From an optimization exercise on the open Yosys and OpenROAD flow, aimed at small area, a short achievable clock period and few clock cycles; shortcuts taken in it are not production practice.
At most, simulation tests tie the RTL to the original design; equivalence was not proved.
Some runs may be left out. An edit can pass the tests and still lose a function that they never use.
Only the layout flow was run in runs 2, 3 and 5 to 11; the RTL was not checked for function there.

`flow/config.mk`:
```
export PLATFORM = sky130hd
export DESIGN_NAME = poly2mono
export DESIGN_NICKNAME = poly2mono
export VERILOG_FILES = /design/flow/design.v
export SDC_FILE = /design/flow/constraint.sdc
export NUM_CORES = 4
export LEC_CHECK = 0
export CAP_MARGIN = 20
export CORE_MARGIN = 2
export CORE_UTILIZATION = 40
export SLEW_MARGIN = 20
```
`flow/constraint.sdc`:
```
create_clock -name core_clock -period 6.0 [get_ports {clk}]
set_input_delay 1.2000 -clock core_clock [delete_from_list [all_inputs] [get_ports {clk}]]
set_output_delay 1.2000 -clock core_clock [all_outputs]
set_load 0.01 [all_outputs]
```
`flow/design.v`:
```
module ptcam #(
  parameter DWIDTH = 19,
  parameter MEMSIZE = 16
)(
  input  logic              clk,
  input  logic              reset_n,
  input  logic [AWIDTH-1:0] w_addr,
  input  logic [DWIDTH-1:0] w_din,
  input  logic [DWIDTH-1:0] w_mask,
  input  logic              w_en,
  input  logic [AWIDTH-1:0] r_addr,
  output logic [DWIDTH-1:0] r_dout,
  input  logic [DWIDTH-1:0] search_din,
  input  logic [DWIDTH-1:0] search_mask,
  input  logic              search_en,
  output logic              search_valid,
  output logic [DWIDTH-1:0] search_dout,
  output logic [AWIDTH-1:0] search_addr_out,
  output logic              search_notfound
);
  localparam AWIDTH = $clog2(MEMSIZE);
  integer i;
  logic [MEMSIZE-1:0][DWIDTH-1:0] mem;
  always_ff @(posedge clk) begin
    if (~reset_n) begin
      for (i=0; i<MEMSIZE; i=i+1)
        mem[i] <= 0;
    end
    else if (w_en)
      mem[w_addr] <= (w_din & w_mask) | (mem[w_addr] & ~w_mask);
  end
  always_ff @(posedge clk)
    r_dout <= mem[r_addr];
  logic [DWIDTH-1:0] search_din_str;
  logic [DWIDTH-1:0] search_mask_str;
  logic [AWIDTH-1:0] search_addr;
  logic search_busy;
  logic search_match, end_of_search;
  assign search_match = (mem[search_addr] & search_mask_str) == (search_din_str & search_mask_str);
  assign end_of_search = search_addr == MEMSIZE-1;
  always_ff @(posedge clk) begin
    if (~search_busy & search_en) begin
      search_din_str <= search_din;
      search_mask_str <= search_mask;
    end
  end
  always_ff @(posedge clk) begin
    if (~reset_n)
      search_busy <= 1'b0;
    else if (search_busy & (search_match | end_of_search))
      search_busy <= 1'b0;
    else if (~search_busy & search_en)
      search_busy <= 1'b1;
  end
  always_ff @(posedge clk) begin
    if (~reset_n)
      search_addr <= 0;
    else if (search_busy) begin
      if (search_match | end_of_search)
        search_addr <= 0;
      else
        search_addr <= search_addr + 1;
    end
  end
  always_ff @(posedge clk) begin
    if (~reset_n)
      search_dout <= 0;
    else if (search_match)
      search_dout <= mem[search_addr];
  end
  always_ff @(posedge clk) begin
    if (~reset_n)
      search_addr_out <= 0;
    else if (search_match)
      search_addr_out <= search_addr;
  end
  always_ff @(posedge clk) begin
    if (~reset_n)
      search_notfound <= 1'b0;
    else if (search_match)
      search_notfound <= 1'b0;
    else if (end_of_search)
      search_notfound <= 1'b1;
  end
  always_ff @(posedge clk)
    search_valid <= search_busy & (end_of_search | search_match);
endmodule
module poly2mono #(
  parameter MAX_VOICE = 16
)(
  input  logic       clk,
  input  logic       reset_n,
  output logic       ready,
  input  logic       valid_in,
  input  logic       note_on_in,
  input  logic [6:0] note_num_in,
  input  logic [6:0] velocity_in,
  output logic       note_on_out,
  output logic [6:0] note_num_out,
  output logic [6:0] velocity_out
);
  typedef enum logic [3:0] {
    S_IDLE,
    S_STORE_INPUT,
    S_SEARCH_SAME_NOTE,
    S_SEARCH_SAME_NOTE_WAIT,
    S_UPDATE_VELOCITY,
    S_SEARCH_NONACTIVE,
    S_SEARCH_NONACTIVE_WAIT,
    S_UPDATE_LIST,
    S_CLEAR_ACTIVE,
    S_CHECK_VOICES,
    S_SEARCH_LAST_VOICED,
    S_SEARCH_LAST_VOICED_WAIT,
    S_UPDATE_TO_LAST_VOICED,
    S_SEARCH_PRIORITY,
    S_SEARCH_PRIORITY_WAIT,
    S_UPDATE_PRIORITY
  } t_state;
  typedef enum logic [18:0] {
    M_ACTIVE = {1'b1, 18'b0},
    M_PRIORITY = {1'b0, ~4'b0, 14'b0},
    M_NOTENUM = {5'b0, ~7'b0, 7'b0},
    M_VELOCITY = {12'b0, ~7'b0}
  } t_mask;
  t_state state;
  logic note_on_str;
  logic [6:0] note_num_str, velocity_str;
  logic [3:0] w_addr, search_addr_out;
  logic [18:0] w_din, search_din, search_dout;
  logic [18:0] w_mask, search_mask;   
  logic w_en, search_en, search_valid, search_notfound;
  logic [3:0] search_addr_out_str;
  logic [18:0] search_dout_str;
  logic [4:0] voices;
  logic [3:0] pcount;
  ptcam ptcam_i (
    .r_addr (4'd0),
    .r_dout (),
    .*
  );
  always_ff @(posedge clk) begin
    if (~reset_n)
      state <= S_IDLE;
    else if (state == S_UPDATE_VELOCITY)
      state <= S_IDLE;
    else if (state == S_UPDATE_LIST)
      state <= S_IDLE;
    else if (state == S_UPDATE_TO_LAST_VOICED)
      state <= S_IDLE;
    else if (state == S_IDLE & valid_in)
      state <= S_STORE_INPUT;
    else if (state == S_STORE_INPUT)
      state <= S_SEARCH_SAME_NOTE;
    else if (state == S_SEARCH_SAME_NOTE)
      state <= S_SEARCH_SAME_NOTE_WAIT;
    else if (state == S_SEARCH_SAME_NOTE_WAIT & search_valid) begin
      if (note_on_str & |velocity_str)
        state <= search_notfound ? S_SEARCH_NONACTIVE : S_UPDATE_VELOCITY;
      else
        state <= search_notfound ? S_IDLE : S_CLEAR_ACTIVE;
    end
    else if (state == S_SEARCH_NONACTIVE)
      state <= S_SEARCH_NONACTIVE_WAIT;
    else if (state == S_SEARCH_NONACTIVE_WAIT & search_valid)
      state <= search_notfound ? S_IDLE : S_UPDATE_LIST;
    else if (state == S_CLEAR_ACTIVE)
      state <= S_CHECK_VOICES;
    else if (state == S_CHECK_VOICES) begin
      if (voices[3:0] == pcount)
        state <= S_SEARCH_LAST_VOICED;
      else if (|voices)
        state <= S_SEARCH_PRIORITY;
      else
        state <= S_IDLE;
    end
    else if (state == S_SEARCH_LAST_VOICED)
      state <= S_SEARCH_LAST_VOICED_WAIT;
    else if (state == S_SEARCH_LAST_VOICED_WAIT & search_valid)
      state <= S_UPDATE_TO_LAST_VOICED;
    else if (state == S_SEARCH_PRIORITY)
      state <= S_SEARCH_PRIORITY_WAIT;
    else if (state == S_SEARCH_PRIORITY_WAIT & search_valid)
      state <= S_UPDATE_PRIORITY;
    else if (state == S_UPDATE_PRIORITY)
      state <= (pcount == voices[3:0]) ? S_IDLE : S_SEARCH_PRIORITY;
  end
  always_ff @(posedge clk) begin
    if (state == S_IDLE & valid_in) begin
      note_on_str <= note_on_in;
      note_num_str <= note_num_in;
      velocity_str <= velocity_in;
    end
  end
  always_ff @(posedge clk) begin
    if (state == S_SEARCH_SAME_NOTE)
      search_din <= {1'b1, 4'b0, note_num_str, 7'b0};
    else if (state == S_SEARCH_NONACTIVE)
      search_din <= {1'b0, 4'b0, 7'b0, 7'b0};
    else if (state == S_SEARCH_LAST_VOICED)
      search_din <= {1'b1, pcount - 4'd1, 7'b0, 7'b0};
    else if (state == S_SEARCH_PRIORITY)
      search_din <= {1'b1, pcount, 7'b0, 7'b0};
  end
  always_ff @(posedge clk) begin
    if (state == S_SEARCH_SAME_NOTE)
      search_mask <= M_ACTIVE | M_NOTENUM;
    else if (state == S_SEARCH_NONACTIVE)
      search_mask <= M_ACTIVE;
    else if (state == S_SEARCH_LAST_VOICED)
      search_mask <= M_ACTIVE | M_PRIORITY;
    else if (state == S_SEARCH_PRIORITY)
      search_mask <= M_ACTIVE | M_PRIORITY;
  end
  always_ff @(posedge clk) begin
    if (state == S_SEARCH_SAME_NOTE)
      search_en <= 1'b1;
    else if (state == S_SEARCH_NONACTIVE)
      search_en <= 1'b1;
    else if (state == S_SEARCH_LAST_VOICED)
      search_en <= 1'b1;
    else if (state == S_SEARCH_PRIORITY)
      search_en <= 1'b1;
    else
      search_en <= 1'b0;
  end
  always_ff @(posedge clk) begin
    if (search_valid)
      search_addr_out_str <= search_addr_out;
  end
  always_ff @(posedge clk) begin
    if (search_valid)
      search_dout_str <= search_dout;
  end
  always_ff @(posedge clk) begin
    if (state == S_UPDATE_VELOCITY)
      w_addr <= search_addr_out_str;
    else if (state == S_UPDATE_LIST)
      w_addr <= search_addr_out_str;
    else if (state == S_CLEAR_ACTIVE)
      w_addr <= search_addr_out_str;
    else if (state == S_UPDATE_PRIORITY)
      w_addr <= search_addr_out_str;
  end
  always_ff @(posedge clk) begin
    if (state == S_UPDATE_VELOCITY)
      w_din <= {1'b0, 4'b0, 7'b0, velocity_str};
    else if (state == S_UPDATE_LIST)
      w_din <= {1'b1, voices[3:0], note_num_str, velocity_str};
    else if (state == S_CLEAR_ACTIVE)
      w_din <= {1'b0, 4'b0, 7'b0, 7'b0};
    else if (state == S_UPDATE_PRIORITY)
      w_din <= {1'b0, pcount - 4'd1, 7'b0, 7'b0};
  end
  always_ff @(posedge clk) begin
    if (state == S_UPDATE_VELOCITY)
      w_mask <= M_VELOCITY;
    else if (state == S_UPDATE_LIST)
      w_mask <= M_ACTIVE | M_PRIORITY | M_NOTENUM | M_VELOCITY;
    else if (state == S_CLEAR_ACTIVE)
      w_mask <= M_ACTIVE;
    else if (state == S_UPDATE_PRIORITY)
      w_mask <= M_PRIORITY;
  end
  always_ff @(posedge clk) begin
    if (state == S_UPDATE_VELOCITY)
      w_en <= 1'b1;
    else if (state == S_UPDATE_LIST)
      w_en <= 1'b1;
    else if (state == S_CLEAR_ACTIVE)
      w_en <= 1'b1;
    else if (state == S_UPDATE_PRIORITY)
      w_en <= 1'b1;
    else
      w_en <= 1'b0;
  end
  always @(posedge clk) begin
    if (~reset_n)
      voices <= 5'd0;
    else if (state == S_UPDATE_LIST)
      voices <= voices + 5'd1;
    else if (state == S_CLEAR_ACTIVE)
      voices <= voices - 5'd1;
  end
  always @(posedge clk) begin
    if (state == S_CLEAR_ACTIVE)
      pcount <= search_dout_str[17:14];
    else if (state == S_UPDATE_PRIORITY & pcount != voices[3:0])
      pcount <= pcount + 4'd1;
  end
  always @(posedge clk) begin
    if (~reset_n)
      note_on_out <= 1'b0;
    else if (state == S_STORE_INPUT & ~voices[4] & note_on_str & |velocity_str)
      note_on_out <= 1'b1;
    else if (state == S_CHECK_VOICES & ~|voices)
      note_on_out <= 1'b0;
  end
  always @(posedge clk) begin
    if (~reset_n)
      note_num_out <= 7'd0;
    else if (state == S_STORE_INPUT & ~voices[4] & note_on_str & |velocity_str)
      note_num_out <= note_num_str;
    else if (state == S_UPDATE_TO_LAST_VOICED)
      note_num_out <= search_dout_str[13:7];
  end
  always @(posedge clk) begin
    if (~reset_n)
      velocity_out <= 7'd0;
    else if (state == S_STORE_INPUT & ~voices[4] & note_on_str & |velocity_str)
      velocity_out <= velocity_str;
    else if (state == S_UPDATE_TO_LAST_VOICED)
      velocity_out <= search_dout_str[6:0];
  end
  assign ready = state == S_IDLE;
endmodule
```
`flow/run.sh`:
```
#!/bin/bash
# synth_recipe.tcl (not shown) runs the flow's synth.tcl, then flattens the netlist and writes it again
# the make line also repeats each setting of config.mk as NAME=value (left out here)
make -C /OpenROAD-flow-scripts/flow DESIGN_CONFIG=/design/flow/config.mk WORK_HOME=/design/flow/orfs CLKGATE_MAP_FILE= SYNTH_SCRIPT=/design/flow/synth_recipe.tcl finish
```
==> results by group, run 1 <==
Status
  • Status: timing/DRC/antenna clean

Setup path
  • Crit path DAT: between 4 and 5 ns
  • Delay-heaviest family, CP: compound AO/OA/AOI/OAI gates
  • Crit Path Class: reg -> reg
  • Worst-case reg-to-reg path depth: 8
  • CP endpoint kind: register
  • Max stage delay cell, worst path: dfxtp_4
  • Required time of the worst setup path: 6.52 ns
  • Worst R2R End: ptcam_i.search_dout[12]$_SDFFE_PN0N_
  • Sequence of cells on the critical path: mux4_2 -> a22o_1 -> a221oi_2 -> xnor2_1 -> a41o_1 -> a211o_1 -> or4_1 -> a21oi_1
  • Startpoint types: register
  • Reg2reg start: ptcam_i.search_addr[0]$_SDFFE_PN0P_
  • Crit. Startpoint: ptcam_i.search_addr[0]$_SDFFE_PN0P_
  • Crit Path Max Fanout: 42
  • Largest stage delay on the critical path: 0.90 ns
  • Crit. path cell count: 8
  • Reg2reg setup slack: around 2.1 ns
  • Worst Path Buf+Inv: 0
  • Critical Path Sink: ptcam_i.search_dout[12]$_SDFFE_PN0N_

Layout
  • Commonest non-fill, non-tap cell in the layout: nor2_1
  • Sequential cell count: 454
  • Register with the most flip-flops: ptcam_i.mem
  • Register area: 0.00983 sq mm
  • CLK BUF: 68
  • Multi-input gate count: 1554
  • Final clock-cell share: 6.45%
  • Final core utilization: 45.4%
  • Non-clock buffer share: 3.17%
  • Antenna cell count: 0
  • Max reg flops: 304
  • Inverters: 23
  • Nets: 2200
  • Sequential cell area share: 40.2%
  • Leading cell kind: multi-input combinational cells
  • Multi-input gate share of the layout cell area: 46.2%
  • Commonest non-fill, non-tap cells in the layout: nor2_1 (474), dfxtp_1 (378), a22oi_1 (243), mux2i_1 (116), mux4_2 (98)
  • Fill count: 4914
  • Layout cells sized above 1: 12.7%
  • Area occupied by multi-input gates: 0.0113 sq mm

Drt
  • Detailed Route WL: 74.6 mm
  • Antenna-violating nets left: 0
  • First-pass DRT Iterations: 8
  • Wire per inst: 25.7 um
  • DRT met1 WL: 30.8 mm
  • Post-route DRC violation count: 0
  • 1st-iter DRT viols: 2287
  • Vias per cell: 6.37
  • Vias after detailed routing: roughly 18000
  • Highest routed layer: met4
  • Met2 WL: between 30 and 40 mm
  • Met3 wire len: about 8.4 mm

GRT
  • GR Overflow Total: 0
  • Vias in the first global route: 17646
  • Met1 Use GR: 36.2%
  • Pin count of the biggest net entering global routing: 168
  • Tot GR Track Use: between 20% and 30%
  • GR Layer Usage met2: 39.9%
  • Initial antenna violation count: 0
  • Global-route wire length before repair: 113 mm
  • Grt met3 use: around 6.2%
  • Gr busiest metal: met2

Synthesis
  • EDFF count, synth: 73
  • Synthesized area: 0.0218 sq mm
  • Post-synth ARST share: 0%
  • Adder-cell area share of the yosys netlist: 0.667%
  • Cell accounting for the most synthesized area: dfxtp_1
  • Synth Area in Simple Gates: 14.5%
  • Proportion of synthesized area in mux cells: between 10% and 20%
  • Synth Register Bits: 454
  • Xor and xnor fraction of the mapped netlist area: 1.09%
  • Sequential area share after synthesis: a little under half
  • Main combinational cell family by area after synthesis: multiplexers
  • Post-synthesis compound-gate area fraction: 17.0%
  • Post-synthesis average cell area: 9.79 sq um
  • Syn Nets: 2253
  • Main flop type after synthesis: dfxtp_1
  • Most frequent cell after synthesis: nor2_1
  • Synthesis Warnings: 2
  • Top-area cell type share of the netlist area: 35.0%
  • Syn Inst Count: between 2000 and 2500
  • Yosys cell types: 63
  • Top cells by area, synth: dfxtp_1 (35%), mux4_2 (10%), edfxtp_1 (10%)
  • Most instantiated cells after synthesis: nor2_1 (488), dfxtp_1 (381), a22oi_1 (243)

STA
  • Final period util: 65.5%
  • Clock skew: 0.0204 ns
  • Worst Tran Pin Value: about 1.2 ns
  • F_max: about 250 MHz
  • Count of pins over their slew limit: 0
  • Worst relative slew slack: 16.5%
  • Worst hold margin: 0.416 ns
  • RSZ-0062 raised after global routing: false
  • Final setup vio count: 0
  • Hold Fails Final Rpt: 0

Die
  • Die area: 0.0563 sq mm
  • Die Wd: between 200 and 250 um
  • I/O Pins: 34
  • Num tapcells: 696
  • Core area: roughly 0.054 sq mm
  • Core Rows: 85
  • Die height: 237 um
  • Starting Density: about two fifths

Clocking
  • # hold bufs at CTS: 0
  • Worst-path clk slew: 0.06 ns
  • CTS H-tree depth: 2
  • CTS tree: done
  • Post-CTS Setup Bufs: 0
  • Sink Count: 454
  • CTS Root Cell: clkbuf_16
  • Post-CTS Resized: 0
  • Num CTS Buffers: 48
  • Worst-Skew Late Latency: roughly 0.60 ns
  • Clock Path Buffers: 3

Worst hold path
  • Hold worst-path end: w_addr[1]$_DFFE_PP_
  • Worst hold path depth: 0
  • Hold Crit Start: search_addr_out_str[1]$_DFFE_PP_
  • Worst hold-check path type: reg -> reg

Run
  • Max Cap Viol: 0

Place
  • PortBufs: 33
  • Dpl hpwl: 44.6 mm
  • GPL Wtd Cong: 0.867
  • Area after DPL: ~0.023 sq mm
  • Post-Place Setup Slack: 2.12 ns
  • Dpl cells: 2816
Testbench counts for the RTL of run 1, summed over its fixed seeds: cycles 795,683.
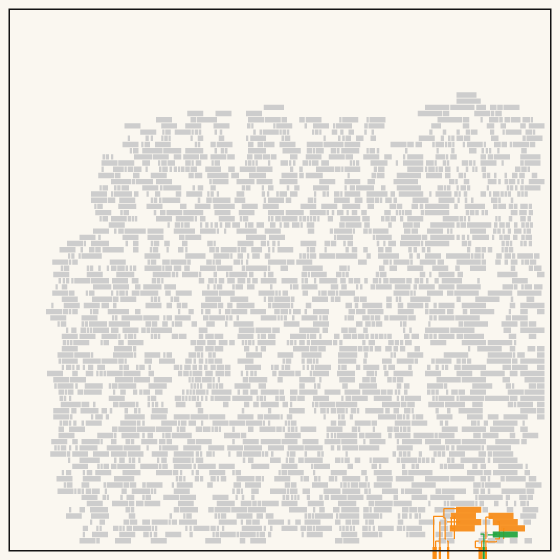
Fig. 1. Nets reached from selected ports (run 1).
- orange: `velocity_in` (bits 7; direction input; end cells 7; buffers 7; wire 132 um)
- green: `note_on_in` (bits 1; direction input; end cells 1; buffers 1; wire 12.3 um)

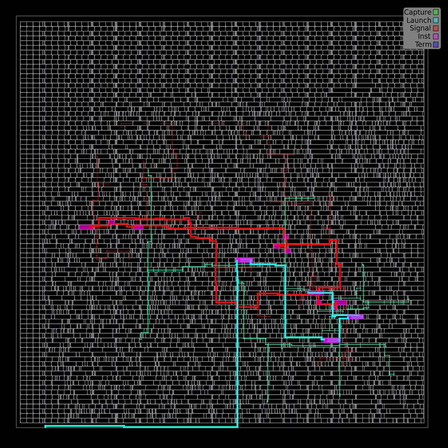
Fig. 2. Path with the least slack (run 1).
post-layout min period: 3.93 ns
fin cells: 2905
total negative setup slack: 0 ns

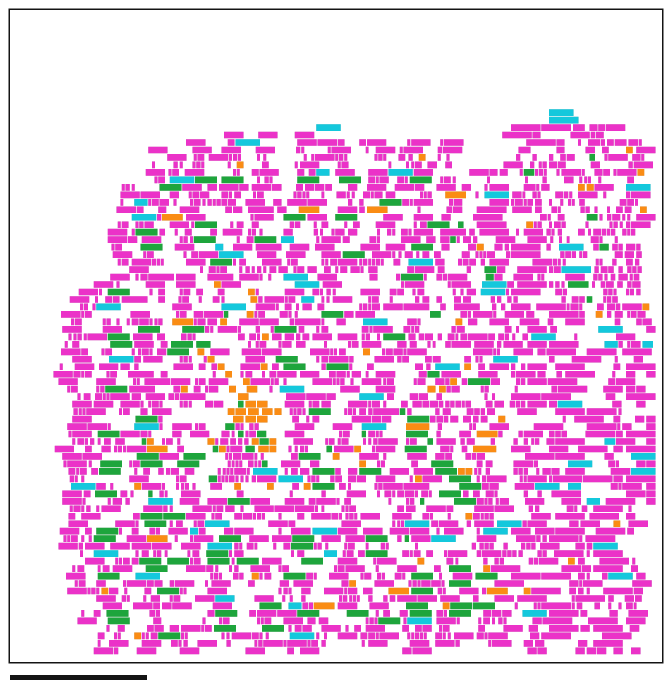
Fig. 3. Drive-strength map (run 1).
Scale bar: 50 um.
- cyan: drive 6 and up (cells 66)
- orange: drive 3 to 4 (cells 85)
- magenta: drive 1 or less (cells 1929)
- green: drive 2 (cells 129)
fin worst setup slack: 2.07 ns
Non-CTS buffers: 90
post-route cell area: 0.0245 sq mm
Area growth syn-to-layout: 12.4%

Fig. 4: run 1, routed clock nets over the placement
Scale bar: 50 um.
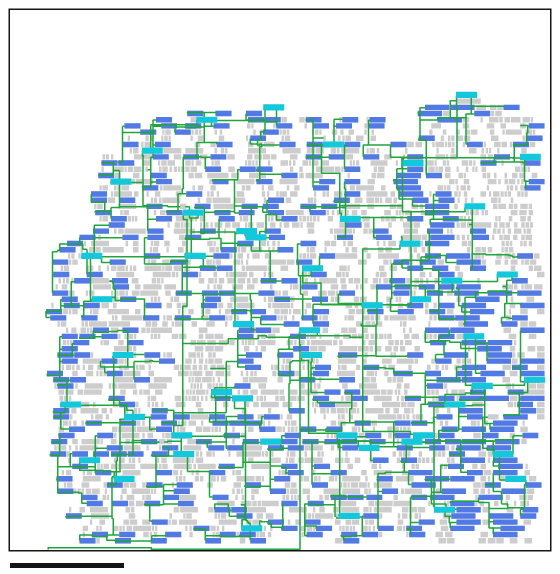

==> inputs of run 2 (changes only) <==
==> flow/design.v (replaced) <==
module poly2mono #(
  parameter MAX_VOICE = 16
)(
  input  logic       clk,
  input  logic       reset_n,
  output logic       ready,
  input  logic       valid_in,
  input  logic       note_on_in,
  input  logic [6:0] note_num_in,
  input  logic [6:0] velocity_in,
  output logic       note_on_out,
  output logic [6:0] note_num_out,
  output logic [6:0] velocity_out
);
  localparam N = 16;
  logic       p_on, p_off;
  logic [6:0] p_note, p_vel;
  logic [6:0] e_note [0:N-1];
  logic [6:0] e_vel  [0:N-1];
  logic [4:0] cnt;
  logic [6:0] onote_r, ovel_r;
  logic [N-1:0] valid, match, pre;
  logic hit, full, push, rm, on_eff, rm_top;
  assign ready = 1'b1;
  always_ff @(posedge clk) begin
    p_on   <= reset_n & valid_in & note_on_in & (|velocity_in);
    p_off  <= reset_n & valid_in & ~(note_on_in & (|velocity_in));
    p_note <= note_num_in;
    p_vel  <= velocity_in;
  end
  always_comb begin
    for (int i = 0; i < N; i++) begin
      valid[i] = cnt > i;
      match[i] = valid[i] & (e_note[i] == p_note);
    end
    pre[0] = match[0];
    for (int i = 1; i < N; i++)
      pre[i] = pre[i-1] | match[i];
  end
  assign hit    = |match;
  assign full   = cnt[4];
  assign push   = p_on & ~hit & ~full;
  assign rm     = p_off & hit;
  assign on_eff = p_on & ~full;
  assign rm_top = p_off & match[0];
  logic [N-1:0] dn, ld, hold_n, hold_v;
  logic [6:0] nx_note [0:N-1];
  logic [6:0] nx_vel  [0:N-1];
  always_comb begin
    for (int i = 0; i < N; i++) begin
      dn[i]     = (i < N-1) & p_off & pre[i];
      ld[i]     = p_on & match[i];
      hold_n[i] = ~push & ~dn[i];
      hold_v[i] = ~push & ~dn[i] & ~ld[i];
    end
    nx_note[0] = ({7{push}} & p_note) | ({7{dn[0]}} & e_note[1]) | ({7{hold_n[0]}} & e_note[0]);
    nx_vel[0]  = ({7{push | ld[0]}} & p_vel) | ({7{dn[0]}} & e_vel[1]) | ({7{hold_v[0]}} & e_vel[0]);
    for (int i = 1; i < N-1; i++) begin
      nx_note[i] = ({7{push}} & e_note[i-1]) | ({7{dn[i]}} & e_note[i+1]) | ({7{hold_n[i]}} & e_note[i]);
      nx_vel[i]  = ({7{push}} & e_vel[i-1]) | ({7{dn[i]}} & e_vel[i+1]) | ({7{ld[i]}} & p_vel)
                 | ({7{hold_v[i]}} & e_vel[i]);
    end
    nx_note[N-1] = ({7{push}} & e_note[N-2]) | ({7{hold_n[N-1]}} & e_note[N-1]);
    nx_vel[N-1]  = ({7{push}} & e_vel[N-2]) | ({7{ld[N-1]}} & p_vel) | ({7{hold_v[N-1]}} & e_vel[N-1]);
  end
  always_ff @(posedge clk) begin
    for (int i = 0; i < N; i++) begin
      e_note[i] <= nx_note[i];
      e_vel[i]  <= nx_vel[i];
    end
  end
  always_ff @(posedge clk) begin
    if (~reset_n)
      cnt <= 5'd0;
    else if (push)
      cnt <= cnt + 5'd1;
    else if (rm)
      cnt <= cnt - 5'd1;
  end
  always_comb begin
    if (on_eff) begin
      note_num_out = p_note;
      velocity_out = p_vel;
    end else if (rm_top) begin
      note_num_out = (cnt == 5'd1) ? e_note[0] : e_note[1];
      velocity_out = (cnt == 5'd1) ? e_vel[0]  : e_vel[1];
    end else begin
      note_num_out = onote_r;
      velocity_out = ovel_r;
    end
  end
  assign note_on_out = p_on | ((cnt != 5'd0) & ~(p_off & match[0] & (cnt == 5'd1)));
  always_ff @(posedge clk) begin
    if (~reset_n) begin
      onote_r <= 7'd0;
      ovel_r  <= 7'd0;
    end else begin
      onote_r <= note_num_out;
      ovel_r  <= velocity_out;
    end
  end
endmodule
--- a/flow/config.mk
+++ b/flow/config.mk
@@ -10,2 +10,3 @@
 export CORE_UTILIZATION = 40
+export SETUP_SLACK_MARGIN = 3
 export SLEW_MARGIN = 20
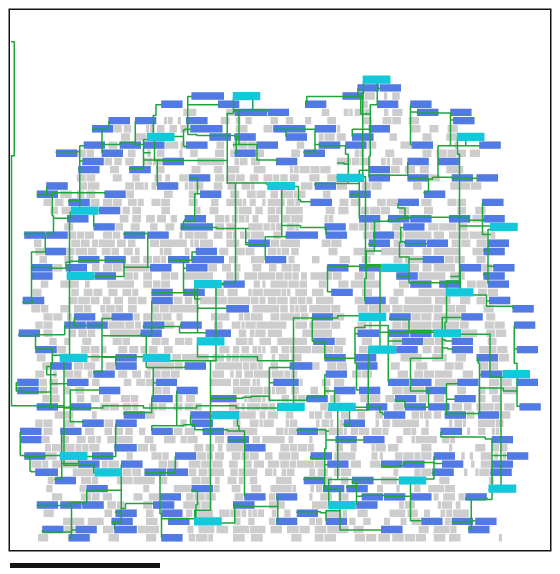
Fig. 5. Routed clock nets over the placement (run 2).
Scale bar: 50 um.
- green: clock wires (length 3500 um)
- blue: flip-flops (count 259)
- cyan: cells driving clock nets (count 28)
- flops lie: widely spread
- routed clock nets: 29

==> run 2 against run 1 <==
Compared with the run above:
- critical endpoint is now note_num_out[6]
- flip-flop and latch count fell by 195
- synthesized area fell by 43%
==> results by group, run 2 <==
Synthesis
  • Adder-cell area share of the yosys netlist: 0.609%
  • Main flop type after synthesis: dfxtp_1
  • Proportion of synthesized area in mux cells: 3.16%
  • Synth Register Bits: between 200 and 300
  • Syn Nets: 1252
  • Xor and xnor fraction of the mapped netlist area: 7.96%
  • Most frequent cell after synthesis: dfxtp_1
  • Main combinational cell family by area after synthesis: compound AO/OA/AOI/OAI gates
  • Post-synthesis average cell area: 10.0 sq um
  • Syn Inst Count: between 1000 and 1500
  • Synthesized area: 0.0123 sq mm
  • Sequential area share after synthesis: 42.6%
  • EDFF count, synth: 7
  • Most instantiated cells after synthesis: dfxtp_1 (252), a22o_1 (161), a221o_1 (101)
  • Yosys cell types: around 60
  • Cell accounting for the most synthesized area: dfxtp_1
  • Synth Area in Simple Gates: 10.0%
  • Top cells by area, synth: dfxtp_1 (41%), a22o_1 (11%), a221o_1 (8.2%)
  • Synthesis Warnings: 5

STA
  • Clock skew: 0.00904 ns
  • Count of pins over their slew limit: 0
  • Final period util: 60.4%
  • Total negative setup slack: 0 ns
  • Worst hold margin: roughly 0.46 ns
  • Worst relative slew slack: 44.6%
  • F_max: 276 MHz
  • Hold Fails Final Rpt: 0
  • RSZ-0062 raised after global routing: true
  • Worst Tran Pin Value: between 0.8 and 0.9 ns

Layout
  • Max reg flops: 112
  • Inverters: 23
  • Sequential cell count: 259
  • Area growth syn-to-layout: 28.2%
  • Non-clock buffer share: 11.7%
  • Leading cell kind: multi-input combinational cells
  • Commonest non-fill, non-tap cells in the layout: dfxtp_1 (244), a22o_1 (161), a221o_1 (101), xnor2_1 (95), a21o_1 (86)
  • Register with the most flip-flops: e_vel
  • Final clock-cell share: 5.94%
  • Nets: approximately 1300
  • CLK BUF: 43
  • Register area: 0.00527 sq mm
  • Post-route cell area: 0.0158 sq mm
  • Layout cells sized above 1: 21.7%
  • Fill count: about 2700
  • Multi-input gate count: 851

Die
  • Starting Density: 40.4%
  • Core Rows: 64
  • I/O Pins: 34
  • Die area: 0.0322 sq mm
  • Die height: 180 um
  • Num tapcells: 396
  • Core area: 0.0305 sq mm

Setup path
  • Required time of the worst setup path: about 4.8 ns
  • Crit Path Class: reg -> out
  • Delay-heaviest family, CP: simple AND/OR/NAND/NOR gates
  • Reg2reg setup slack: 2.85 ns
  • CP endpoint kind: output port
  • Sequence of cells on the critical path: buf_12 -> xor2_2 -> nor4_1 -> and3_4 -> nand2_8 -> nand2_1 -> o21ai_1 -> mux2_4 -> buf_6
  • Crit path DAT: 2.42 ns
  • Max stage delay cell, worst path: and3_4
  • Crit. Startpoint: p_note[2]$_DFF_P_
  • Worst-case reg-to-reg path depth: 13
  • Worst Path Buf+Inv: 2
  • Startpoint types: register
  • Crit. path cell count: 9
  • Reg2reg start: p_note[6]$_DFF_P_
  • Critical Path Sink: note_num_out[6]

GRT
  • Grt met3 use: under 10%
  • Global-route wire length before repair: 56.8 mm
  • Initial antenna violation count: 0
  • Met1 Use GR: 31.8%
  • GR Overflow Total: 0
  • Pin count of the biggest net entering global routing: 69
  • GR Layer Usage met2: 32.0%

Clocking
  • # hold bufs at CTS: 0
  • CTS tree: done
  • Post-CTS Setup Bufs: 17
  • CTS H-tree depth: 1
  • Worst-Skew Late Latency: 0.55 ns
  • CTS Root Cell: clkbuf_16
  • Post-CTS Resized: 199
  • Worst-path clk slew: 0.06 ns
  • Clock Path Buffers: 3

Drt
  • Met3 wire len: 2.28 mm
  • Vias after detailed routing: about 11000
  • Highest routed layer: met4
  • First-pass DRT Iterations: 5
  • Met2 WL: 17.8 mm
  • Vias per cell: 6.23
  • DRT met1 WL: 17.9 mm
  • Detailed Route WL: 39.0 mm
  • Post-route DRC violation count: 0
  • 1st-iter DRT viols: 1006
  • Wire per inst: 22.7 um

Status
  • Status: timing/DRC/antenna clean

Place
  • Dpl cells: roughly 1600
  • PortBufs: 32
  • GPL Wtd Cong: 0.840
  • Dpl hpwl: 22.3 mm
  • Area after DPL: roughly 0.013 sq mm

Run
  • Max Cap Viol: 0

Worst hold path
  • Worst hold-check path type: reg -> reg
  • Hold worst-path end: e_vel[15][0]$_DFF_P_
  • Worst hold path depth: 1
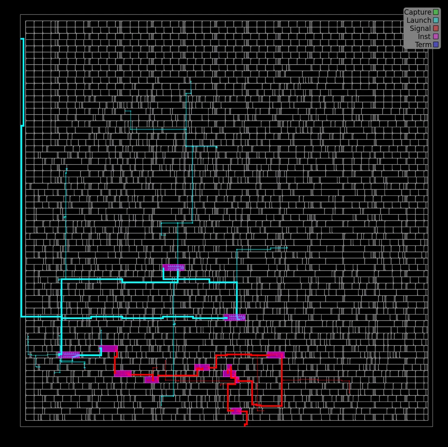
Fig. 6. Path with the least slack (run 2).
fin worst setup slack: 2.38 ns
fin cells: 1717
post-layout min period: 3.62 ns
final core utilization: 51.8%

Fig. 7: run 2, gate families picked out
Scale bar: 50 um.
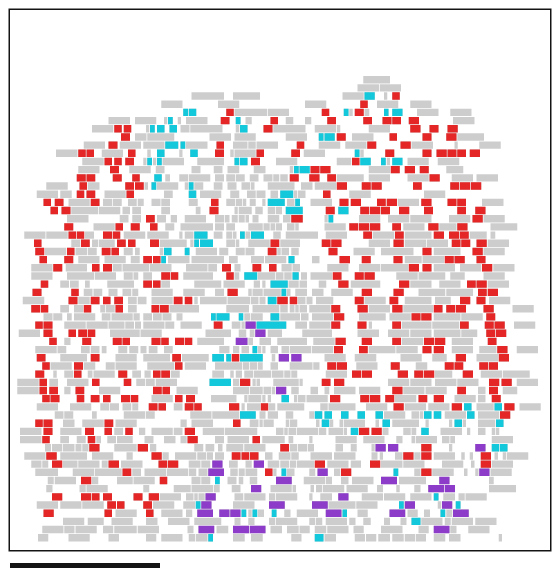

==> inputs of run 3 (changes only) <==
--- a/flow/config.mk
+++ b/flow/config.mk
@@ -10,3 +10,3 @@
 export CORE_UTILIZATION = 40
-export SETUP_SLACK_MARGIN = 3
+export SETUP_SLACK_MARGIN = 0
 export SLEW_MARGIN = 20
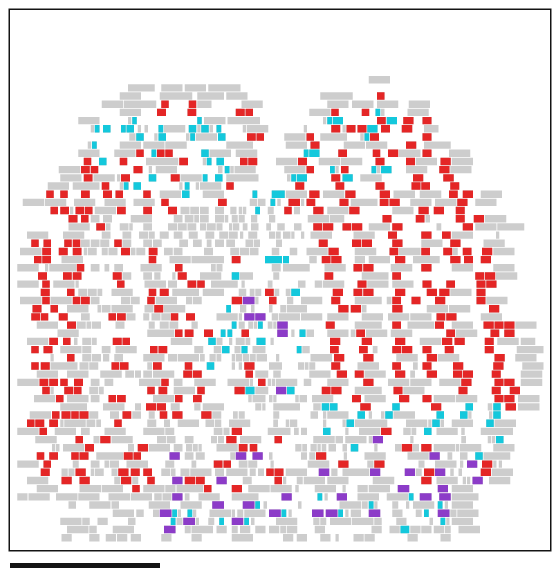
Fig. 8. Gate families picked out (run 3).
Scale bar: 50 um.
- cyan: inverting AOI/OAI gates (cells 97)
- purple: multiplexers (cells 37)
- red: AND-OR and OR-AND gates (cells 360)
multi-input gate share of the layout cell area: 47.1%
fin cells: 1635
commonest non-fill, non-tap cell in the layout: dfxtp_1

==> run 3 against run 2 <==
Compared with the run above:
- register-to-register slack lost 0.77 ns
- worst setup slack lost 1.3 ns
- non-clock buffer count shrank 81
- clock skew grew 0.012 ns
- die area is the same
- clock-buffer cell count shrank 3
- final cell count shrank 4.8%
==> results by group, run 3 <==
Clocking
  • Clock Path Buffers: 3
  • Num CTS Buffers: 28
  • Post-CTS Setup Bufs: 0
  • CTS tree: done
  • Worst-Skew Late Latency: 0.55 ns
  • CTS Root Cell: clkbuf_16
  • CTS H-tree depth: 1
  • Post-CTS Resized: 0
  • Worst-path clk slew: 0.06 ns
  • # hold bufs at CTS: 0
  • Sink Count: ~260

Worst hold path
  • Worst hold path depth: 1
  • Hold worst-path end: e_vel[15][2]$_DFF_P_
  • Worst hold-check path type: reg -> reg
  • Hold Crit Start: e_vel[15][2]$_DFF_P_

Layout
  • Fill count: 2875
  • Sequential cell count: around 260
  • Final clock-cell share: 6.79%
  • Final core utilization: 45.3%
  • CLK BUF: 40
  • Commonest non-fill, non-tap cells in the layout: dfxtp_1 (252), a22o_1 (161), a221o_1 (101), xnor2_1 (95), a21o_1 (87)
  • Non-clock buffer share: under 10%
  • Sequential cell area share: 38.0%
  • Antenna cell count: 0
  • Post-route cell area: 0.0138 sq mm
  • Non-CTS buffers: 58
  • Layout cells sized above 1: 7.59%
  • Multi-input gate count: 848
  • Area growth syn-to-layout: 12.2%
  • Regs by FF count: e_vel: 112 flops, e_note: 105 flops
  • Register with the most flip-flops: e_vel
  • Area occupied by multi-input gates: 0.00651 sq mm
  • Inverters: 23
  • Max reg flops: 112
  • Leading cell kind: multi-input combinational cells
  • Register area: 0.00526 sq mm
  • Nets: 1242

Synthesis
  • Most frequent cell after synthesis: dfxtp_1
  • Top-area cell type share of the netlist area: 40.9%
  • Syn Inst Count: 1228
  • Post-synthesis average cell area: between 10 and 15 sq um
  • Synth Area in Simple Gates: 10.0%
  • Xor and xnor fraction of the mapped netlist area: 7.96%
  • EDFF count, synth: 7
  • Adder-cell area share of the yosys netlist: 0.609%
  • Synthesized area: 0.0123 sq mm
  • Main flop type after synthesis: dfxtp_1
  • Proportion of synthesized area in mux cells: 3.16%
  • Main combinational cell family by area after synthesis: compound AO/OA/AOI/OAI gates
  • Top cells by area, synth: dfxtp_1 (41%), a22o_1 (11%), a221o_1 (8.2%)
  • Post-synthesis compound-gate area fraction: approximately 31%
  • Synth Register Bits: 259
  • Cell accounting for the most synthesized area: dfxtp_1
  • Syn Nets: 1252
  • Yosys cell types: just over 60
  • Synthesis Warnings: 5
  • Post-synth ARST share: 0%
  • Most instantiated cells after synthesis: dfxtp_1 (252), a22o_1 (161), a221o_1 (101)
  • Sequential area share after synthesis: between 40% and 50%

Setup path
  • Worst R2R End: e_vel[0][4]$_DFF_P_
  • Worst Path Buf+Inv: 2
  • Max stage delay cell, worst path: nand2_1
  • Crit Path Max Fanout: 28
  • Critical Path Sink: note_num_out[2]
  • Worst-case reg-to-reg path depth: 11
  • Delay-heaviest family, CP: simple AND/OR/NAND/NOR gates
  • CP endpoint kind: output port
  • Reg2reg start: cnt[1]$_SDFFE_PN0P_
  • Required time of the worst setup path: 4.80 ns
  • Crit path DAT: 3.75 ns
  • Crit. Startpoint: p_note[2]$_DFF_P_
  • Sequence of cells on the critical path: buf_4 -> xor2_1 -> nor4_1 -> and3_1 -> nand2_1 -> nand2_1 -> o21ai_0 -> mux2_2 -> clkdlybuf4s50_1
  • Top cell by count, worst path: nand2_1
  • Crit. path cell count: 9
  • Crit Path Class: reg -> out
  • Startpoint types: register
  • Reg2reg setup slack: 2.08 ns
  • Largest stage delay on the critical path: around 0.58 ns

GRT
  • Initial antenna violation count: 0
  • Met1 Use GR: a little under 30%
  • GR Overflow Total: 0
  • Pin count of the biggest net entering global routing: 137
  • Grt met3 use: 2.29%
  • GR Layer Usage met2: 28.6%
  • Global-route wire length before repair: around 52 mm
  • Tot GR Track Use: 19.0%
  • Gr busiest metal: met1
  • Vias in the first global route: 9353

Place
  • Dpl cells: ~1600
  • Post-Place Setup Slack: approximately 1.7 ns
  • Area after DPL: 0.0129 sq mm
  • PortBufs: 32
  • Dpl hpwl: 22.0 mm
  • GPL Wtd Cong: about 0.84

Die
  • Starting Density: 40.4%
  • Die height: 180 um
  • Core area: 0.0305 sq mm
  • Die Wd: 180 um
  • Num tapcells: approximately 400
  • Die area: about 0.032 sq mm
  • I/O Pins: 34
  • Core Rows: 64

STA
  • Final setup vio count: 0
  • Clock skew: between 0.02 and 0.025 ns
  • Hold Fails Final Rpt: 0
  • Worst hold margin: ~0.45 ns
  • Post-layout min period: 4.95 ns
  • Worst Tran Pin Value: between 0.9 and 1 ns
  • Final period util: 82.5%
  • Count of pins over their slew limit: 0
  • F_max: 202 MHz
  • Fin worst setup slack: 1.05 ns
  • Worst relative slew slack: 38.5%
  • Total negative setup slack: 0 ns
  • RSZ-0062 raised after global routing: false

Drt
  • Highest routed layer: met4
  • Met2 WL: approximately 14 mm
  • Antenna-violating nets left: 0
  • Post-route DRC violation count: 0
  • Vias after detailed routing: 9694
  • Wire per inst: between 15 and 20 um
  • 1st-iter DRT viols: 757
  • Detailed Route WL: 31.4 mm
  • Met3 wire len: 1.16 mm
  • DRT met1 WL: 16.2 mm
  • First-pass DRT Iterations: 5
  • Vias per cell: 5.93

Status
  • Status: timing/DRC/antenna clean

Run
  • Max Cap Viol: 0
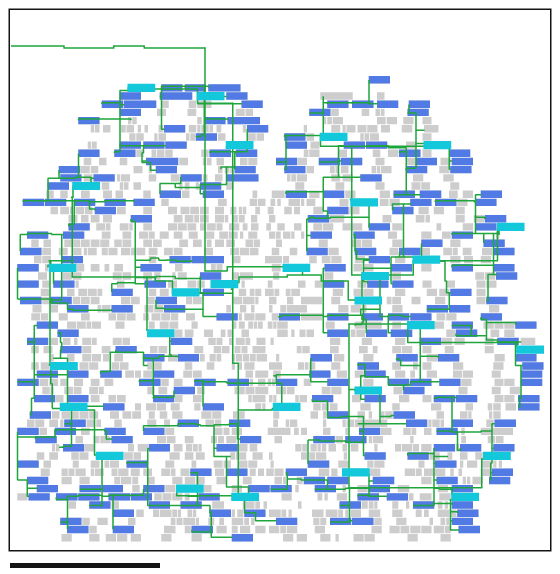
Fig. 9. Routed clock nets over the placement (run 3).
Scale bar: 50 um.
- blue: flip-flops (count 259)
- green: clock wires (length 3250 um)
- cyan: cells driving clock nets (count 28)
- flops lie: widely spread
- routed clock nets: 29

Fig. 10: run 3, drive-strength map
Scale bar: 50 um.
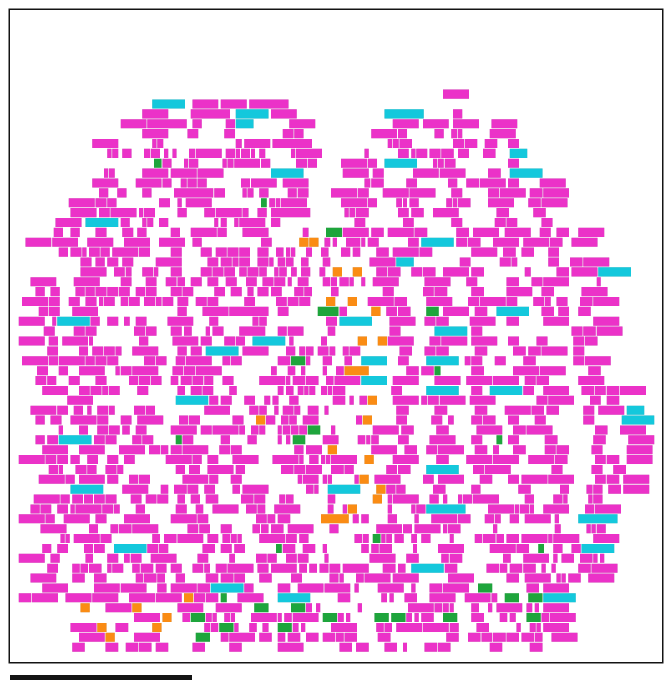

==> inputs of run 4 (changes only) <==
--- a/flow/design.v
+++ b/flow/design.v
@@ -45,27 +45,26 @@
   assign rm_top = p_off & match[0];
-  logic [N-1:0] dn, ld, hold_n, hold_v;
-  logic [6:0] nx_note [0:N-1];
-  logic [6:0] nx_vel  [0:N-1];
-  always_comb begin
-    for (int i = 0; i < N; i++) begin
-      dn[i]     = (i < N-1) & p_off & pre[i];
-      ld[i]     = p_on & match[i];
-      hold_n[i] = ~push & ~dn[i];
-      hold_v[i] = ~push & ~dn[i] & ~ld[i];
+  always_ff @(posedge clk) begin
+    if (push) begin
+      e_note[0] <= p_note;
+      e_vel[0]  <= p_vel;
+    end else if (p_off & match[0]) begin
+      e_note[0] <= e_note[1];
+      e_vel[0]  <= e_vel[1];
+    end else if (p_on & match[0])
+      e_vel[0]  <= p_vel;
+    for (int i = 1; i < N-1; i++) begin
+      if (push) begin
+        e_note[i] <= e_note[i-1];
+        e_vel[i]  <= e_vel[i-1];
+      end else if (p_off & pre[i]) begin
+        e_note[i] <= e_note[i+1];
+        e_vel[i]  <= e_vel[i+1];
+      end else if (p_on & match[i])
+        e_vel[i]  <= p_vel;
     end
-    nx_note[0] = ({7{push}} & p_note) | ({7{dn[0]}} & e_note[1]) | ({7{hold_n[0]}} & e_note[0]);
-    nx_vel[0]  = ({7{push | ld[0]}} & p_vel) | ({7{dn[0]}} & e_vel[1]) | ({7{hold_v[0]}} & e_vel[0]);
-    for (int i = 1; i < N-1; i++) begin
-      nx_note[i] = ({7{push}} & e_note[i-1]) | ({7{dn[i]}} & e_note[i+1]) | ({7{hold_n[i]}} & e_note[i]);
-      nx_vel[i]  = ({7{push}} & e_vel[i-1]) | ({7{dn[i]}} & e_vel[i+1]) | ({7{ld[i]}} & p_vel)
-                 | ({7{hold_v[i]}} & e_vel[i]);
-    end
-    nx_note[N-1] = ({7{push}} & e_note[N-2]) | ({7{hold_n[N-1]}} & e_note[N-1]);
-    nx_vel[N-1]  = ({7{push}} & e_vel[N-2]) | ({7{ld[N-1]}} & p_vel) | ({7{hold_v[N-1]}} & e_vel[N-1]);
-  end
-  always_ff @(posedge clk) begin
-    for (int i = 0; i < N; i++) begin
-      e_note[i] <= nx_note[i];
-      e_vel[i]  <= nx_vel[i];
-    end
+    if (push) begin
+      e_note[N-1] <= e_note[N-2];
+      e_vel[N-1]  <= e_vel[N-2];
+    end else if (p_on & match[N-1])
+      e_vel[N-1]  <= p_vel;
   end
@@ -91,3 +90,3 @@
   end
-  assign note_on_out = p_on | ((cnt != 5'd0) & ~(p_off & match[0] & (cnt == 5'd1)));
+  assign note_on_out = push | ((cnt != 5'd0) & ~(rm & (cnt == 5'd1)));
   always_ff @(posedge clk) begin
--- a/flow/config.mk
+++ b/flow/config.mk
@@ -10,3 +10,2 @@
 export CORE_UTILIZATION = 40
-export SETUP_SLACK_MARGIN = 0
 export SLEW_MARGIN = 20
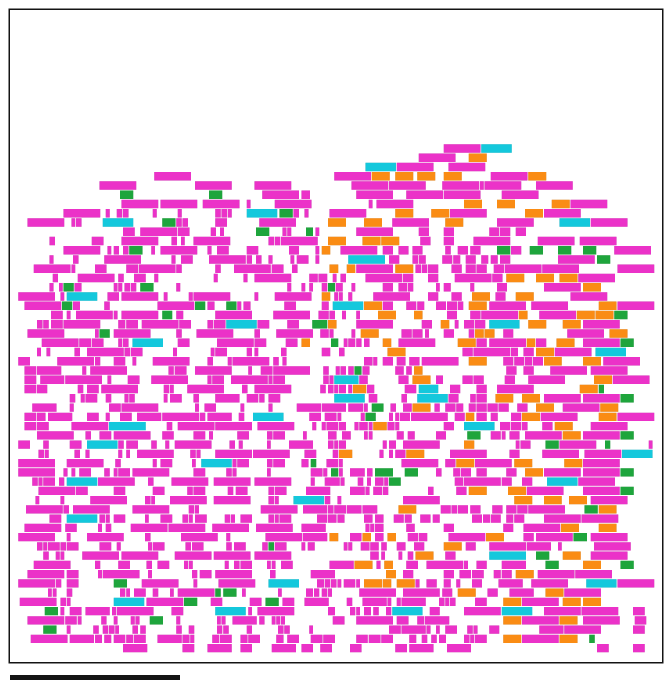
Fig. 11. Drive-strength map (run 4).
Scale bar: 50 um.
- green: drive 2 (cells 55)
- orange: drive 3 to 4 (cells 111)
- magenta: drive 1 or less (cells 974)
- cyan: drive 6 and up (cells 33)

==> run 4 against run 3 <==
Compared with the run above:
- sequential share of layout area rose by 9.9 points
- flip-flop and latch count is the same
- first-iteration DRC count down 13%
- clock skew shrank 0.010 ns
- worst setup slack lost 0.83 ns
- core utilization shrank 0.53 points
==> results by group, run 4 <==
Status
  • Status: timing/DRC/antenna clean

Setup path
  • Crit Path Max Fanout: 18
  • Critical Path Sink: note_on_out
  • Required time of the worst setup path: 4.80 ns
  • Delay-heaviest family, CP: simple AND/OR/NAND/NOR gates
  • Crit. path cell count: 9
  • Max stage delay cell, worst path: dfxtp_1
  • Crit. Startpoint: p_note[3]$_DFF_P_
  • Worst Path Buf+Inv: 1
  • Crit Path Class: reg -> out

Clocking
  • Clock Path Buffers: 3
  • Num CTS Buffers: 28
  • CTS Root Cell: clkbuf_16
  • CTS H-tree depth: 1
  • Post-CTS Setup Bufs: 0
  • Worst-path clk slew: 0.07 ns
  • # hold bufs at CTS: 0
  • CTS tree: done
  • Worst-Skew Late Latency: ~0.55 ns

Synthesis
  • Synthesis Warnings: 3
  • Cell accounting for the most synthesized area: edfxtp_1
  • Adder-cell area share of the yosys netlist: less than 1%
  • Most frequent cell after synthesis: edfxtp_1
  • Main flop type after synthesis: edfxtp_1
  • Xor and xnor fraction of the mapped netlist area: under 10%
  • Post-synthesis compound-gate area fraction: 7.71%
  • Synthesized area: 0.0141 sq mm
  • EDFF count, synth: 224
  • Syn Nets: 1182
  • Post-synthesis average cell area: 12.2 sq um
  • Most instantiated cells after synthesis: edfxtp_1 (224), nor2_1 (118), a21oi_1 (114)

Place
  • Dpl cells: roughly 1600
  • Area after DPL: around 0.015 sq mm
  • GPL Wtd Cong: 0.825

STA
  • Clock skew: between 0.01 and 0.015 ns
  • Count of pins over their slew limit: 0
  • Worst Tran Pin Value: approximately 1.1 ns
  • F_max: 173 MHz
  • RSZ-0062 raised after global routing: false
  • Worst hold margin: 0.524 ns
  • Final period util: 96.3%

GRT
  • GR Layer Usage met2: 25.5%
  • Initial antenna violation count: 0
  • Tot GR Track Use: 17.2%
  • Grt met3 use: 2.32%
  • Global-route wire length before repair: about 50 mm
  • Gr busiest metal: met1

Worst hold path
  • Hold worst-path end: e_note[15][0]$_DFFE_PP_
  • Hold Crit Start: e_note[14][0]$_DFFE_PP_

Drt
  • DRT met1 WL: 16.2 mm
  • Vias after detailed routing: 8781
  • 1st-iter DRT viols: 656
  • Detailed Route WL: 31.4 mm
  • Antenna-violating nets left: 0
  • Met3 wire len: between 1 and 1.5 mm
  • Vias per cell: 5.39
  • Post-route DRC violation count: 0

Layout
  • Sequential cell area share: ~48%
  • Post-route cell area: around 0.016 sq mm
  • Commonest non-fill, non-tap cells in the layout: edfxtp_1 (224), nor2_1 (117), a21oi_1 (114), mux2i_1 (102), mux2_4 (86)
  • Register area: 0.00743 sq mm
  • Area growth syn-to-layout: 10.1%
  • Regs by FF count: e_note: 112 flops, e_vel: 112 flops
  • Antenna cell count: 0
  • Inverters: 16
  • Final clock-cell share: 5.83%
  • Leading cell kind: registers
  • Layout cells sized above 1: between 15 and 20%
  • Fill count: 3139
  • Area occupied by multi-input gates: 0.00607 sq mm
  • Multi-input gate share of the layout cell area: 39.1%

Die
  • Num tapcells: 455
  • Core area: 0.0346 sq mm
  • Core Rows: 68

Run
  • Max Cap Viol: 0
Testbench counts for the RTL of run 4, summed over its fixed seeds: cycles 24,000.
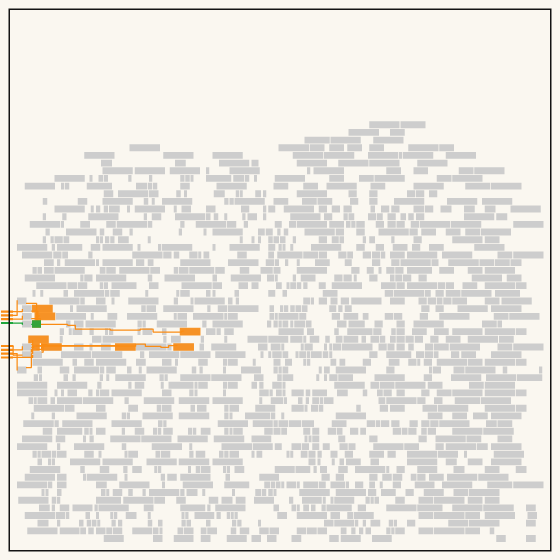
Fig. 12. Nets reached from selected ports (run 4).
- green: `note_on_in` (bits 1; direction input; end cells 1; buffers 1; wire 4.90 um)
- orange: `velocity_in` (bits 7; direction input; end cells 9; buffers 7; wire 228 um)
PortBufs: 32
I/O Pins: 34

Fig. 13: run 4, path with the least slack
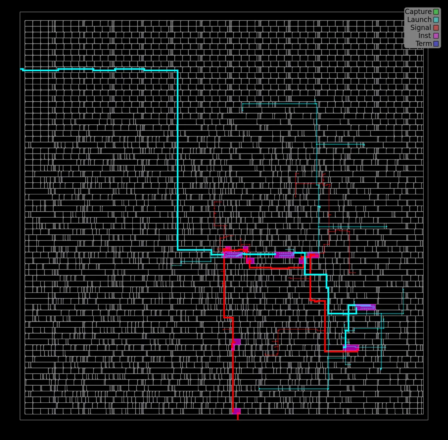

==> inputs of run 5 (changes only) <==
==> flow/design.v (replaced) <==
module poly2mono #(
  parameter MAX_VOICE = 16
)(
  input  logic       clk,
  input  logic       reset_n,
  output logic       ready,
  input  logic       valid_in,
  input  logic       note_on_in,
  input  logic [6:0] note_num_in,
  input  logic [6:0] velocity_in,
  output logic       note_on_out,
  output logic [6:0] note_num_out,
  output logic [6:0] velocity_out
);
  localparam N = 16;
  logic       p_on, p_off;
  logic [6:0] p_note, p_vel;
  logic [6:0] e_note [0:N-1];
  logic [6:0] e_vel  [0:N-1];
  logic [4:0] cnt;
  assign ready = 1'b1;
  logic [N-1:0] valid, match, pre, dn, ld, hold_n, hold_v;
  logic hit, full, push, rm;
  logic [6:0] nx_note [0:N-1];
  logic [6:0] nx_vel  [0:N-1];
  logic [4:0] cnt_nx;
  always_comb begin
    for (int i = 0; i < N; i++) begin
      valid[i] = cnt > i;
      match[i] = valid[i] & (e_note[i] == p_note);
    end
    pre[0] = match[0];
    for (int i = 1; i < N; i++)
      pre[i] = pre[i-1] | match[i];
  end
  assign hit  = |match;
  assign full = cnt[4];
  assign push = p_on & ~hit & ~full;
  assign rm   = p_off & hit;
  always_comb begin
    for (int i = 0; i < N; i++) begin
      dn[i]     = (i < N-1) & p_off & pre[i];
      ld[i]     = p_on & match[i];
      hold_n[i] = ~push & ~dn[i];
      hold_v[i] = ~push & ~dn[i] & ~ld[i];
    end
    nx_note[0] = ({7{push}} & p_note) | ({7{dn[0]}} & e_note[1]) | ({7{hold_n[0]}} & e_note[0]);
    nx_vel[0]  = ({7{push | ld[0]}} & p_vel) | ({7{dn[0]}} & e_vel[1]) | ({7{hold_v[0]}} & e_vel[0]);
    for (int i = 1; i < N-1; i++) begin
      nx_note[i] = ({7{push}} & e_note[i-1]) | ({7{dn[i]}} & e_note[i+1]) | ({7{hold_n[i]}} & e_note[i]);
      nx_vel[i]  = ({7{push}} & e_vel[i-1]) | ({7{dn[i]}} & e_vel[i+1]) | ({7{ld[i]}} & p_vel)
                 | ({7{hold_v[i]}} & e_vel[i]);
    end
    nx_note[N-1] = ({7{push}} & e_note[N-2]) | ({7{hold_n[N-1]}} & e_note[N-1]);
    nx_vel[N-1]  = ({7{push}} & e_vel[N-2]) | ({7{ld[N-1]}} & p_vel) | ({7{hold_v[N-1]}} & e_vel[N-1]);
  end
  always_ff @(posedge clk) begin
    for (int i = 0; i < N; i++) begin
      e_note[i] <= nx_note[i];
      e_vel[i]  <= nx_vel[i];
    end
  end
  assign cnt_nx = push ? cnt + 5'd1 : rm ? cnt - 5'd1 : cnt;
  always_ff @(posedge clk) begin
    if (~reset_n)
      cnt <= 5'd0;
    else
      cnt <= cnt_nx;
  end
  logic in_is_on, in_on, in_off;
  assign in_is_on = note_on_in & (|velocity_in);
  assign in_on    = reset_n & valid_in & in_is_on;
  assign in_off   = reset_n & valid_in & ~in_is_on;
  always_ff @(posedge clk) begin
    p_on   <= in_on;
    p_off  <= in_off;
    p_note <= note_num_in;
    p_vel  <= velocity_in;
  end
  logic eq_p, eq_0, eq_1, top_hit, one_nx;
  assign eq_p = note_num_in == p_note;
  assign eq_0 = note_num_in == e_note[0];
  assign eq_1 = note_num_in == e_note[1];
  assign top_hit = push  ? eq_p
                 : dn[0] ? (valid[1] & eq_1)
                 :         (valid[0] & eq_0);
  assign one_nx = cnt_nx == 5'd1;
  always_ff @(posedge clk) begin
    if (~reset_n) begin
      note_on_out  <= 1'b0;
      note_num_out <= 7'd0;
      velocity_out <= 7'd0;
    end else if (in_on) begin
      note_on_out <= 1'b1;
      if (~cnt_nx[4]) begin
        note_num_out <= note_num_in;
        velocity_out <= velocity_in;
      end
    end else if (in_off & top_hit) begin
      note_on_out  <= ~one_nx;
      note_num_out <= one_nx ? nx_note[0] : nx_note[1];
      velocity_out <= one_nx ? nx_vel[0]  : nx_vel[1];
    end
  end
endmodule
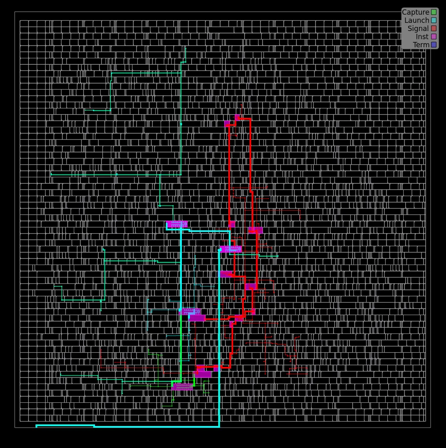
Fig. 14. Path with the least slack (run 5).
final core utilization: 45.9%
post-layout min period: 5.12 ns

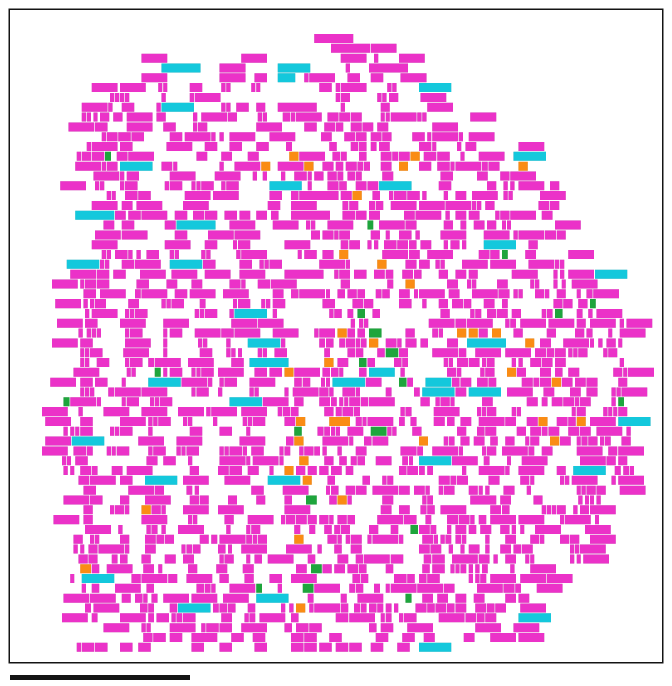
Fig. 15. Drive-strength map (run 5).
Scale bar: 50 um.
- cyan: drive 6 and up (cells 37)
- green: drive 2 (cells 21)
- orange: drive 3 to 4 (cells 35)
- magenta: drive 1 or less (cells 1347)
fin worst setup slack: 0.882 ns
post-route cell area: 0.0141 sq mm
Area growth syn-to-layout: 12.9%
Non-CTS buffers: 63

==> run 5 against run 4 <==
Compared with the run above:
- still clean on timing, DRC and antenna
- via count up 25%
- core utilization rose by 1.1 points
- register-to-register slack worse by 0.09 ns
- critical path type is now reg -> reg
- largest cell class is now multi-input combinational cells
==> results by group, run 5 <==
Layout
  • Multi-input gate share of the layout cell area: 46.5%
  • Fin cells: 1836
  • Final clock-cell share: 7.13%
  • CLK BUF: 32
  • Commonest non-fill, non-tap cells in the layout: nand2_1 (297), dfxtp_1 (253), a22oi_1 (86), a222oi_1 (84), xnor2_1 (74)
  • Leading cell kind: multi-input combinational cells
  • Commonest non-fill, non-tap cell in the layout: nand2_1
  • Inverters: 53
  • Layout cells sized above 1: approximately 6.5%
  • Register with the most flip-flops: e_vel
  • Fill count: 2953
  • Area occupied by multi-input gates: 0.00654 sq mm
  • Multi-input gate count: 1010
  • Antenna cell count: 0
  • Regs by FF count: e_vel: 112 flops, e_note: 105 flops
  • Non-clock buffer share: 4.02%
  • Register area: 0.00528 sq mm
  • Nets: 1441
  • Sequential cell area share: 37.5%
  • Max reg flops: 112
  • Sequential cell count: between 200 and 300

Drt
  • DRT met1 WL: 16.8 mm
  • Wire per inst: about 19 um
  • Detailed Route WL: 35.5 mm
  • First-pass DRT Iterations: 8
  • Highest routed layer: met4
  • 1st-iter DRT viols: approximately 1200
  • Vias after detailed routing: 10956
  • Vias per cell: 5.97
  • Met2 WL: 16.4 mm
  • Post-route DRC violation count: 0
  • Met3 wire len: roughly 1.8 mm
  • Antenna-violating nets left: 0

Die
  • I/O Pins: 34
  • Core Rows: 64
  • Die area: approximately 0.033 sq mm
  • Die Wd: between 150 and 200 um
  • Starting Density: roughly two fifths
  • Die height: 181 um
  • Core area: just over 0.03 sq mm
  • Num tapcells: around 400

Synthesis
  • Xor and xnor fraction of the mapped netlist area: 9.62%
  • EDFF count, synth: 7
  • Synthesis Warnings: 5
  • Most instantiated cells after synthesis: nand2_1 (297), dfxtp_1 (253), a22oi_1 (86)
  • Top-area cell type share of the netlist area: 40.6%
  • Main combinational cell family by area after synthesis: compound AO/OA/AOI/OAI gates
  • Proportion of synthesized area in mux cells: less than 1%
  • Post-synthesis average cell area: 8.77 sq um
  • Post-synthesis compound-gate area fraction: about a quarter
  • Syn Nets: 1447
  • Adder-cell area share of the yosys netlist: less than 1%
  • Sequential area share after synthesis: 42.3%
  • Synth Register Bits: 260
  • Yosys cell types: 61
  • Main flop type after synthesis: dfxtp_1
  • Top cells by area, synth: dfxtp_1 (41%), nand2_1 (8.9%), a222oi_1 (6.7%)
  • Synth Area in Simple Gates: 17.7%
  • Synthesized area: 0.0125 sq mm
  • Cell accounting for the most synthesized area: dfxtp_1
  • Syn Inst Count: approximately 1400
  • Post-synth ARST share: 0%
  • Most frequent cell after synthesis: nand2_1

Setup path
  • Crit Path Class: reg -> reg
  • Crit Path Max Fanout: 24
  • Worst-case reg-to-reg path depth: 12
  • Reg2reg start: cnt[1]$_SDFF_PN0_
  • Worst Path Buf+Inv: 1
  • Startpoint types: register
  • Delay-heaviest family, CP: simple AND/OR/NAND/NOR gates
  • Max stage delay cell, worst path: nor3_4
  • CP endpoint kind: register
  • Top cell by count, worst path: or4_1
  • Critical Path Sink: note_num_out[4]$_SDFFE_PN0P_
  • Worst R2R End: note_num_out[4]$_SDFFE_PN0P_
  • Largest stage delay on the critical path: 0.92 ns
  • Sequence of cells on the critical path: inv_1 -> ha_1 -> o21ba_2 -> a31oi_1 -> nor3_1 -> or3_1 -> or4_1 -> nor3_4 -> a211o_1 -> nand2_1 -> or4_1 -> a31o_1
  • Reg2reg setup slack: 0.88 ns
  • Required time of the worst setup path: ~6.5 ns
  • Crit. Startpoint: cnt[1]$_SDFF_PN0_
  • Crit path DAT: between 5 and 6 ns
  • Crit. path cell count: 12

STA
  • Worst Tran Pin Value: 1.14 ns
  • Total negative setup slack: 0 ns
  • Worst relative slew slack: 23.6%
  • Hold Fails Final Rpt: 0
  • Final setup vio count: 0
  • F_max: 195 MHz
  • Worst hold margin: 0.443 ns
  • Clock skew: between 0.01 and 0.015 ns
  • Final period util: 85.3%
  • RSZ-0062 raised after global routing: false
  • Count of pins over their slew limit: 0

Place
  • Area after DPL: 0.0131 sq mm
  • Dpl hpwl: 25.5 mm
  • Dpl cells: 1782
  • Post-Place Setup Slack: 0.966 ns
  • PortBufs: 32
  • GPL Wtd Cong: approximately 0.89

GRT
  • Gr busiest metal: met2
  • Pin count of the biggest net entering global routing: 121
  • GR Layer Usage met2: 34.3%
  • GR Overflow Total: 0
  • Met1 Use GR: 30.1%
  • Vias in the first global route: about 11000
  • Initial antenna violation count: 0
  • Grt met3 use: 2.38%
  • Global-route wire length before repair: 57.9 mm
  • Tot GR Track Use: a little over a fifth

Clocking
  • Post-CTS Setup Bufs: 0
  • CTS H-tree depth: 1
  • Clock Path Buffers: 3
  • Worst-path clk slew: 0.06 ns
  • CTS Root Cell: clkbuf_16
  • Num CTS Buffers: 29
  • Post-CTS Resized: 0
  • Worst-Skew Late Latency: about 0.57 ns
  • # hold bufs at CTS: 0
  • CTS tree: done
  • Sink Count: 260

Worst hold path
  • Worst hold-check path type: reg -> reg
  • Worst hold path depth: 2
  • Hold Crit Start: e_vel[15][0]$_DFF_P_
  • Hold worst-path end: e_vel[15][0]$_DFF_P_

Status
  • Status: timing/DRC/antenna clean

Run
  • Max Cap Viol: 0
Fig. 16: run 5, routed clock nets over the placement
Scale bar: 50 um.
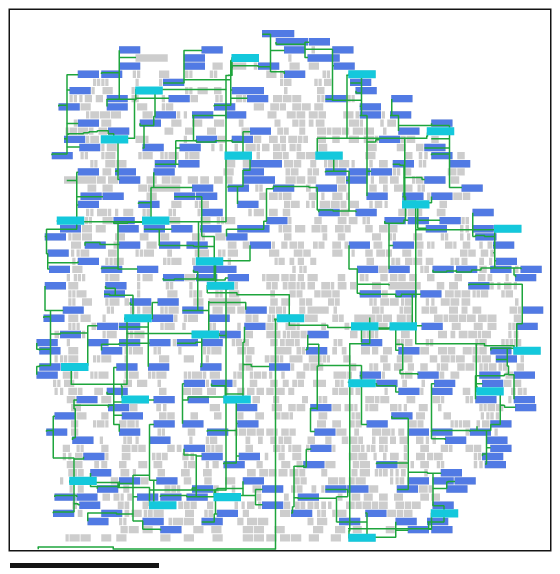

==> inputs of run 6 (changes only) <==
--- a/flow/config.mk
+++ b/flow/config.mk
@@ -10,2 +10,4 @@
 export CORE_UTILIZATION = 40
+export SETUP_SLACK_MARGIN = 3.5
 export SLEW_MARGIN = 20
+export TNS_END_PERCENT = 5
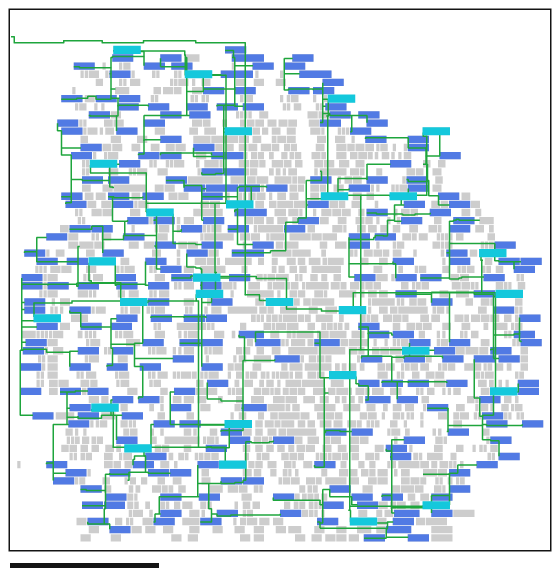
Fig. 17. Routed clock nets over the placement (run 6).
Scale bar: 50 um.
- blue: flip-flops (count 260)
- cyan: cells driving clock nets (count 28)
- green: clock wires (length 3420 um)
- routed clock nets: 29
- flops lie: widely spread
Worst-Skew Late Latency: 0.55 ns
clock skew: 0.0139 ns

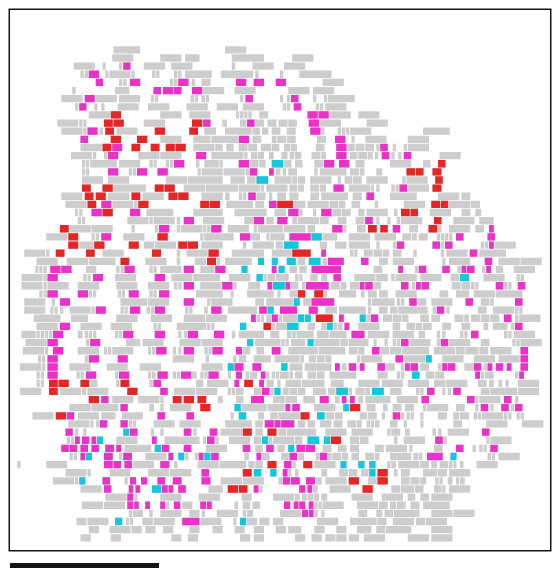
Fig. 18. Gate families picked out (run 6).
Scale bar: 50 um.
- cyan: AND and OR gates (cells 55)
- magenta: inverting AOI/OAI gates (cells 287; where widely spread)
- red: AND-OR and OR-AND gates (cells 89)

==> run 6 against run 5 <==
Compared with the run above:
- maximum frequency is 42% higher
- clock-buffer cell count is 13 higher
- flip-flop and latch count stayed put
- final cell count is 3.5% higher
- global-route usage is 1.6 points higher
- critical path type unchanged
- largest cell class unchanged
==> results by group, run 6 <==
Status
  • Status: timing/DRC/antenna clean

Place
  • Post-Place Setup Slack: between 1 and 1.5 ns
  • GPL Wtd Cong: 0.868
  • Area after DPL: 0.0131 sq mm

STA
  • Hold Fails Final Rpt: 0
  • Count of pins over their slew limit: 0
  • RSZ-0062 raised after global routing: true
  • Worst hold margin: roughly 0.44 ns
  • Total negative setup slack: 0 ns

Layout
  • Sequential cell area share: 34.3%
  • Leading cell kind: multi-input combinational cells
  • Max reg flops: between 100 and 150
  • Commonest non-fill, non-tap cells in the layout: nand2_1 (296), dfxtp_1 (245), a22oi_1 (86), a222oi_1 (84), xnor2_1 (73)
  • Post-route cell area: 0.0155 sq mm
  • Non-CTS buffers: 130
  • Register with the most flip-flops: e_vel
  • Nets: 1507
  • Layout cells sized above 1: between 10% and 20%
  • Regs by FF count: e_vel: 112 flops, e_note: 105 flops
  • Fill count: 2821
  • Commonest non-fill, non-tap cell in the layout: nand2_1
  • Non-clock buffer share: 9.25%

Drt
  • Antenna-violating nets left: 0
  • First-pass DRT Iterations: 8

Worst hold path
  • Worst hold path depth: 2
  • Hold worst-path end: e_vel[15][2]$_DFF_P_
  • Worst hold-check path type: reg -> reg

Clocking
  • Sink Count: 260
  • # hold bufs at CTS: 0
  • Num CTS Buffers: 28
  • CTS Root Cell: clkbuf_16

Run
  • Max Cap Viol: 0

Synthesis
  • Synthesized area: 0.0125 sq mm
  • Main combinational cell family by area after synthesis: compound AO/OA/AOI/OAI gates
  • Sequential area share after synthesis: 42.3%
  • EDFF count, synth: 7
  • Syn Inst Count: 1423
  • Synthesis Warnings: 5
  • Most frequent cell after synthesis: nand2_1
  • Post-synthesis compound-gate area fraction: between 20% and 30%
  • Yosys cell types: 61
  • Post-synth ARST share: 0%

Setup path
  • Crit. Startpoint: cnt[1]$_SDFF_PN0_
  • Largest stage delay on the critical path: ~0.56 ns
  • Critical Path Sink: note_num_out[4]$_SDFFE_PN0P_
  • Crit path DAT: 4.06 ns
  • Reg2reg setup slack: 2.39 ns
  • Crit Path Max Fanout: 8
  • Max stage delay cell, worst path: or4_4
  • Startpoint types: register
  • Worst Path Buf+Inv: 1
  • Required time of the worst setup path: 6.45 ns
  • Crit Path Class: reg -> reg

Die
  • Die Wd: 181 um
  • Num tapcells: about 400
  • Core Rows: between 60 and 70

GRT
  • GR Layer Usage met2: 35.4%
  • Vias in the first global route: 10983
  • Tot GR Track Use: 22.7%
  • Gr busiest metal: met2
Fig. 19: run 6, nets reached from selected ports
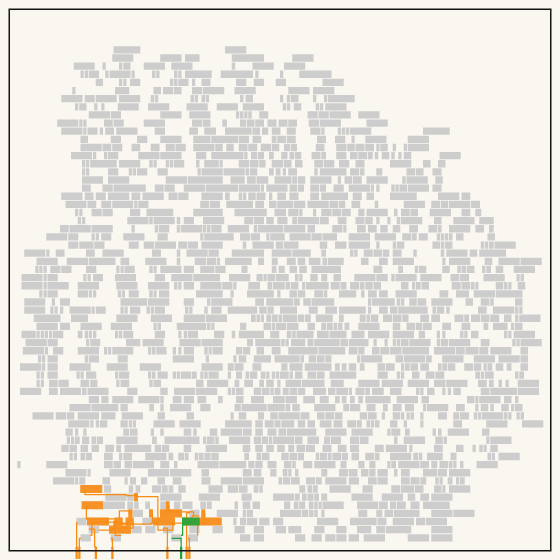

==> inputs of run 7 (changes only) <==
--- a/flow/design.v
+++ b/flow/design.v
@@ -20,4 +20,5 @@
   logic [4:0] cnt;
+  logic [N-1:0] m;
   assign ready = 1'b1;
-  logic [N-1:0] valid, match, pre, dn, ld, hold_n, hold_v;
+  logic [N-1:0] valid, pre, dn, ld, hold_n, hold_v;
   logic hit, full, push, rm;
@@ -29,9 +30,8 @@
       valid[i] = cnt > i;
-      match[i] = valid[i] & (e_note[i] == p_note);
     end
-    pre[0] = match[0];
+    pre[0] = m[0];
     for (int i = 1; i < N; i++)
-      pre[i] = pre[i-1] | match[i];
+      pre[i] = pre[i-1] | m[i];
   end
-  assign hit  = |match;
+  assign hit  = |m;
   assign full = cnt[4];
@@ -42,3 +42,3 @@
       dn[i]     = (i < N-1) & p_off & pre[i];
-      ld[i]     = p_on & match[i];
+      ld[i]     = p_on & m[i];
       hold_n[i] = ~push & ~dn[i];
@@ -79,9 +79,15 @@
   end
-  logic eq_p, eq_0, eq_1, top_hit, one_nx;
-  assign eq_p = note_num_in == p_note;
-  assign eq_0 = note_num_in == e_note[0];
-  assign eq_1 = note_num_in == e_note[1];
-  assign top_hit = push  ? eq_p
-                 : dn[0] ? (valid[1] & eq_1)
-                 :         (valid[0] & eq_0);
+  logic [N:0] v;    
+  logic [N-1:0] m_nx;
+  logic top_hit, one_nx;
+  always_comb begin
+    v[0] = note_num_in == p_note;
+    for (int j = 0; j < N; j++)
+      v[j+1] = valid[j] & (note_num_in == e_note[j]);
+    for (int i = 0; i < N; i++)
+      m_nx[i] = push ? v[i] : (p_off & pre[i]) ? ((i < N-1) ? v[i+2] : 1'b0) : v[i+1];
+  end
+  assign top_hit = m_nx[0];
+  always_ff @(posedge clk)
+    m <= m_nx;
   assign one_nx = cnt_nx == 5'd1;
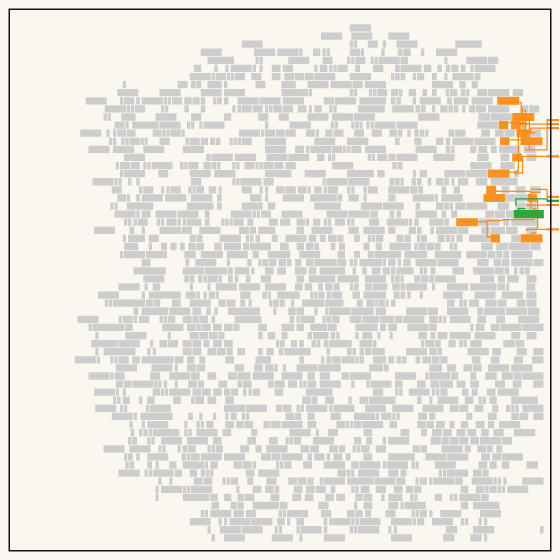
Fig. 20. Nets reached from selected ports (run 7).
- green: `note_on_in` (bits 1; direction input; end cells 1; buffers 1; wire 18.0 um)
- orange: `velocity_in` (bits 7; direction input; end cells 16; buffers 8; wire 258 um)

==> run 7 against run 6 <==
Compared with the run above:
- highest routed layer unchanged
- die area increased by 0.95%
- still clean
==> results by group, run 7 <==
Layout
  • Sequential cell count: 276
  • Area growth syn-to-layout: 18.8%
  • CLK BUF: 49
  • Final clock-cell share: 6.74%
  • Multi-input gate count: roughly 1000
  • Non-CTS buffers: 93
  • Non-clock buffer share: 6.04%
  • Leading cell kind: multi-input combinational cells
  • Register with the most flip-flops: e_vel

Clocking
  • CTS H-tree depth: 1
  • Post-CTS Resized: approximately 110
  • Post-CTS Setup Bufs: 32
  • Worst-Skew Late Latency: 0.57 ns
  • CTS Root Cell: clkbuf_16
  • CTS tree: done
  • # hold bufs at CTS: 0
  • Num CTS Buffers: 30

Synthesis
  • Most frequent cell after synthesis: nand2_1
  • Cell accounting for the most synthesized area: dfxtp_1
  • Yosys cell types: between 50 and 60
  • Post-synth ARST share: 0%
  • EDFF count, synth: 7
  • Post-synthesis average cell area: between 8 and 9 sq um
  • Syn Nets: 1470
  • Synth Area in Simple Gates: approximately 21%
  • Sequential area share after synthesis: 44.4%
  • Top cells by area, synth: dfxtp_1 (43%), nand2_1 (10%), a222oi_1 (6.1%)
  • Most instantiated cells after synthesis: nand2_1 (341), dfxtp_1 (269), a22oi_1 (100)
  • Xor and xnor fraction of the mapped netlist area: 8.48%

Setup path
  • Worst Path Buf+Inv: 1
  • Reg2reg setup slack: 3.23 ns
  • Largest stage delay on the critical path: 0.63 ns
  • Crit. path cell count: 8
  • Crit path DAT: ~3.2 ns
  • Max stage delay cell, worst path: or4_4
  • Worst R2R End: velocity_out[3]$_SDFFE_PN0P_
  • Crit. Startpoint: m[4]$_DFF_P_
  • Reg2reg start: m[4]$_DFF_P_
  • CP endpoint kind: register

GRT
  • Met1 Use GR: between 20 and 30%
  • Tot GR Track Use: 21.5%
  • GR Overflow Total: 0

Worst hold path
  • Hold worst-path end: e_vel[15][0]$_DFF_P_
  • Hold Crit Start: e_vel[15][0]$_DFF_P_
  • Worst hold-check path type: reg -> reg
  • Worst hold path depth: 2

Drt
  • Met2 WL: about 17 mm
  • Wire per inst: approximately 19 um
  • Vias per cell: 5.82
  • Met3 wire len: roughly 1.7 mm
  • DRT met1 WL: ~17 mm
  • Highest routed layer: met4

Die
  • I/O Pins: 34
  • Die area: about 0.033 sq mm
  • Die height: about 180 um
  • Core area: approximately 0.031 sq mm

Place
  • GPL Wtd Cong: 0.874
  • Dpl cells: approximately 1800
  • PortBufs: 32
  • Area after DPL: 0.0132 sq mm

STA
  • F_max: 361 MHz
  • Final period util: between 40% and 50%
  • Clock skew: ~0.028 ns

Status
  • Status: timing/DRC/antenna clean
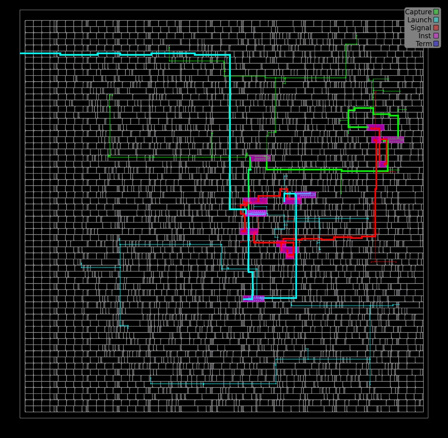
Fig. 21. Path with the least slack (run 7).
final core utilization: 48.5%
fin worst setup slack: 3.23 ns
fin cells: 1888

Fig. 22: run 7, routed clock nets over the placement
Scale bar: 50 um.
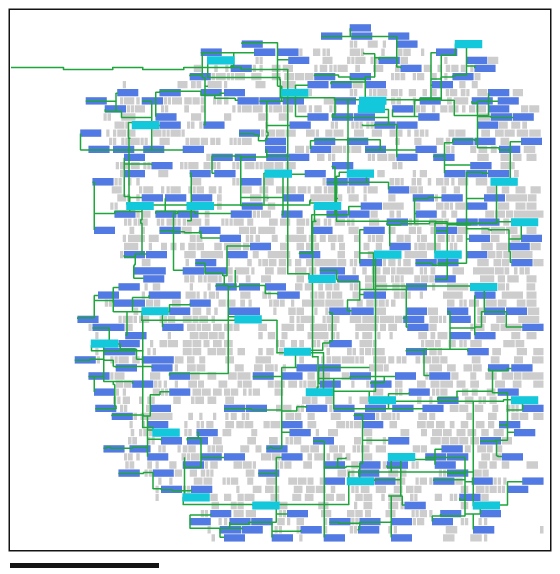

==> inputs of run 8 (changes only) <==
--- a/flow/config.mk
+++ b/flow/config.mk
@@ -10,3 +10,3 @@
 export CORE_UTILIZATION = 40
-export SETUP_SLACK_MARGIN = 3.5
+export SETUP_SLACK_MARGIN = 3.2
 export SLEW_MARGIN = 20
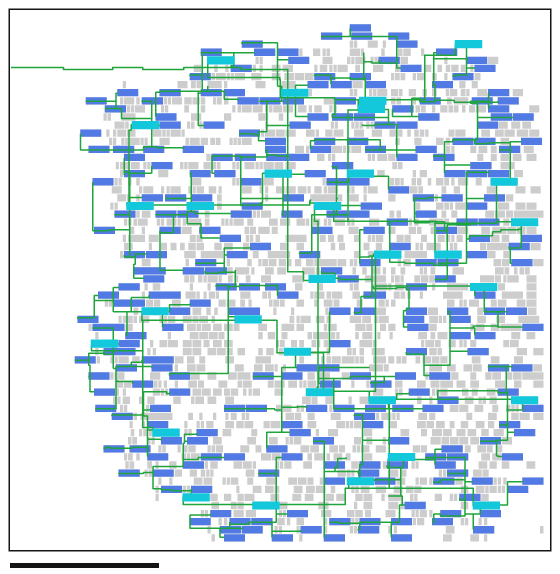
Fig. 23. Routed clock nets over the placement (run 8).
Scale bar: 50 um.
- green: clock wires (length 3700 um)
- blue: flip-flops (count 276)
- cyan: cells driving clock nets (count 30)
- routed clock nets: 31
- flops lie: widely spread
Worst-Skew Late Latency: 0.57 ns

==> run 8 against run 7 <==
Compared with the run above:
- flip-flop and latch count unchanged
- first-iteration DRC count up 6.6%
- critical path type unchanged
- via count down 1.5%
- sequential share of layout area up 0.98 points
- design area down 2.7%
- still clean
- synthesized area unchanged
- register-to-register slack worse by 0.09 ns
- maximum frequency down 3.0%
==> results by group, run 8 <==
Synthesis
  • Syn Nets: 1470
  • Top cells by area, synth: dfxtp_1 (43%), nand2_1 (10%), a222oi_1 (6.1%)
  • Post-synthesis average cell area: about 8.7 sq um
  • Synth Register Bits: 276
  • Post-synthesis compound-gate area fraction: 21.2%
  • Synth Area in Simple Gates: 20.7%
  • EDFF count, synth: 7
  • Cell accounting for the most synthesized area: dfxtp_1
  • Main combinational cell family by area after synthesis: compound AO/OA/AOI/OAI gates
  • Synthesized area: 0.0126 sq mm
  • Proportion of synthesized area in mux cells: less than 1%

Layout
  • Fill count: approximately 2900
  • Non-clock buffer share: under 10%
  • Inverters: 30
  • CLK BUF: 49
  • Non-CTS buffers: 69
  • Post-route cell area: 0.0146 sq mm
  • Sequential cell count: ~280
  • Regs by FF count: e_vel: 112 flops, e_note: 105 flops, m: 16 flops
  • Final clock-cell share: just under 7%
  • Antenna cell count: 0
  • Register area: 0.00560 sq mm
  • Multi-input gate share of the layout cell area: 45.8%
  • Final core utilization: 47.2%
  • Area growth syn-to-layout: 15.5%
  • Fin cells: 1862
  • Sequential cell area share: a little under 40%
  • Register with the most flip-flops: e_vel
  • Leading cell kind: multi-input combinational cells
  • Max reg flops: roughly 110

Drt
  • First-pass DRT Iterations: 7
  • Highest routed layer: met4
  • 1st-iter DRT viols: ~1200
  • DRT met1 WL: 16.3 mm
  • Met3 wire len: roughly 1.6 mm
  • Vias after detailed routing: 10833
  • Wire per inst: 18.8 um
  • Post-route DRC violation count: 0
  • Met2 WL: 16.6 mm
  • Detailed Route WL: 35.1 mm

Die
  • I/O Pins: 34
  • Die area: roughly 0.033 sq mm
  • Die Wd: 181 um
  • Core area: 0.0308 sq mm

GRT
  • GR Layer Usage met2: 35.3%
  • Pin count of the biggest net entering global routing: 86
  • Initial antenna violation count: 0
  • Global-route wire length before repair: 57.7 mm
  • Tot GR Track Use: 21.0%
  • Vias in the first global route: 10309
  • Met1 Use GR: around 29%
  • Gr busiest metal: met2
  • GR Overflow Total: 0

Setup path
  • Startpoint types: register
  • Crit path DAT: 3.32 ns
  • Sequence of cells on the critical path: nor4_4 -> buf_4 -> and2_2 -> nand2_8 -> inv_8 -> nor2_1 -> a221o_1 -> and3_1 -> a211o_1
  • Delay-heaviest family, CP: simple AND/OR/NAND/NOR gates
  • Crit. Startpoint: m[12]$_DFF_P_
  • Crit. path cell count: 9
  • Worst-case reg-to-reg path depth: 9
  • Crit Path Max Fanout: 65
  • CP endpoint kind: register
  • Crit Path Class: reg -> reg
  • Critical Path Sink: note_num_out[0]$_SDFFE_PN0P_
  • Reg2reg setup slack: 3.14 ns
  • Worst R2R End: note_num_out[0]$_SDFFE_PN0P_

Worst hold path
  • Worst hold-check path type: reg -> reg
  • Hold worst-path end: e_vel[15][0]$_DFF_P_

Clocking
  • Post-CTS Setup Bufs: 17
  • CTS H-tree depth: 1
  • Post-CTS Resized: 51
  • CTS Root Cell: clkbuf_16

Status
  • Status: timing/DRC/antenna clean

Place
  • Dpl cells: 1789
  • PortBufs: 32
  • GPL Wtd Cong: ~0.9
  • Area after DPL: between 0.01 and 0.015 sq mm

STA
  • Worst hold margin: roughly 0.45 ns
  • Hold Fails Final Rpt: 0
  • RSZ-0062 raised after global routing: true
  • Final period util: 47.6%
  • F_max: 350 MHz

Run
  • Max Cap Viol: 0
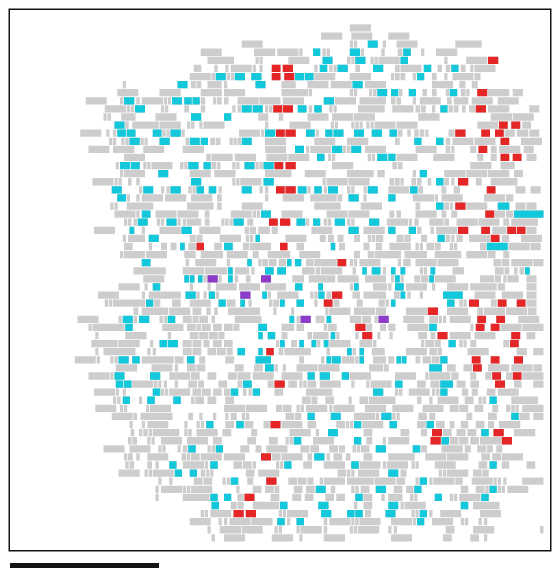
Fig. 24. Gate families picked out (run 8).
Scale bar: 50 um.
- red: AND-OR and OR-AND gates (cells 72)
- cyan: inverting AOI/OAI gates (cells 253)
- purple: multiplexers (cells 5; where centre)

Fig. 25: run 8, drive-strength map
Scale bar: 50 um.
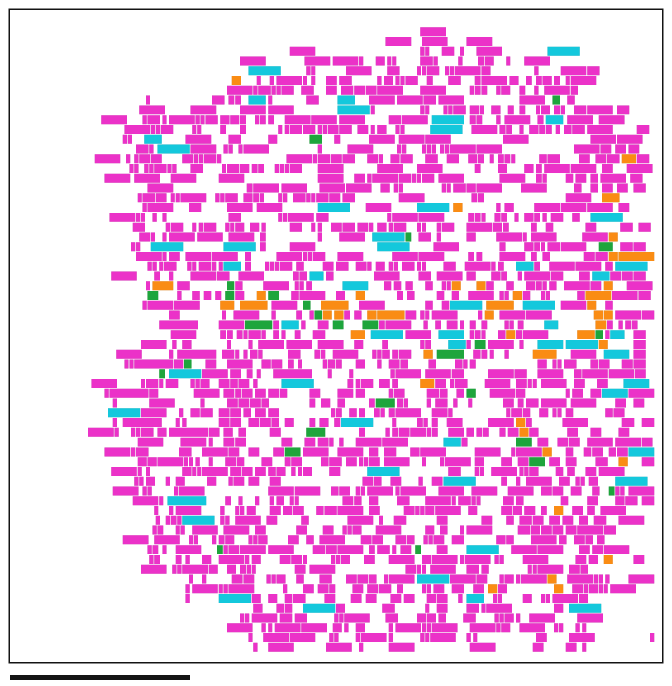

==> inputs of run 9 (changes only) <==
--- a/flow/config.mk
+++ b/flow/config.mk
@@ -9,4 +9,4 @@
 export CORE_MARGIN = 2
-export CORE_UTILIZATION = 40
-export SETUP_SLACK_MARGIN = 3.2
+export CORE_UTILIZATION = 60
+export SETUP_SLACK_MARGIN = 3.8
 export SLEW_MARGIN = 20
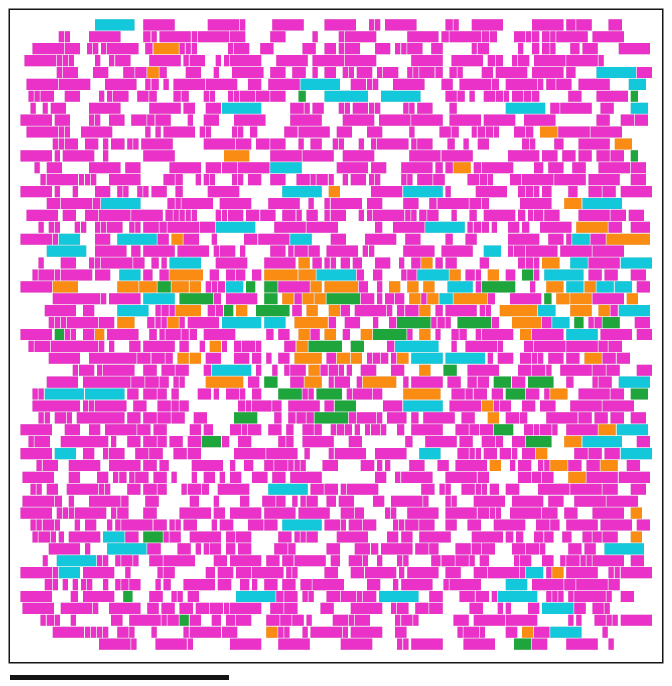
Fig. 26. Drive-strength map (run 9).
Scale bar: 50 um.
- orange: drive 3 to 4 (cells 88)
- cyan: drive 6 and up (cells 70)
- green: drive 2 (cells 40)
- magenta: drive 1 or less (cells 1299)

==> run 9 against run 8 <==
Compared with the run above:
- first-iteration DRC count is 3.1% lower
- global-route usage is 9.5 points higher
- flip-flop and latch count stayed put
- critical path depth is 1 lower
- worst setup slack better by 0.15 ns
- maximum frequency is 5.5% higher
- via count is 4.2% higher
- hold slack worse by 0.0040 ns
- core utilization is 25 points higher
- design area is 2.8% higher
- largest cell class unchanged
==> results by group, run 9 <==
GRT
  • Met1 Use GR: approximately 43%
  • Vias in the first global route: a little over 10000
  • Gr busiest metal: met2
  • Global-route wire length before repair: ~56 mm
  • Grt met3 use: about 4.0%
  • GR Layer Usage met2: ~50%

Drt
  • Met2 WL: 16.9 mm
  • Met3 wire len: 2.52 mm
  • Detailed Route WL: between 30 and 40 mm
  • Highest routed layer: met4
  • Wire per inst: 20.2 um
  • First-pass DRT Iterations: 9
  • Vias after detailed routing: 11285
  • Antenna-violating nets left: 0
  • 1st-iter DRT viols: 1205
  • Vias per cell: 6.37

Place
  • Dpl hpwl: 22.8 mm
  • Post-Place Setup Slack: 1.58 ns
  • Area after DPL: 0.0131 sq mm
  • PortBufs: 32
  • Dpl cells: 1666
  • GPL Wtd Cong: 0.850

STA
  • F_max: ~370 MHz
  • Post-layout min period: 2.71 ns
  • Final period util: 45.1%
  • RSZ-0062 raised after global routing: true
  • Hold Fails Final Rpt: 0
  • Worst Tran Pin Value: 0.840 ns
  • Final setup vio count: 0
  • Worst relative slew slack: 44.0%
  • Fin worst setup slack: 3.29 ns
  • Clock skew: 0.00834 ns
  • Worst hold margin: 0.443 ns
  • Total negative setup slack: 0 ns

Layout
  • Antenna cell count: 0
  • CLK BUF: 45
  • Non-clock buffer share: 7.35%
  • Max reg flops: approximately 110
  • Post-route cell area: 0.0150 sq mm
  • Commonest non-fill, non-tap cells in the layout: nand2_1 (336), dfxtp_1 (257), a22oi_1 (100), a222oi_1 (77), nand3_1 (74)
  • Multi-input gate share of the layout cell area: 45.9%
  • Final core utilization: 71.9%
  • Final clock-cell share: 6.02%
  • Regs by FF count: e_vel: 112 flops, e_note: 105 flops, m: 16 flops
  • Register with the most flip-flops: e_vel
  • Area growth syn-to-layout: 18.8%
  • Sequential cell count: 276
  • Area occupied by multi-input gates: 0.00687 sq mm
  • Inverters: 30
  • Register area: between 0.005 and 0.006 sq mm
  • Nets: 1503
  • Layout cells sized above 1: 13.2%
  • Sequential cell area share: 37.5%

Clocking
  • Num CTS Buffers: 29
  • Worst-path clk slew: 0.06 ns
  • Sink Count: around 280
  • Post-CTS Setup Bufs: 31
  • CTS tree: done
  • Clock Path Buffers: 3
  • CTS H-tree depth: 1
  • Worst-Skew Late Latency: 0.55 ns
  • # hold bufs at CTS: 0
  • CTS Root Cell: clkbuf_16

Synthesis
  • Synthesized area: ~0.013 sq mm
  • Main flop type after synthesis: dfxtp_1
  • Proportion of synthesized area in mux cells: 0.397%
  • Cell accounting for the most synthesized area: dfxtp_1
  • Top cells by area, synth: dfxtp_1 (43%), nand2_1 (10%), a222oi_1 (6.1%)
  • Syn Nets: 1470
  • EDFF count, synth: 7
  • Synthesis Warnings: 5
  • Post-synthesis compound-gate area fraction: 21.2%
  • Sequential area share after synthesis: 44.4%
  • Most instantiated cells after synthesis: nand2_1 (341), dfxtp_1 (269), a22oi_1 (100)
  • Most frequent cell after synthesis: nand2_1
  • Main combinational cell family by area after synthesis: compound AO/OA/AOI/OAI gates
  • Synth Area in Simple Gates: 20.7%
  • Xor and xnor fraction of the mapped netlist area: 8.48%
  • Post-synthesis average cell area: 8.71 sq um
  • Top-area cell type share of the netlist area: 42.7%
  • Syn Inst Count: between 1000 and 1500

Die
  • Core Rows: 53
  • I/O Pins: 34
  • Die height: 149 um
  • Die area: 0.0222 sq mm
  • Die Wd: 149 um

Worst hold path
  • Hold Crit Start: e_vel[15][1]$_DFF_P_
  • Worst hold-check path type: reg -> reg
  • Hold worst-path end: e_vel[15][1]$_DFF_P_

Setup path
  • Required time of the worst setup path: 6.44 ns
  • Worst R2R End: note_num_out[0]$_SDFFE_PN0P_
  • Startpoint types: register
  • Reg2reg setup slack: 3.29 ns
  • Largest stage delay on the critical path: 0.63 ns
  • Crit. path cell count: 8
  • Crit Path Max Fanout: 8
  • Worst Path Buf+Inv: 1
  • Crit path DAT: 3.15 ns
  • Worst-case reg-to-reg path depth: 8
  • Critical Path Sink: note_num_out[0]$_SDFFE_PN0P_
  • CP endpoint kind: register
  • Crit Path Class: reg -> reg

Status
  • Status: timing/DRC/antenna clean
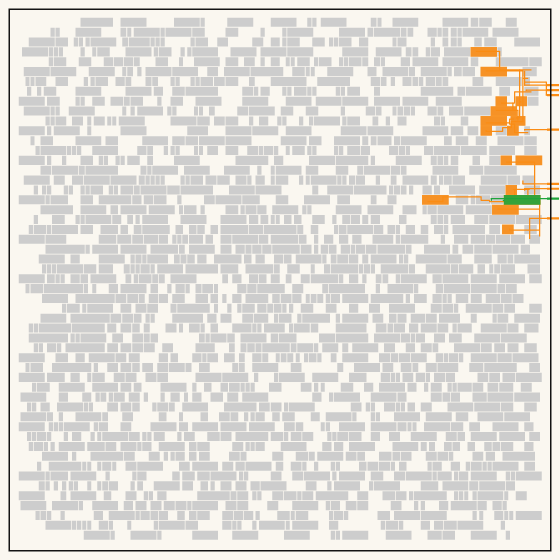
Fig. 27. Nets reached from selected ports (run 9).
- orange: `velocity_in` (bits 7; direction input; end cells 16; buffers 7; wire 261 um)
- green: `note_on_in` (bits 1; direction input; end cells 1; buffers 1; wire 16.8 um)

Fig. 28: run 9, path with the least slack
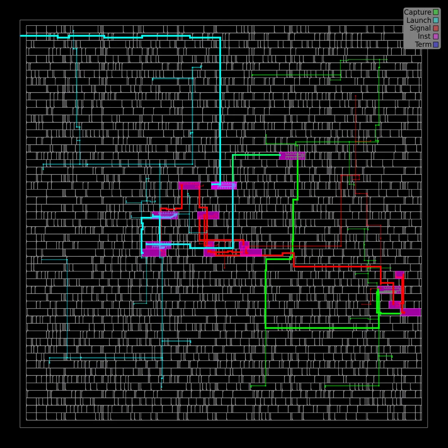

==> inputs of run 10 (changes only) <==
--- a/flow/config.mk
+++ b/flow/config.mk
@@ -10,2 +10,4 @@
 export CORE_UTILIZATION = 60
+export CTS_BUF_LIST = sky130_fd_sc_hd__clkbuf_4 sky130_fd_sc_hd__clkbuf_8
+export CTS_CLUSTER_SIZE = 30
 export SETUP_SLACK_MARGIN = 3.8
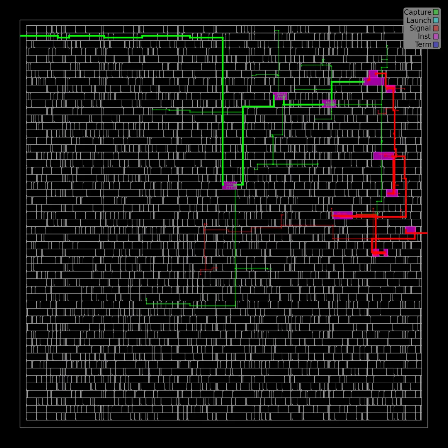
Fig. 29. Path with the least slack (run 10).
fin worst setup slack: 3.20 ns
final core utilization: 70.8%
fin cells: 1785

==> run 10 against run 9 <==
Compared with the run above:
- register-to-register slack got worse by 0.04 ns
- hold slack improved by 0.0016 ns
- global-route usage barely moved
- via count is 2.3% lower
- non-clock buffer count down 17
- critical path type is now in -> reg
- flip-flop and latch count is the same
- core utilization shrank 1.1 points
- synthesized cell count did not move
==> results by group, run 10 <==
Status
  • Status: timing/DRC/antenna clean

Die
  • Core area: 0.0208 sq mm
  • Num tapcells: around 280
  • Core Rows: 53
  • I/O Pins: 34
  • Starting Density: 60.5%
  • Die area: ~0.022 sq mm
  • Die height: 149 um
  • Die Wd: 149 um

Layout
  • Antenna cell count: 0
  • Multi-input gate count: 1038
  • Area growth syn-to-layout: 17.0%
  • Sequential cell area share: around two fifths
  • Commonest non-fill, non-tap cells in the layout: nand2_1 (336), dfxtp_1 (259), a22oi_1 (100), a222oi_1 (77), nand3_1 (74)
  • Regs by FF count: e_vel: 112 flops, e_note: 105 flops, m: 16 flops
  • Post-route cell area: between 0.01 and 0.015 sq mm
  • Final clock-cell share: 6.58%
  • Register area: ~0.0056 sq mm
  • Fill count: 1680
  • Leading cell kind: multi-input combinational cells
  • Register with the most flip-flops: e_vel
  • Sequential cell count: 276
  • Non-CTS buffers: 86
  • Layout cells sized above 1: 14.0%
  • Max reg flops: roughly 110
  • Nets: 1501

GRT
  • Global-route wire length before repair: about 55 mm
  • Initial antenna violation count: 0
  • Met1 Use GR: 42.7%
  • Tot GR Track Use: 30.5%
  • GR Overflow Total: 0
  • GR Layer Usage met2: 49.6%
  • Vias in the first global route: 10282

Synthesis
  • Synthesized area: around 0.013 sq mm
  • Main flop type after synthesis: dfxtp_1
  • Post-synthesis compound-gate area fraction: a little over a fifth
  • Most instantiated cells after synthesis: nand2_1 (341), dfxtp_1 (269), a22oi_1 (100)
  • Post-synthesis average cell area: 8.71 sq um
  • Sequential area share after synthesis: 44.4%
  • Main combinational cell family by area after synthesis: compound AO/OA/AOI/OAI gates
  • Post-synth ARST share: 0%
  • Synthesis Warnings: 5
  • Cell accounting for the most synthesized area: dfxtp_1
  • Top cells by area, synth: dfxtp_1 (43%), nand2_1 (10%), a222oi_1 (6.1%)
  • Most frequent cell after synthesis: nand2_1
  • Synth Register Bits: 276
  • Syn Inst Count: 1446
  • Yosys cell types: between 50 and 60
  • Synth Area in Simple Gates: around 21%
  • Syn Nets: 1470
  • Xor and xnor fraction of the mapped netlist area: under 10%
  • Proportion of synthesized area in mux cells: 0.397%

Drt
  • Met3 wire len: 2.11 mm
  • Antenna-violating nets left: 0
  • Detailed Route WL: 34.8 mm
  • Post-route DRC violation count: 0
  • 1st-iter DRT viols: ~1100
  • First-pass DRT Iterations: 7
  • DRT met1 WL: 15.7 mm
  • Highest routed layer: met4

Setup path
  • Reg2reg setup slack: 3.25 ns
  • Reg2reg start: m[2]$_DFF_P_
  • Sequence of cells on the critical path: clkdlybuf4s50_1 -> nand2_1 -> nor2_2 -> a21boi_4 -> a211oi_4 -> buf_6 -> a22o_1 -> a211o_1
  • Crit path DAT: ~3.2 ns
  • Delay-heaviest family, CP: compound AO/OA/AOI/OAI gates
  • Startpoint types: input port
  • Worst Path Buf+Inv: 2
  • Worst-case reg-to-reg path depth: 7
  • Critical Path Sink: velocity_out[0]$_SDFFE_PN0P_
  • Largest stage delay on the critical path: 0.66 ns
  • Crit Path Max Fanout: 7
  • Max stage delay cell, worst path: clkdlybuf4s50_1
  • Crit. Startpoint: reset_n
  • CP endpoint kind: register
  • Required time of the worst setup path: 6.43 ns

Place
  • Area after DPL: 0.0131 sq mm
  • Dpl hpwl: 22.8 mm
  • PortBufs: 32
  • GPL Wtd Cong: 0.850
  • Dpl cells: 1666

Clocking
  • Sink Count: about 280
  • CTS H-tree depth: 2
  • Num CTS Buffers: 45
  • Worst-Skew Late Latency: roughly 0.56 ns
  • Post-CTS Setup Bufs: 29
  • CTS Root Cell: clkbuf_8
  • Worst-path clk slew: 0.06 ns
  • Clock Path Buffers: 3
  • CTS tree: done

STA
  • RSZ-0062 raised after global routing: true
  • Worst relative slew slack: a little over two fifths
  • Post-layout min period: 2.80 ns
  • Worst Tran Pin Value: about 0.85 ns
  • Final setup vio count: 0
  • F_max: 357 MHz
  • Hold Fails Final Rpt: 0
  • Clock skew: roughly 0.027 ns
  • Count of pins over their slew limit: 0

Worst hold path
  • Worst hold path depth: 2
  • Hold worst-path end: e_vel[15][1]$_DFF_P_
  • Hold Crit Start: e_vel[15][1]$_DFF_P_

Run
  • Max Cap Viol: 0
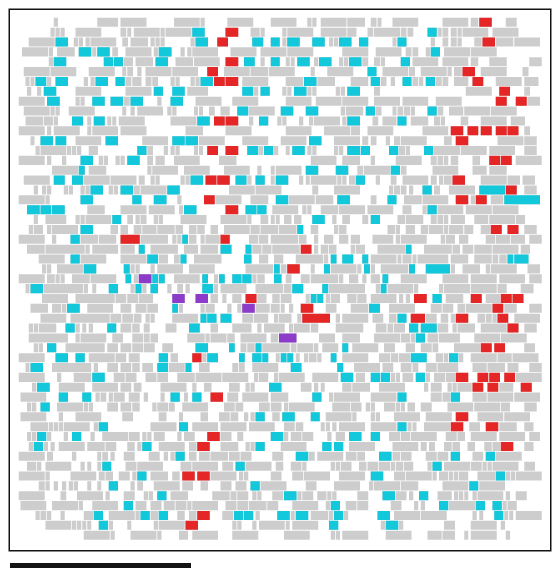
Fig. 30. Gate families picked out (run 10).
Scale bar: 50 um.
- red: AND-OR and OR-AND gates (cells 72)
- purple: multiplexers (cells 5)
- cyan: inverting AOI/OAI gates (cells 253; where widely spread)
multi-input gate share of the layout cell area: 46.4%
commonest non-fill, non-tap cell in the layout: nand2_1

Fig. 31: run 10, routed clock nets over the placement
Scale bar: 50 um.
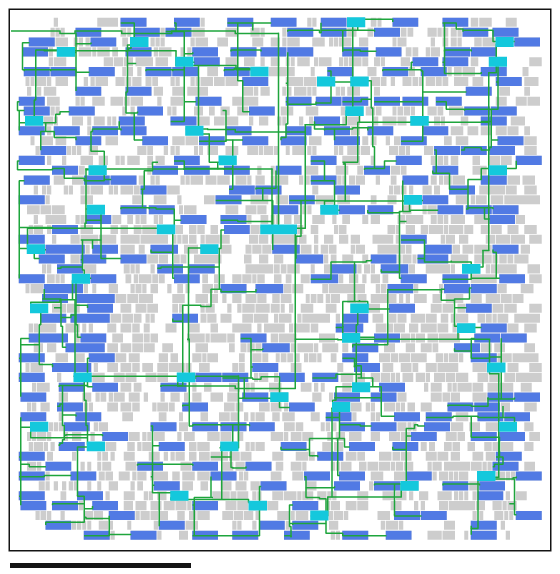

==> inputs of run 11 (changes only) <==
--- a/flow/design.v
+++ b/flow/design.v
@@ -21,2 +21,3 @@
   logic [N-1:0] m;
+  logic c_0, c_1, c_2, c_15, c_16;
   assign ready = 1'b1;
@@ -36,3 +37,3 @@
   assign hit  = |m;
-  assign full = cnt[4];
+  assign full = c_16;
   assign push = p_on & ~hit & ~full;
@@ -64,6 +65,17 @@
   always_ff @(posedge clk) begin
-    if (~reset_n)
-      cnt <= 5'd0;
-    else
-      cnt <= cnt_nx;
+    if (~reset_n) begin
+      cnt  <= 5'd0;
+      c_0  <= 1'b1;
+      c_1  <= 1'b0;
+      c_2  <= 1'b0;
+      c_15 <= 1'b0;
+      c_16 <= 1'b0;
+    end else begin
+      cnt  <= cnt_nx;
+      c_0  <= cnt_nx == 5'd0;
+      c_1  <= cnt_nx == 5'd1;
+      c_2  <= cnt_nx == 5'd2;
+      c_15 <= cnt_nx == 5'd15;
+      c_16 <= cnt_nx == 5'd16;
+    end
   end
@@ -92,3 +104,5 @@
     m <= m_nx;
-  assign one_nx = cnt_nx == 5'd1;
+  logic full_nx;
+  assign one_nx  = push ? c_0 : rm ? c_2 : c_1;
+  assign full_nx = push ? c_15 : ~rm & c_16;
   always_ff @(posedge clk) begin
@@ -100,3 +114,3 @@
       note_on_out <= 1'b1;
-      if (~cnt_nx[4]) begin
+      if (~full_nx) begin
         note_num_out <= note_num_in;
--- a/flow/config.mk
+++ b/flow/config.mk
@@ -9,6 +9,4 @@
 export CORE_MARGIN = 2
-export CORE_UTILIZATION = 60
-export CTS_BUF_LIST = sky130_fd_sc_hd__clkbuf_4 sky130_fd_sc_hd__clkbuf_8
-export CTS_CLUSTER_SIZE = 30
-export SETUP_SLACK_MARGIN = 3.8
+export CORE_UTILIZATION = 40
+export SETUP_SLACK_MARGIN = 3.5
 export SLEW_MARGIN = 20
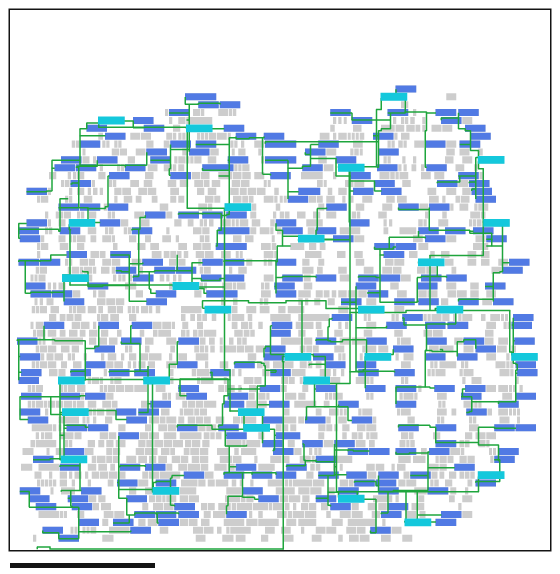
Fig. 32. Routed clock nets over the placement (run 11).
Scale bar: 50 um.
- cyan: cells driving clock nets (count 29)
- blue: flip-flops (count 281)
- green: clock wires (length 3580 um)
- routed clock nets: 30
clock skew: 0.0166 ns
Worst-Skew Late Latency: 0.55 ns

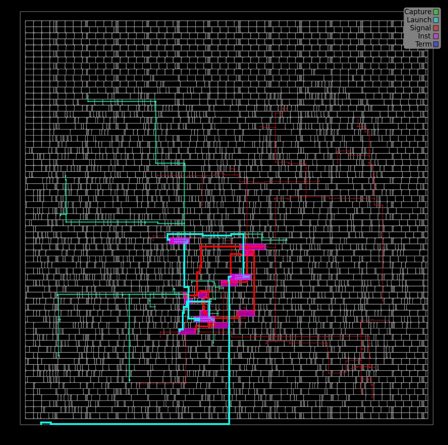
Fig. 33. Path with the least slack (run 11).
fin cells: 1945
final core utilization: 47.8%
post-layout min period: 2.70 ns

==> run 11 against run 10 <==
Compared with the run above:
- critical path type is now reg -> reg
- routed wire length rose by 6.8%
- via count increased by 2.4%
- largest cell class unchanged
- non-clock buffer count increased by 18
- hold slack got worse by 0.0024 ns
- flip-flop and latch count increased by 5
- core utilization decreased by 23 points
- critical path depth stayed put
- clock skew is 0.010 ns lower
- worst setup slack better by 0.095 ns
- maximum frequency rose by 3.5%
- final cell count grew 9.0%
==> results by group, run 11 <==
Layout
  • Commonest non-fill, non-tap cells in the layout: nand2_1 (284), dfxtp_1 (272), a221o_1 (92), a22oi_1 (87), xnor2_1 (64)
  • Layout cells sized above 1: 13.8%
  • Register area: 0.00570 sq mm
  • Antenna cell count: 0
  • Regs by FF count: e_vel: 112 flops, e_note: 105 flops, m: 16 flops
  • Non-CTS buffers: 104
  • Nets: about 1500
  • Post-route cell area: 0.0156 sq mm
  • CLK BUF: 43
  • Sequential cell area share: 36.6%
  • Inverters: 27
  • Area growth syn-to-layout: 17.1%
  • Sequential cell count: 281
  • Leading cell kind: multi-input combinational cells

Setup path
  • Sequence of cells on the critical path: nor4_4 -> and4_4 -> nand2_8 -> clkinv_16 -> nor2_1 -> a221o_1 -> or4b_1 -> nor3_2
  • Worst R2R End: c_1$_SDFF_PN0_
  • Worst-case reg-to-reg path depth: 8
  • Critical Path Sink: c_1$_SDFF_PN0_
  • Delay-heaviest family, CP: simple AND/OR/NAND/NOR gates
  • Startpoint types: register
  • Max stage delay cell, worst path: or4b_1
  • Required time of the worst setup path: around 6.5 ns
  • Crit Path Max Fanout: 45
  • Worst Path Buf+Inv: 1
  • CP endpoint kind: register
  • Reg2reg start: m[1]$_DFF_P_
  • Crit Path Class: reg -> reg
  • Crit path DAT: 3.17 ns
  • Crit. path cell count: 8

Synthesis
  • Synthesized area: 0.0133 sq mm
  • Post-synthesis average cell area: 9.05 sq um
  • Adder-cell area share of the yosys netlist: 0.564%
  • Main flop type after synthesis: dfxtp_1
  • Most frequent cell after synthesis: nand2_1
  • Cell accounting for the most synthesized area: dfxtp_1
  • Proportion of synthesized area in mux cells: less than 1%
  • Yosys cell types: 69
  • Top-area cell type share of the netlist area: 41.2%
  • Syn Nets: around 1500
  • EDFF count, synth: 7
  • Post-synthesis compound-gate area fraction: between 20% and 30%
  • Most instantiated cells after synthesis: nand2_1 (284), dfxtp_1 (274), a221o_1 (92)
  • Synth Area in Simple Gates: between 10% and 20%
  • Post-synth ARST share: 0%

Clocking
  • Post-CTS Setup Bufs: 53
  • # hold bufs at CTS: 0
  • CTS tree: done
  • Num CTS Buffers: 29
  • CTS H-tree depth: 1
  • Post-CTS Resized: ~110
  • Sink Count: 281
  • Clock Path Buffers: 3

GRT
  • Met1 Use GR: 30.3%
  • Gr busiest metal: met2
  • Global-route wire length before repair: 60.6 mm
  • GR Layer Usage met2: between 30 and 40%
  • Pin count of the biggest net entering global routing: 79
  • GR Overflow Total: 0
  • Initial antenna violation count: 0
  • Tot GR Track Use: a little over a fifth
  • Vias in the first global route: 10949
  • Grt met3 use: 2.50%

Die
  • Die area: 0.0347 sq mm
  • Num tapcells: 442
  • Die height: 186 um
  • Die Wd: approximately 190 um
  • Core area: ~0.033 sq mm
  • I/O Pins: 34

Drt
  • Wire per inst: about 19 um
  • Vias per cell: 5.81
  • Detailed Route WL: 37.2 mm
  • DRT met1 WL: 17.9 mm
  • Antenna-violating nets left: 0
  • 1st-iter DRT viols: 1046
  • Vias after detailed routing: 11295
  • First-pass DRT Iterations: 9
  • Highest routed layer: met4
  • Post-route DRC violation count: 0

STA
  • RSZ-0062 raised after global routing: true
  • F_max: 370 MHz
  • Worst relative slew slack: 37.7%
  • Total negative setup slack: 0 ns
  • Worst Tran Pin Value: 0.934 ns
  • Count of pins over their slew limit: 0
  • Final setup vio count: 0
  • Worst hold margin: approximately 0.44 ns
  • Final period util: 45.1%

Place
  • Dpl cells: 1834
  • GPL Wtd Cong: 0.808
  • Area after DPL: 0.0138 sq mm
  • PortBufs: 32
  • Dpl hpwl: 24.5 mm
  • Post-Place Setup Slack: 1.49 ns

Worst hold path
  • Worst hold path depth: 2
  • Hold worst-path end: e_vel[15][5]$_DFF_P_
  • Hold Crit Start: e_vel[15][5]$_DFF_P_

Run
  • Max Cap Viol: 0

Status
  • Status: timing/DRC/antenna clean
Fig. 34: run 11, gate families picked out
Scale bar: 50 um.
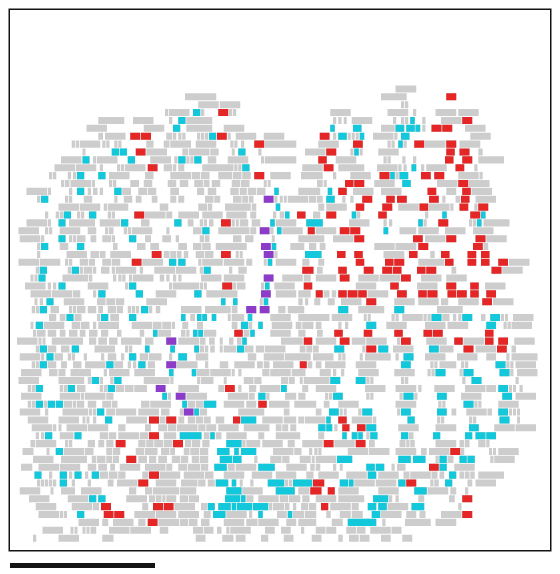

==> inputs of run 12 (changes only) <==
--- a/flow/design.v
+++ b/flow/design.v
@@ -21,2 +21,3 @@
   logic [N-1:0] m;
+  logic hit_r;
   logic c_0, c_1, c_2, c_15, c_16;
@@ -36,3 +37,3 @@
   end
-  assign hit  = |m;
+  assign hit  = hit_r;
   assign full = c_16;
@@ -102,4 +103,8 @@
   assign top_hit = m_nx[0];
-  always_ff @(posedge clk)
-    m <= m_nx;
+  logic hit_nx;
+  assign hit_nx = ((|v[N:1]) & ~(rm & v[0])) | (push & v[0]);
+  always_ff @(posedge clk) begin
+    m     <= m_nx;
+    hit_r <= hit_nx;
+  end
   logic full_nx;
--- a/flow/config.mk
+++ b/flow/config.mk
@@ -9,4 +9,4 @@
 export CORE_MARGIN = 2
-export CORE_UTILIZATION = 40
-export SETUP_SLACK_MARGIN = 3.5
+export CORE_UTILIZATION = 60
+export SETUP_SLACK_MARGIN = 3.8
 export SLEW_MARGIN = 20
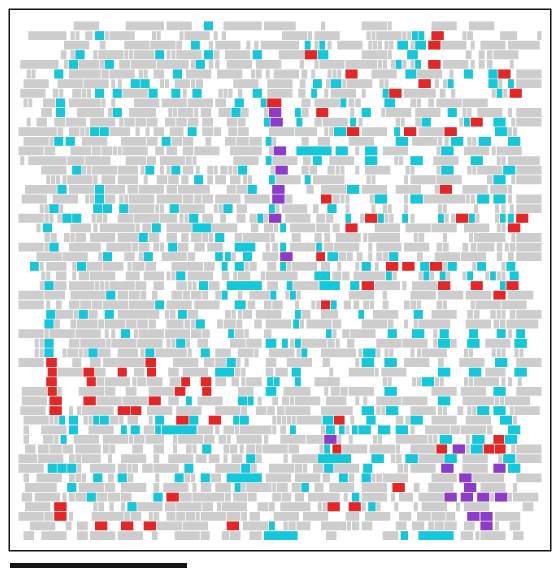
Fig. 35. Gate families picked out (run 12).
Scale bar: 50 um.
- red: AND-OR and OR-AND gates (cells 69; where widely spread)
- purple: multiplexers (cells 21)
- cyan: inverting AOI/OAI gates (cells 291; where widely spread)
multi-input gate share of the layout cell area: 47.4%
fin cells: 1865

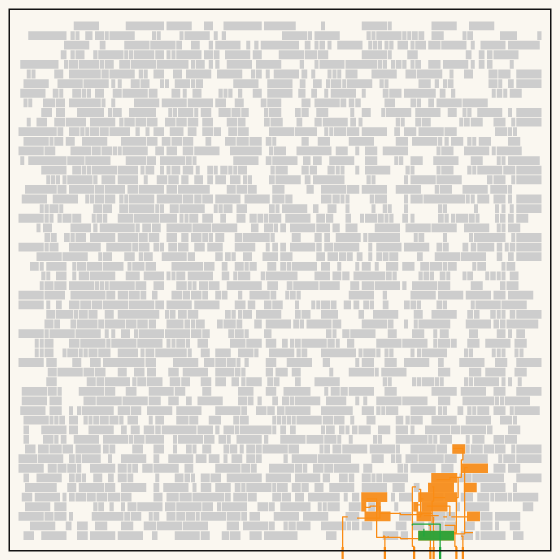
Fig. 36. Nets reached from selected ports (run 12).
- orange: `velocity_in` (bits 7; direction input; end cells 16; buffers 8; wire 241 um)
- green: `note_on_in` (bits 1; direction input; end cells 1; buffers 1; wire 17.2 um)

==> run 12 against run 11 <==
Compared with the run above:
- routed wire length shrank 1.1%
- critical path depth grew 1
- flip-flop and latch count rose by 1
- synthesized area fell by 0.20%
- non-clock buffer count is 12 lower
- design area grew 0.15%
- die area down 33%
- hold slack better by 0.0051 ns
- sequential share of layout area up 0.072 points
- final cell count decreased by 4.1%
- critical endpoint is now velocity_out[3]$_SDFFE_PN0P_
- largest cell class unchanged
- highest routed layer unchanged
==> results by group, run 12 <==
Status
  • Status: timing/DRC/antenna clean

STA
  • Hold Fails Final Rpt: 0
  • Post-layout min period: 2.55 ns
  • Worst Tran Pin Value: 0.928 ns
  • Total negative setup slack: 0 ns
  • Worst relative slew slack: 37.8%
  • Fin worst setup slack: 3.45 ns
  • Final period util: a little over two fifths
  • Count of pins over their slew limit: 0
  • RSZ-0062 raised after global routing: true
  • Worst hold margin: roughly 0.45 ns
  • F_max: 392 MHz

Setup path
  • Crit. Startpoint: velocity_in[2]
  • Startpoint types: input port
  • Critical Path Sink: velocity_out[3]$_SDFFE_PN0P_
  • Crit. path cell count: 9
  • Worst-case reg-to-reg path depth: 7
  • Top cell by count, worst path: buf_6
  • Worst R2R End: velocity_out[1]$_SDFFE_PN0P_
  • Sequence of cells on the critical path: buf_6 -> or4_4 -> o41ai_4 -> buf_4 -> o311ai_4 -> a41oi_4 -> buf_6 -> buf_12 -> mux2i_1
  • Required time of the worst setup path: about 6.5 ns
  • Reg2reg setup slack: 3.48 ns
  • Reg2reg start: p_on$_DFF_P_
  • Delay-heaviest family, CP: buffers and inverters
  • Max stage delay cell, worst path: or4_4
  • Crit path DAT: 3.03 ns
  • CP endpoint kind: register
  • Crit Path Class: in -> reg
  • Worst Path Buf+Inv: 4
  • Crit Path Max Fanout: 6
  • Largest stage delay on the critical path: 0.53 ns

Synthesis
  • Cell accounting for the most synthesized area: dfxtp_1
  • Synth Register Bits: 282
  • Adder-cell area share of the yosys netlist: 0.566%
  • Post-synthesis compound-gate area fraction: 21.5%
  • Most instantiated cells after synthesis: nand2_1 (358), dfxtp_1 (275), xor2_1 (115)
  • Post-synthesis average cell area: 8.54 sq um
  • Yosys cell types: 64
  • Post-synth ARST share: 0%
  • Syn Nets: 1579
  • EDFF count, synth: 7
  • Top cells by area, synth: dfxtp_1 (41%), nand2_1 (10%), xor2_1 (7.6%)
  • Synth Area in Simple Gates: 20.3%
  • Proportion of synthesized area in mux cells: 1.58%
  • Top-area cell type share of the netlist area: 41.5%
  • Syn Inst Count: 1555
  • Most frequent cell after synthesis: nand2_1

Layout
  • Layout cells sized above 1: 12.8%
  • Sequential cell area share: about 37%
  • Post-route cell area: 0.0156 sq mm
  • Area growth syn-to-layout: 17.5%
  • Register area: 0.00572 sq mm
  • Non-clock buffer share: 6.62%
  • Regs by FF count: e_vel: 112 flops, e_note: 105 flops, m: 16 flops
  • Sequential cell count: between 200 and 300
  • Fill count: 1671
  • Final clock-cell share: 6.25%
  • Antenna cell count: 0
  • Area occupied by multi-input gates: 0.00739 sq mm
  • Commonest non-fill, non-tap cell in the layout: nand2_1
  • CLK BUF: 49
  • Commonest non-fill, non-tap cells in the layout: nand2_1 (357), dfxtp_1 (273), a22oi_1 (114), xor2_1 (97), nand3_1 (96)
  • Inverters: 30

Clocking
  • CTS Root Cell: clkbuf_16
  • Sink Count: roughly 280
  • CTS tree: done
  • Post-CTS Setup Bufs: 27
  • CTS H-tree depth: 1
  • Worst-path clk slew: 0.06 ns
  • Clock Path Buffers: 3
  • Num CTS Buffers: 31
  • Post-CTS Resized: 91
  • # hold bufs at CTS: 0
  • Worst-Skew Late Latency: between 0.5 and 0.6 ns

Die
  • Core area: 0.0218 sq mm
  • Num tapcells: 280
  • Starting Density: between 60% and 70%
  • Die area: ~0.023 sq mm
  • I/O Pins: 34
  • Die Wd: about 150 um
  • Die height: 153 um
  • Core Rows: 54

GRT
  • Tot GR Track Use: between 30 and 40%
  • GR Layer Usage met2: between 40% and 50%
  • Grt met3 use: 3.64%
  • Global-route wire length before repair: 59.2 mm
  • Met1 Use GR: 42.1%
  • GR Overflow Total: 0
  • Pin count of the biggest net entering global routing: 69
  • Initial antenna violation count: 0

Place
  • Post-Place Setup Slack: 1.54 ns
  • PortBufs: 32
  • GPL Wtd Cong: 0.911
  • Dpl cells: 1767

Worst hold path
  • Hold Crit Start: e_vel[15][3]$_DFF_P_
  • Hold worst-path end: e_vel[15][3]$_DFF_P_

Drt
  • Highest routed layer: met4
  • Wire per inst: 19.7 um
  • Met3 wire len: 2.02 mm
  • 1st-iter DRT viols: 1355
  • Met2 WL: 17.2 mm
  • Post-route DRC violation count: 0
  • Vias per cell: between 6 and 7
  • First-pass DRT Iterations: 7
  • Detailed Route WL: ~37 mm
  • Vias after detailed routing: 11890

Run
  • Max Cap Viol: 0
Testbench counts for the RTL of run 12, summed over its fixed seeds: cycles 24,000.

==> gallery <==
Routed clock nets over the placement.
Scale bar: 50 um.
Plate I
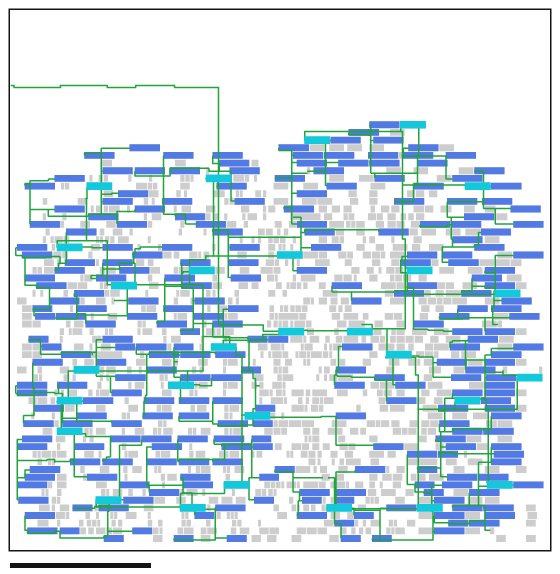
Plate II
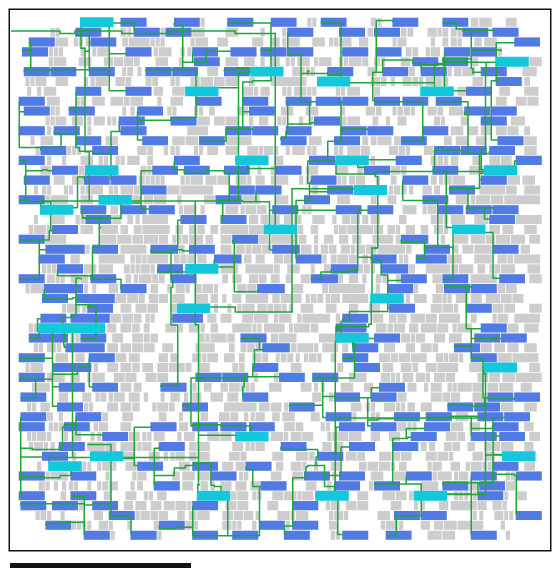
Plate III
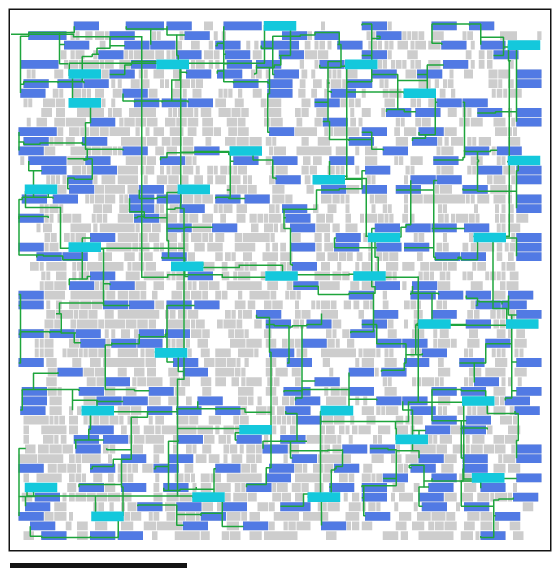
- largest die: Plate I
Plate I comes from run 4.
Plate III comes from run 12.
Plate II comes from run 9.


## Gallery

Gate families picked out.
Scale bar: 50 um.
panel A
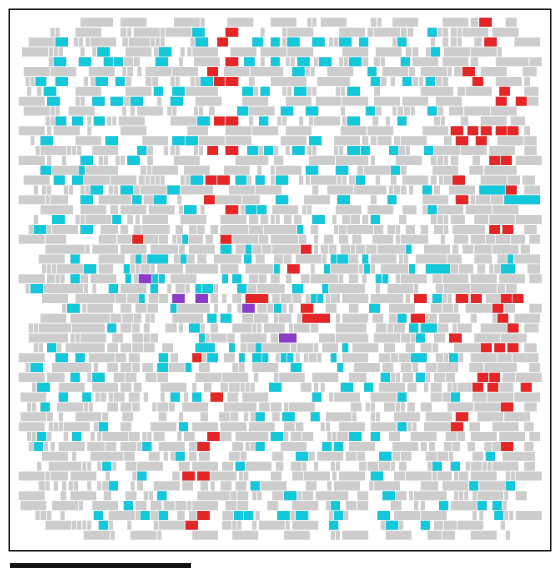
panel B
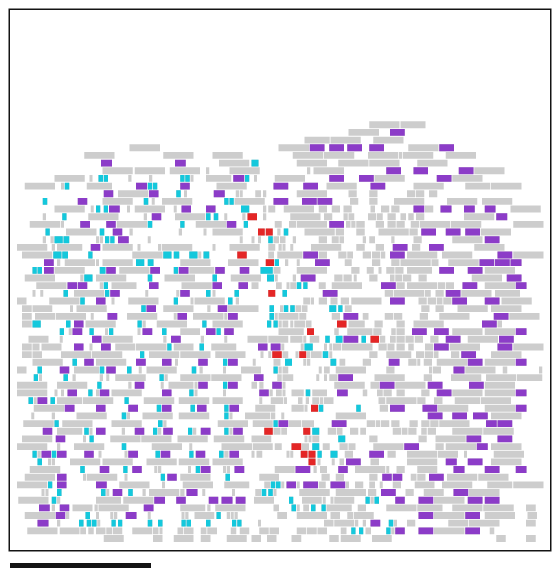
panel C
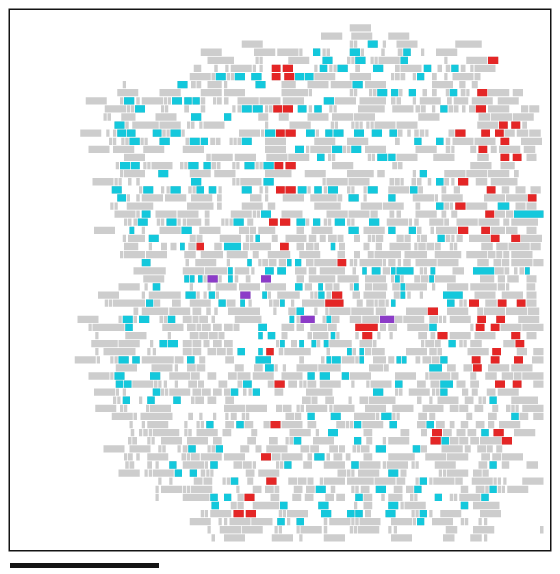
panel D
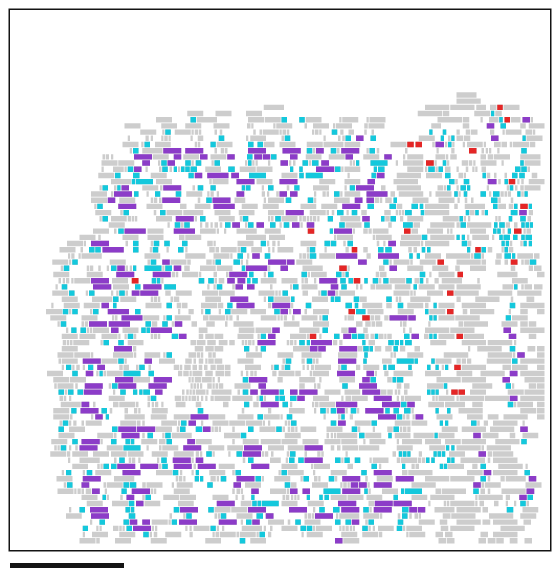
panel E
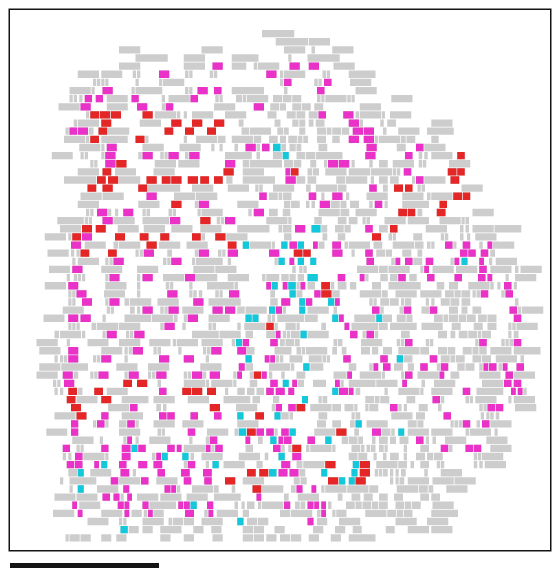
| from | picture |
|---|---|
| run 5 | panel E |
| run 4 | panel B |
| run 1 | panel D |
| run 7 | panel C |
| run 9 | panel A |

## afterwards: timing with drivers on the ports
Ports are ideal in the flow. The routed layouts listed here were re-timed in OpenROAD.
Step 1, drivers: a clkbuf_16 drives clk and a buf_2 each remaining input, both assumed.
Step 2 times the ports against the registers' clock, not the clock port: input delays grow and output delays shrink by t, the midpoint of the rising clock arrivals with the driver on.
a / b / c = no drivers / after step 1 / after step 2; a / b = the first two.
| run | t, ns | setup WS [ns] | worst hold slack (ns) | worst setup path at the end | slew at the worst register clock pin (ns) |
|---|---|---|---|---|---|
| run 1 | 0.641 | 2.068 / 2.068 / 2.068 | 0.416 / 0.416 / 0.416 | register to register | 0.07 / 0.07 |
| run 2 | 0.599 | 2.378 / 2.326 / 2.849 | 0.456 / 0.456 / 0.456 | register to register | 0.06 / 0.06 |
| run 3 | 0.585 | 1.048 / 0.998 / 1.583 | 0.454 / 0.454 / 0.454 | register to output | 0.06 / 0.06 |
| run 4 | 0.591 | 0.221 / 0.170 / 0.761 | 0.524 / 0.524 / 0.524 | register to output | 0.07 / 0.07 |
| run 5 | 0.608 | 0.882 / 0.882 / 0.882 | 0.443 / 0.443 / 0.443 | register to register | 0.06 / 0.06 |
| run 6 | 0.597 | 2.394 / 2.394 / 1.919 | 0.442 / 0.442 / 0.442 | input to register | 0.06 / 0.06 |
| run 7 | 0.604 | 3.229 / 3.229 / 2.741 | 0.446 / 0.446 / 0.446 | input to register | 0.06 / 0.06 |
| run 8 | 0.603 | 3.143 / 3.143 / 2.613 | 0.447 / 0.447 / 0.447 | input to register | 0.06 / 0.06 |
| run 9 | 0.595 | 3.293 / 3.293 / 2.748 | 0.443 / 0.443 / 0.443 | input to register | 0.06 / 0.06 |
| run 10 | 0.591 | 3.201 / 3.217 / 2.626 | 0.444 / 0.444 / 0.444 | input to register | 0.07 / 0.07 |
| run 11 | 0.589 | 3.296 / 3.271 / 2.771 | 0.442 / 0.442 / 0.442 | input to register | 0.06 / 0.06 |
| run 12 | 0.599 | 3.447 / 3.465 / 2.866 | 0.447 / 0.447 / 0.447 | input to register | 0.06 / 0.06 |
After both steps setup and hold are still met in every run listed. For run 12, which loses most, drivers alone change the setup slack by +0.018 ns; drivers and shift together by -0.581 ns.
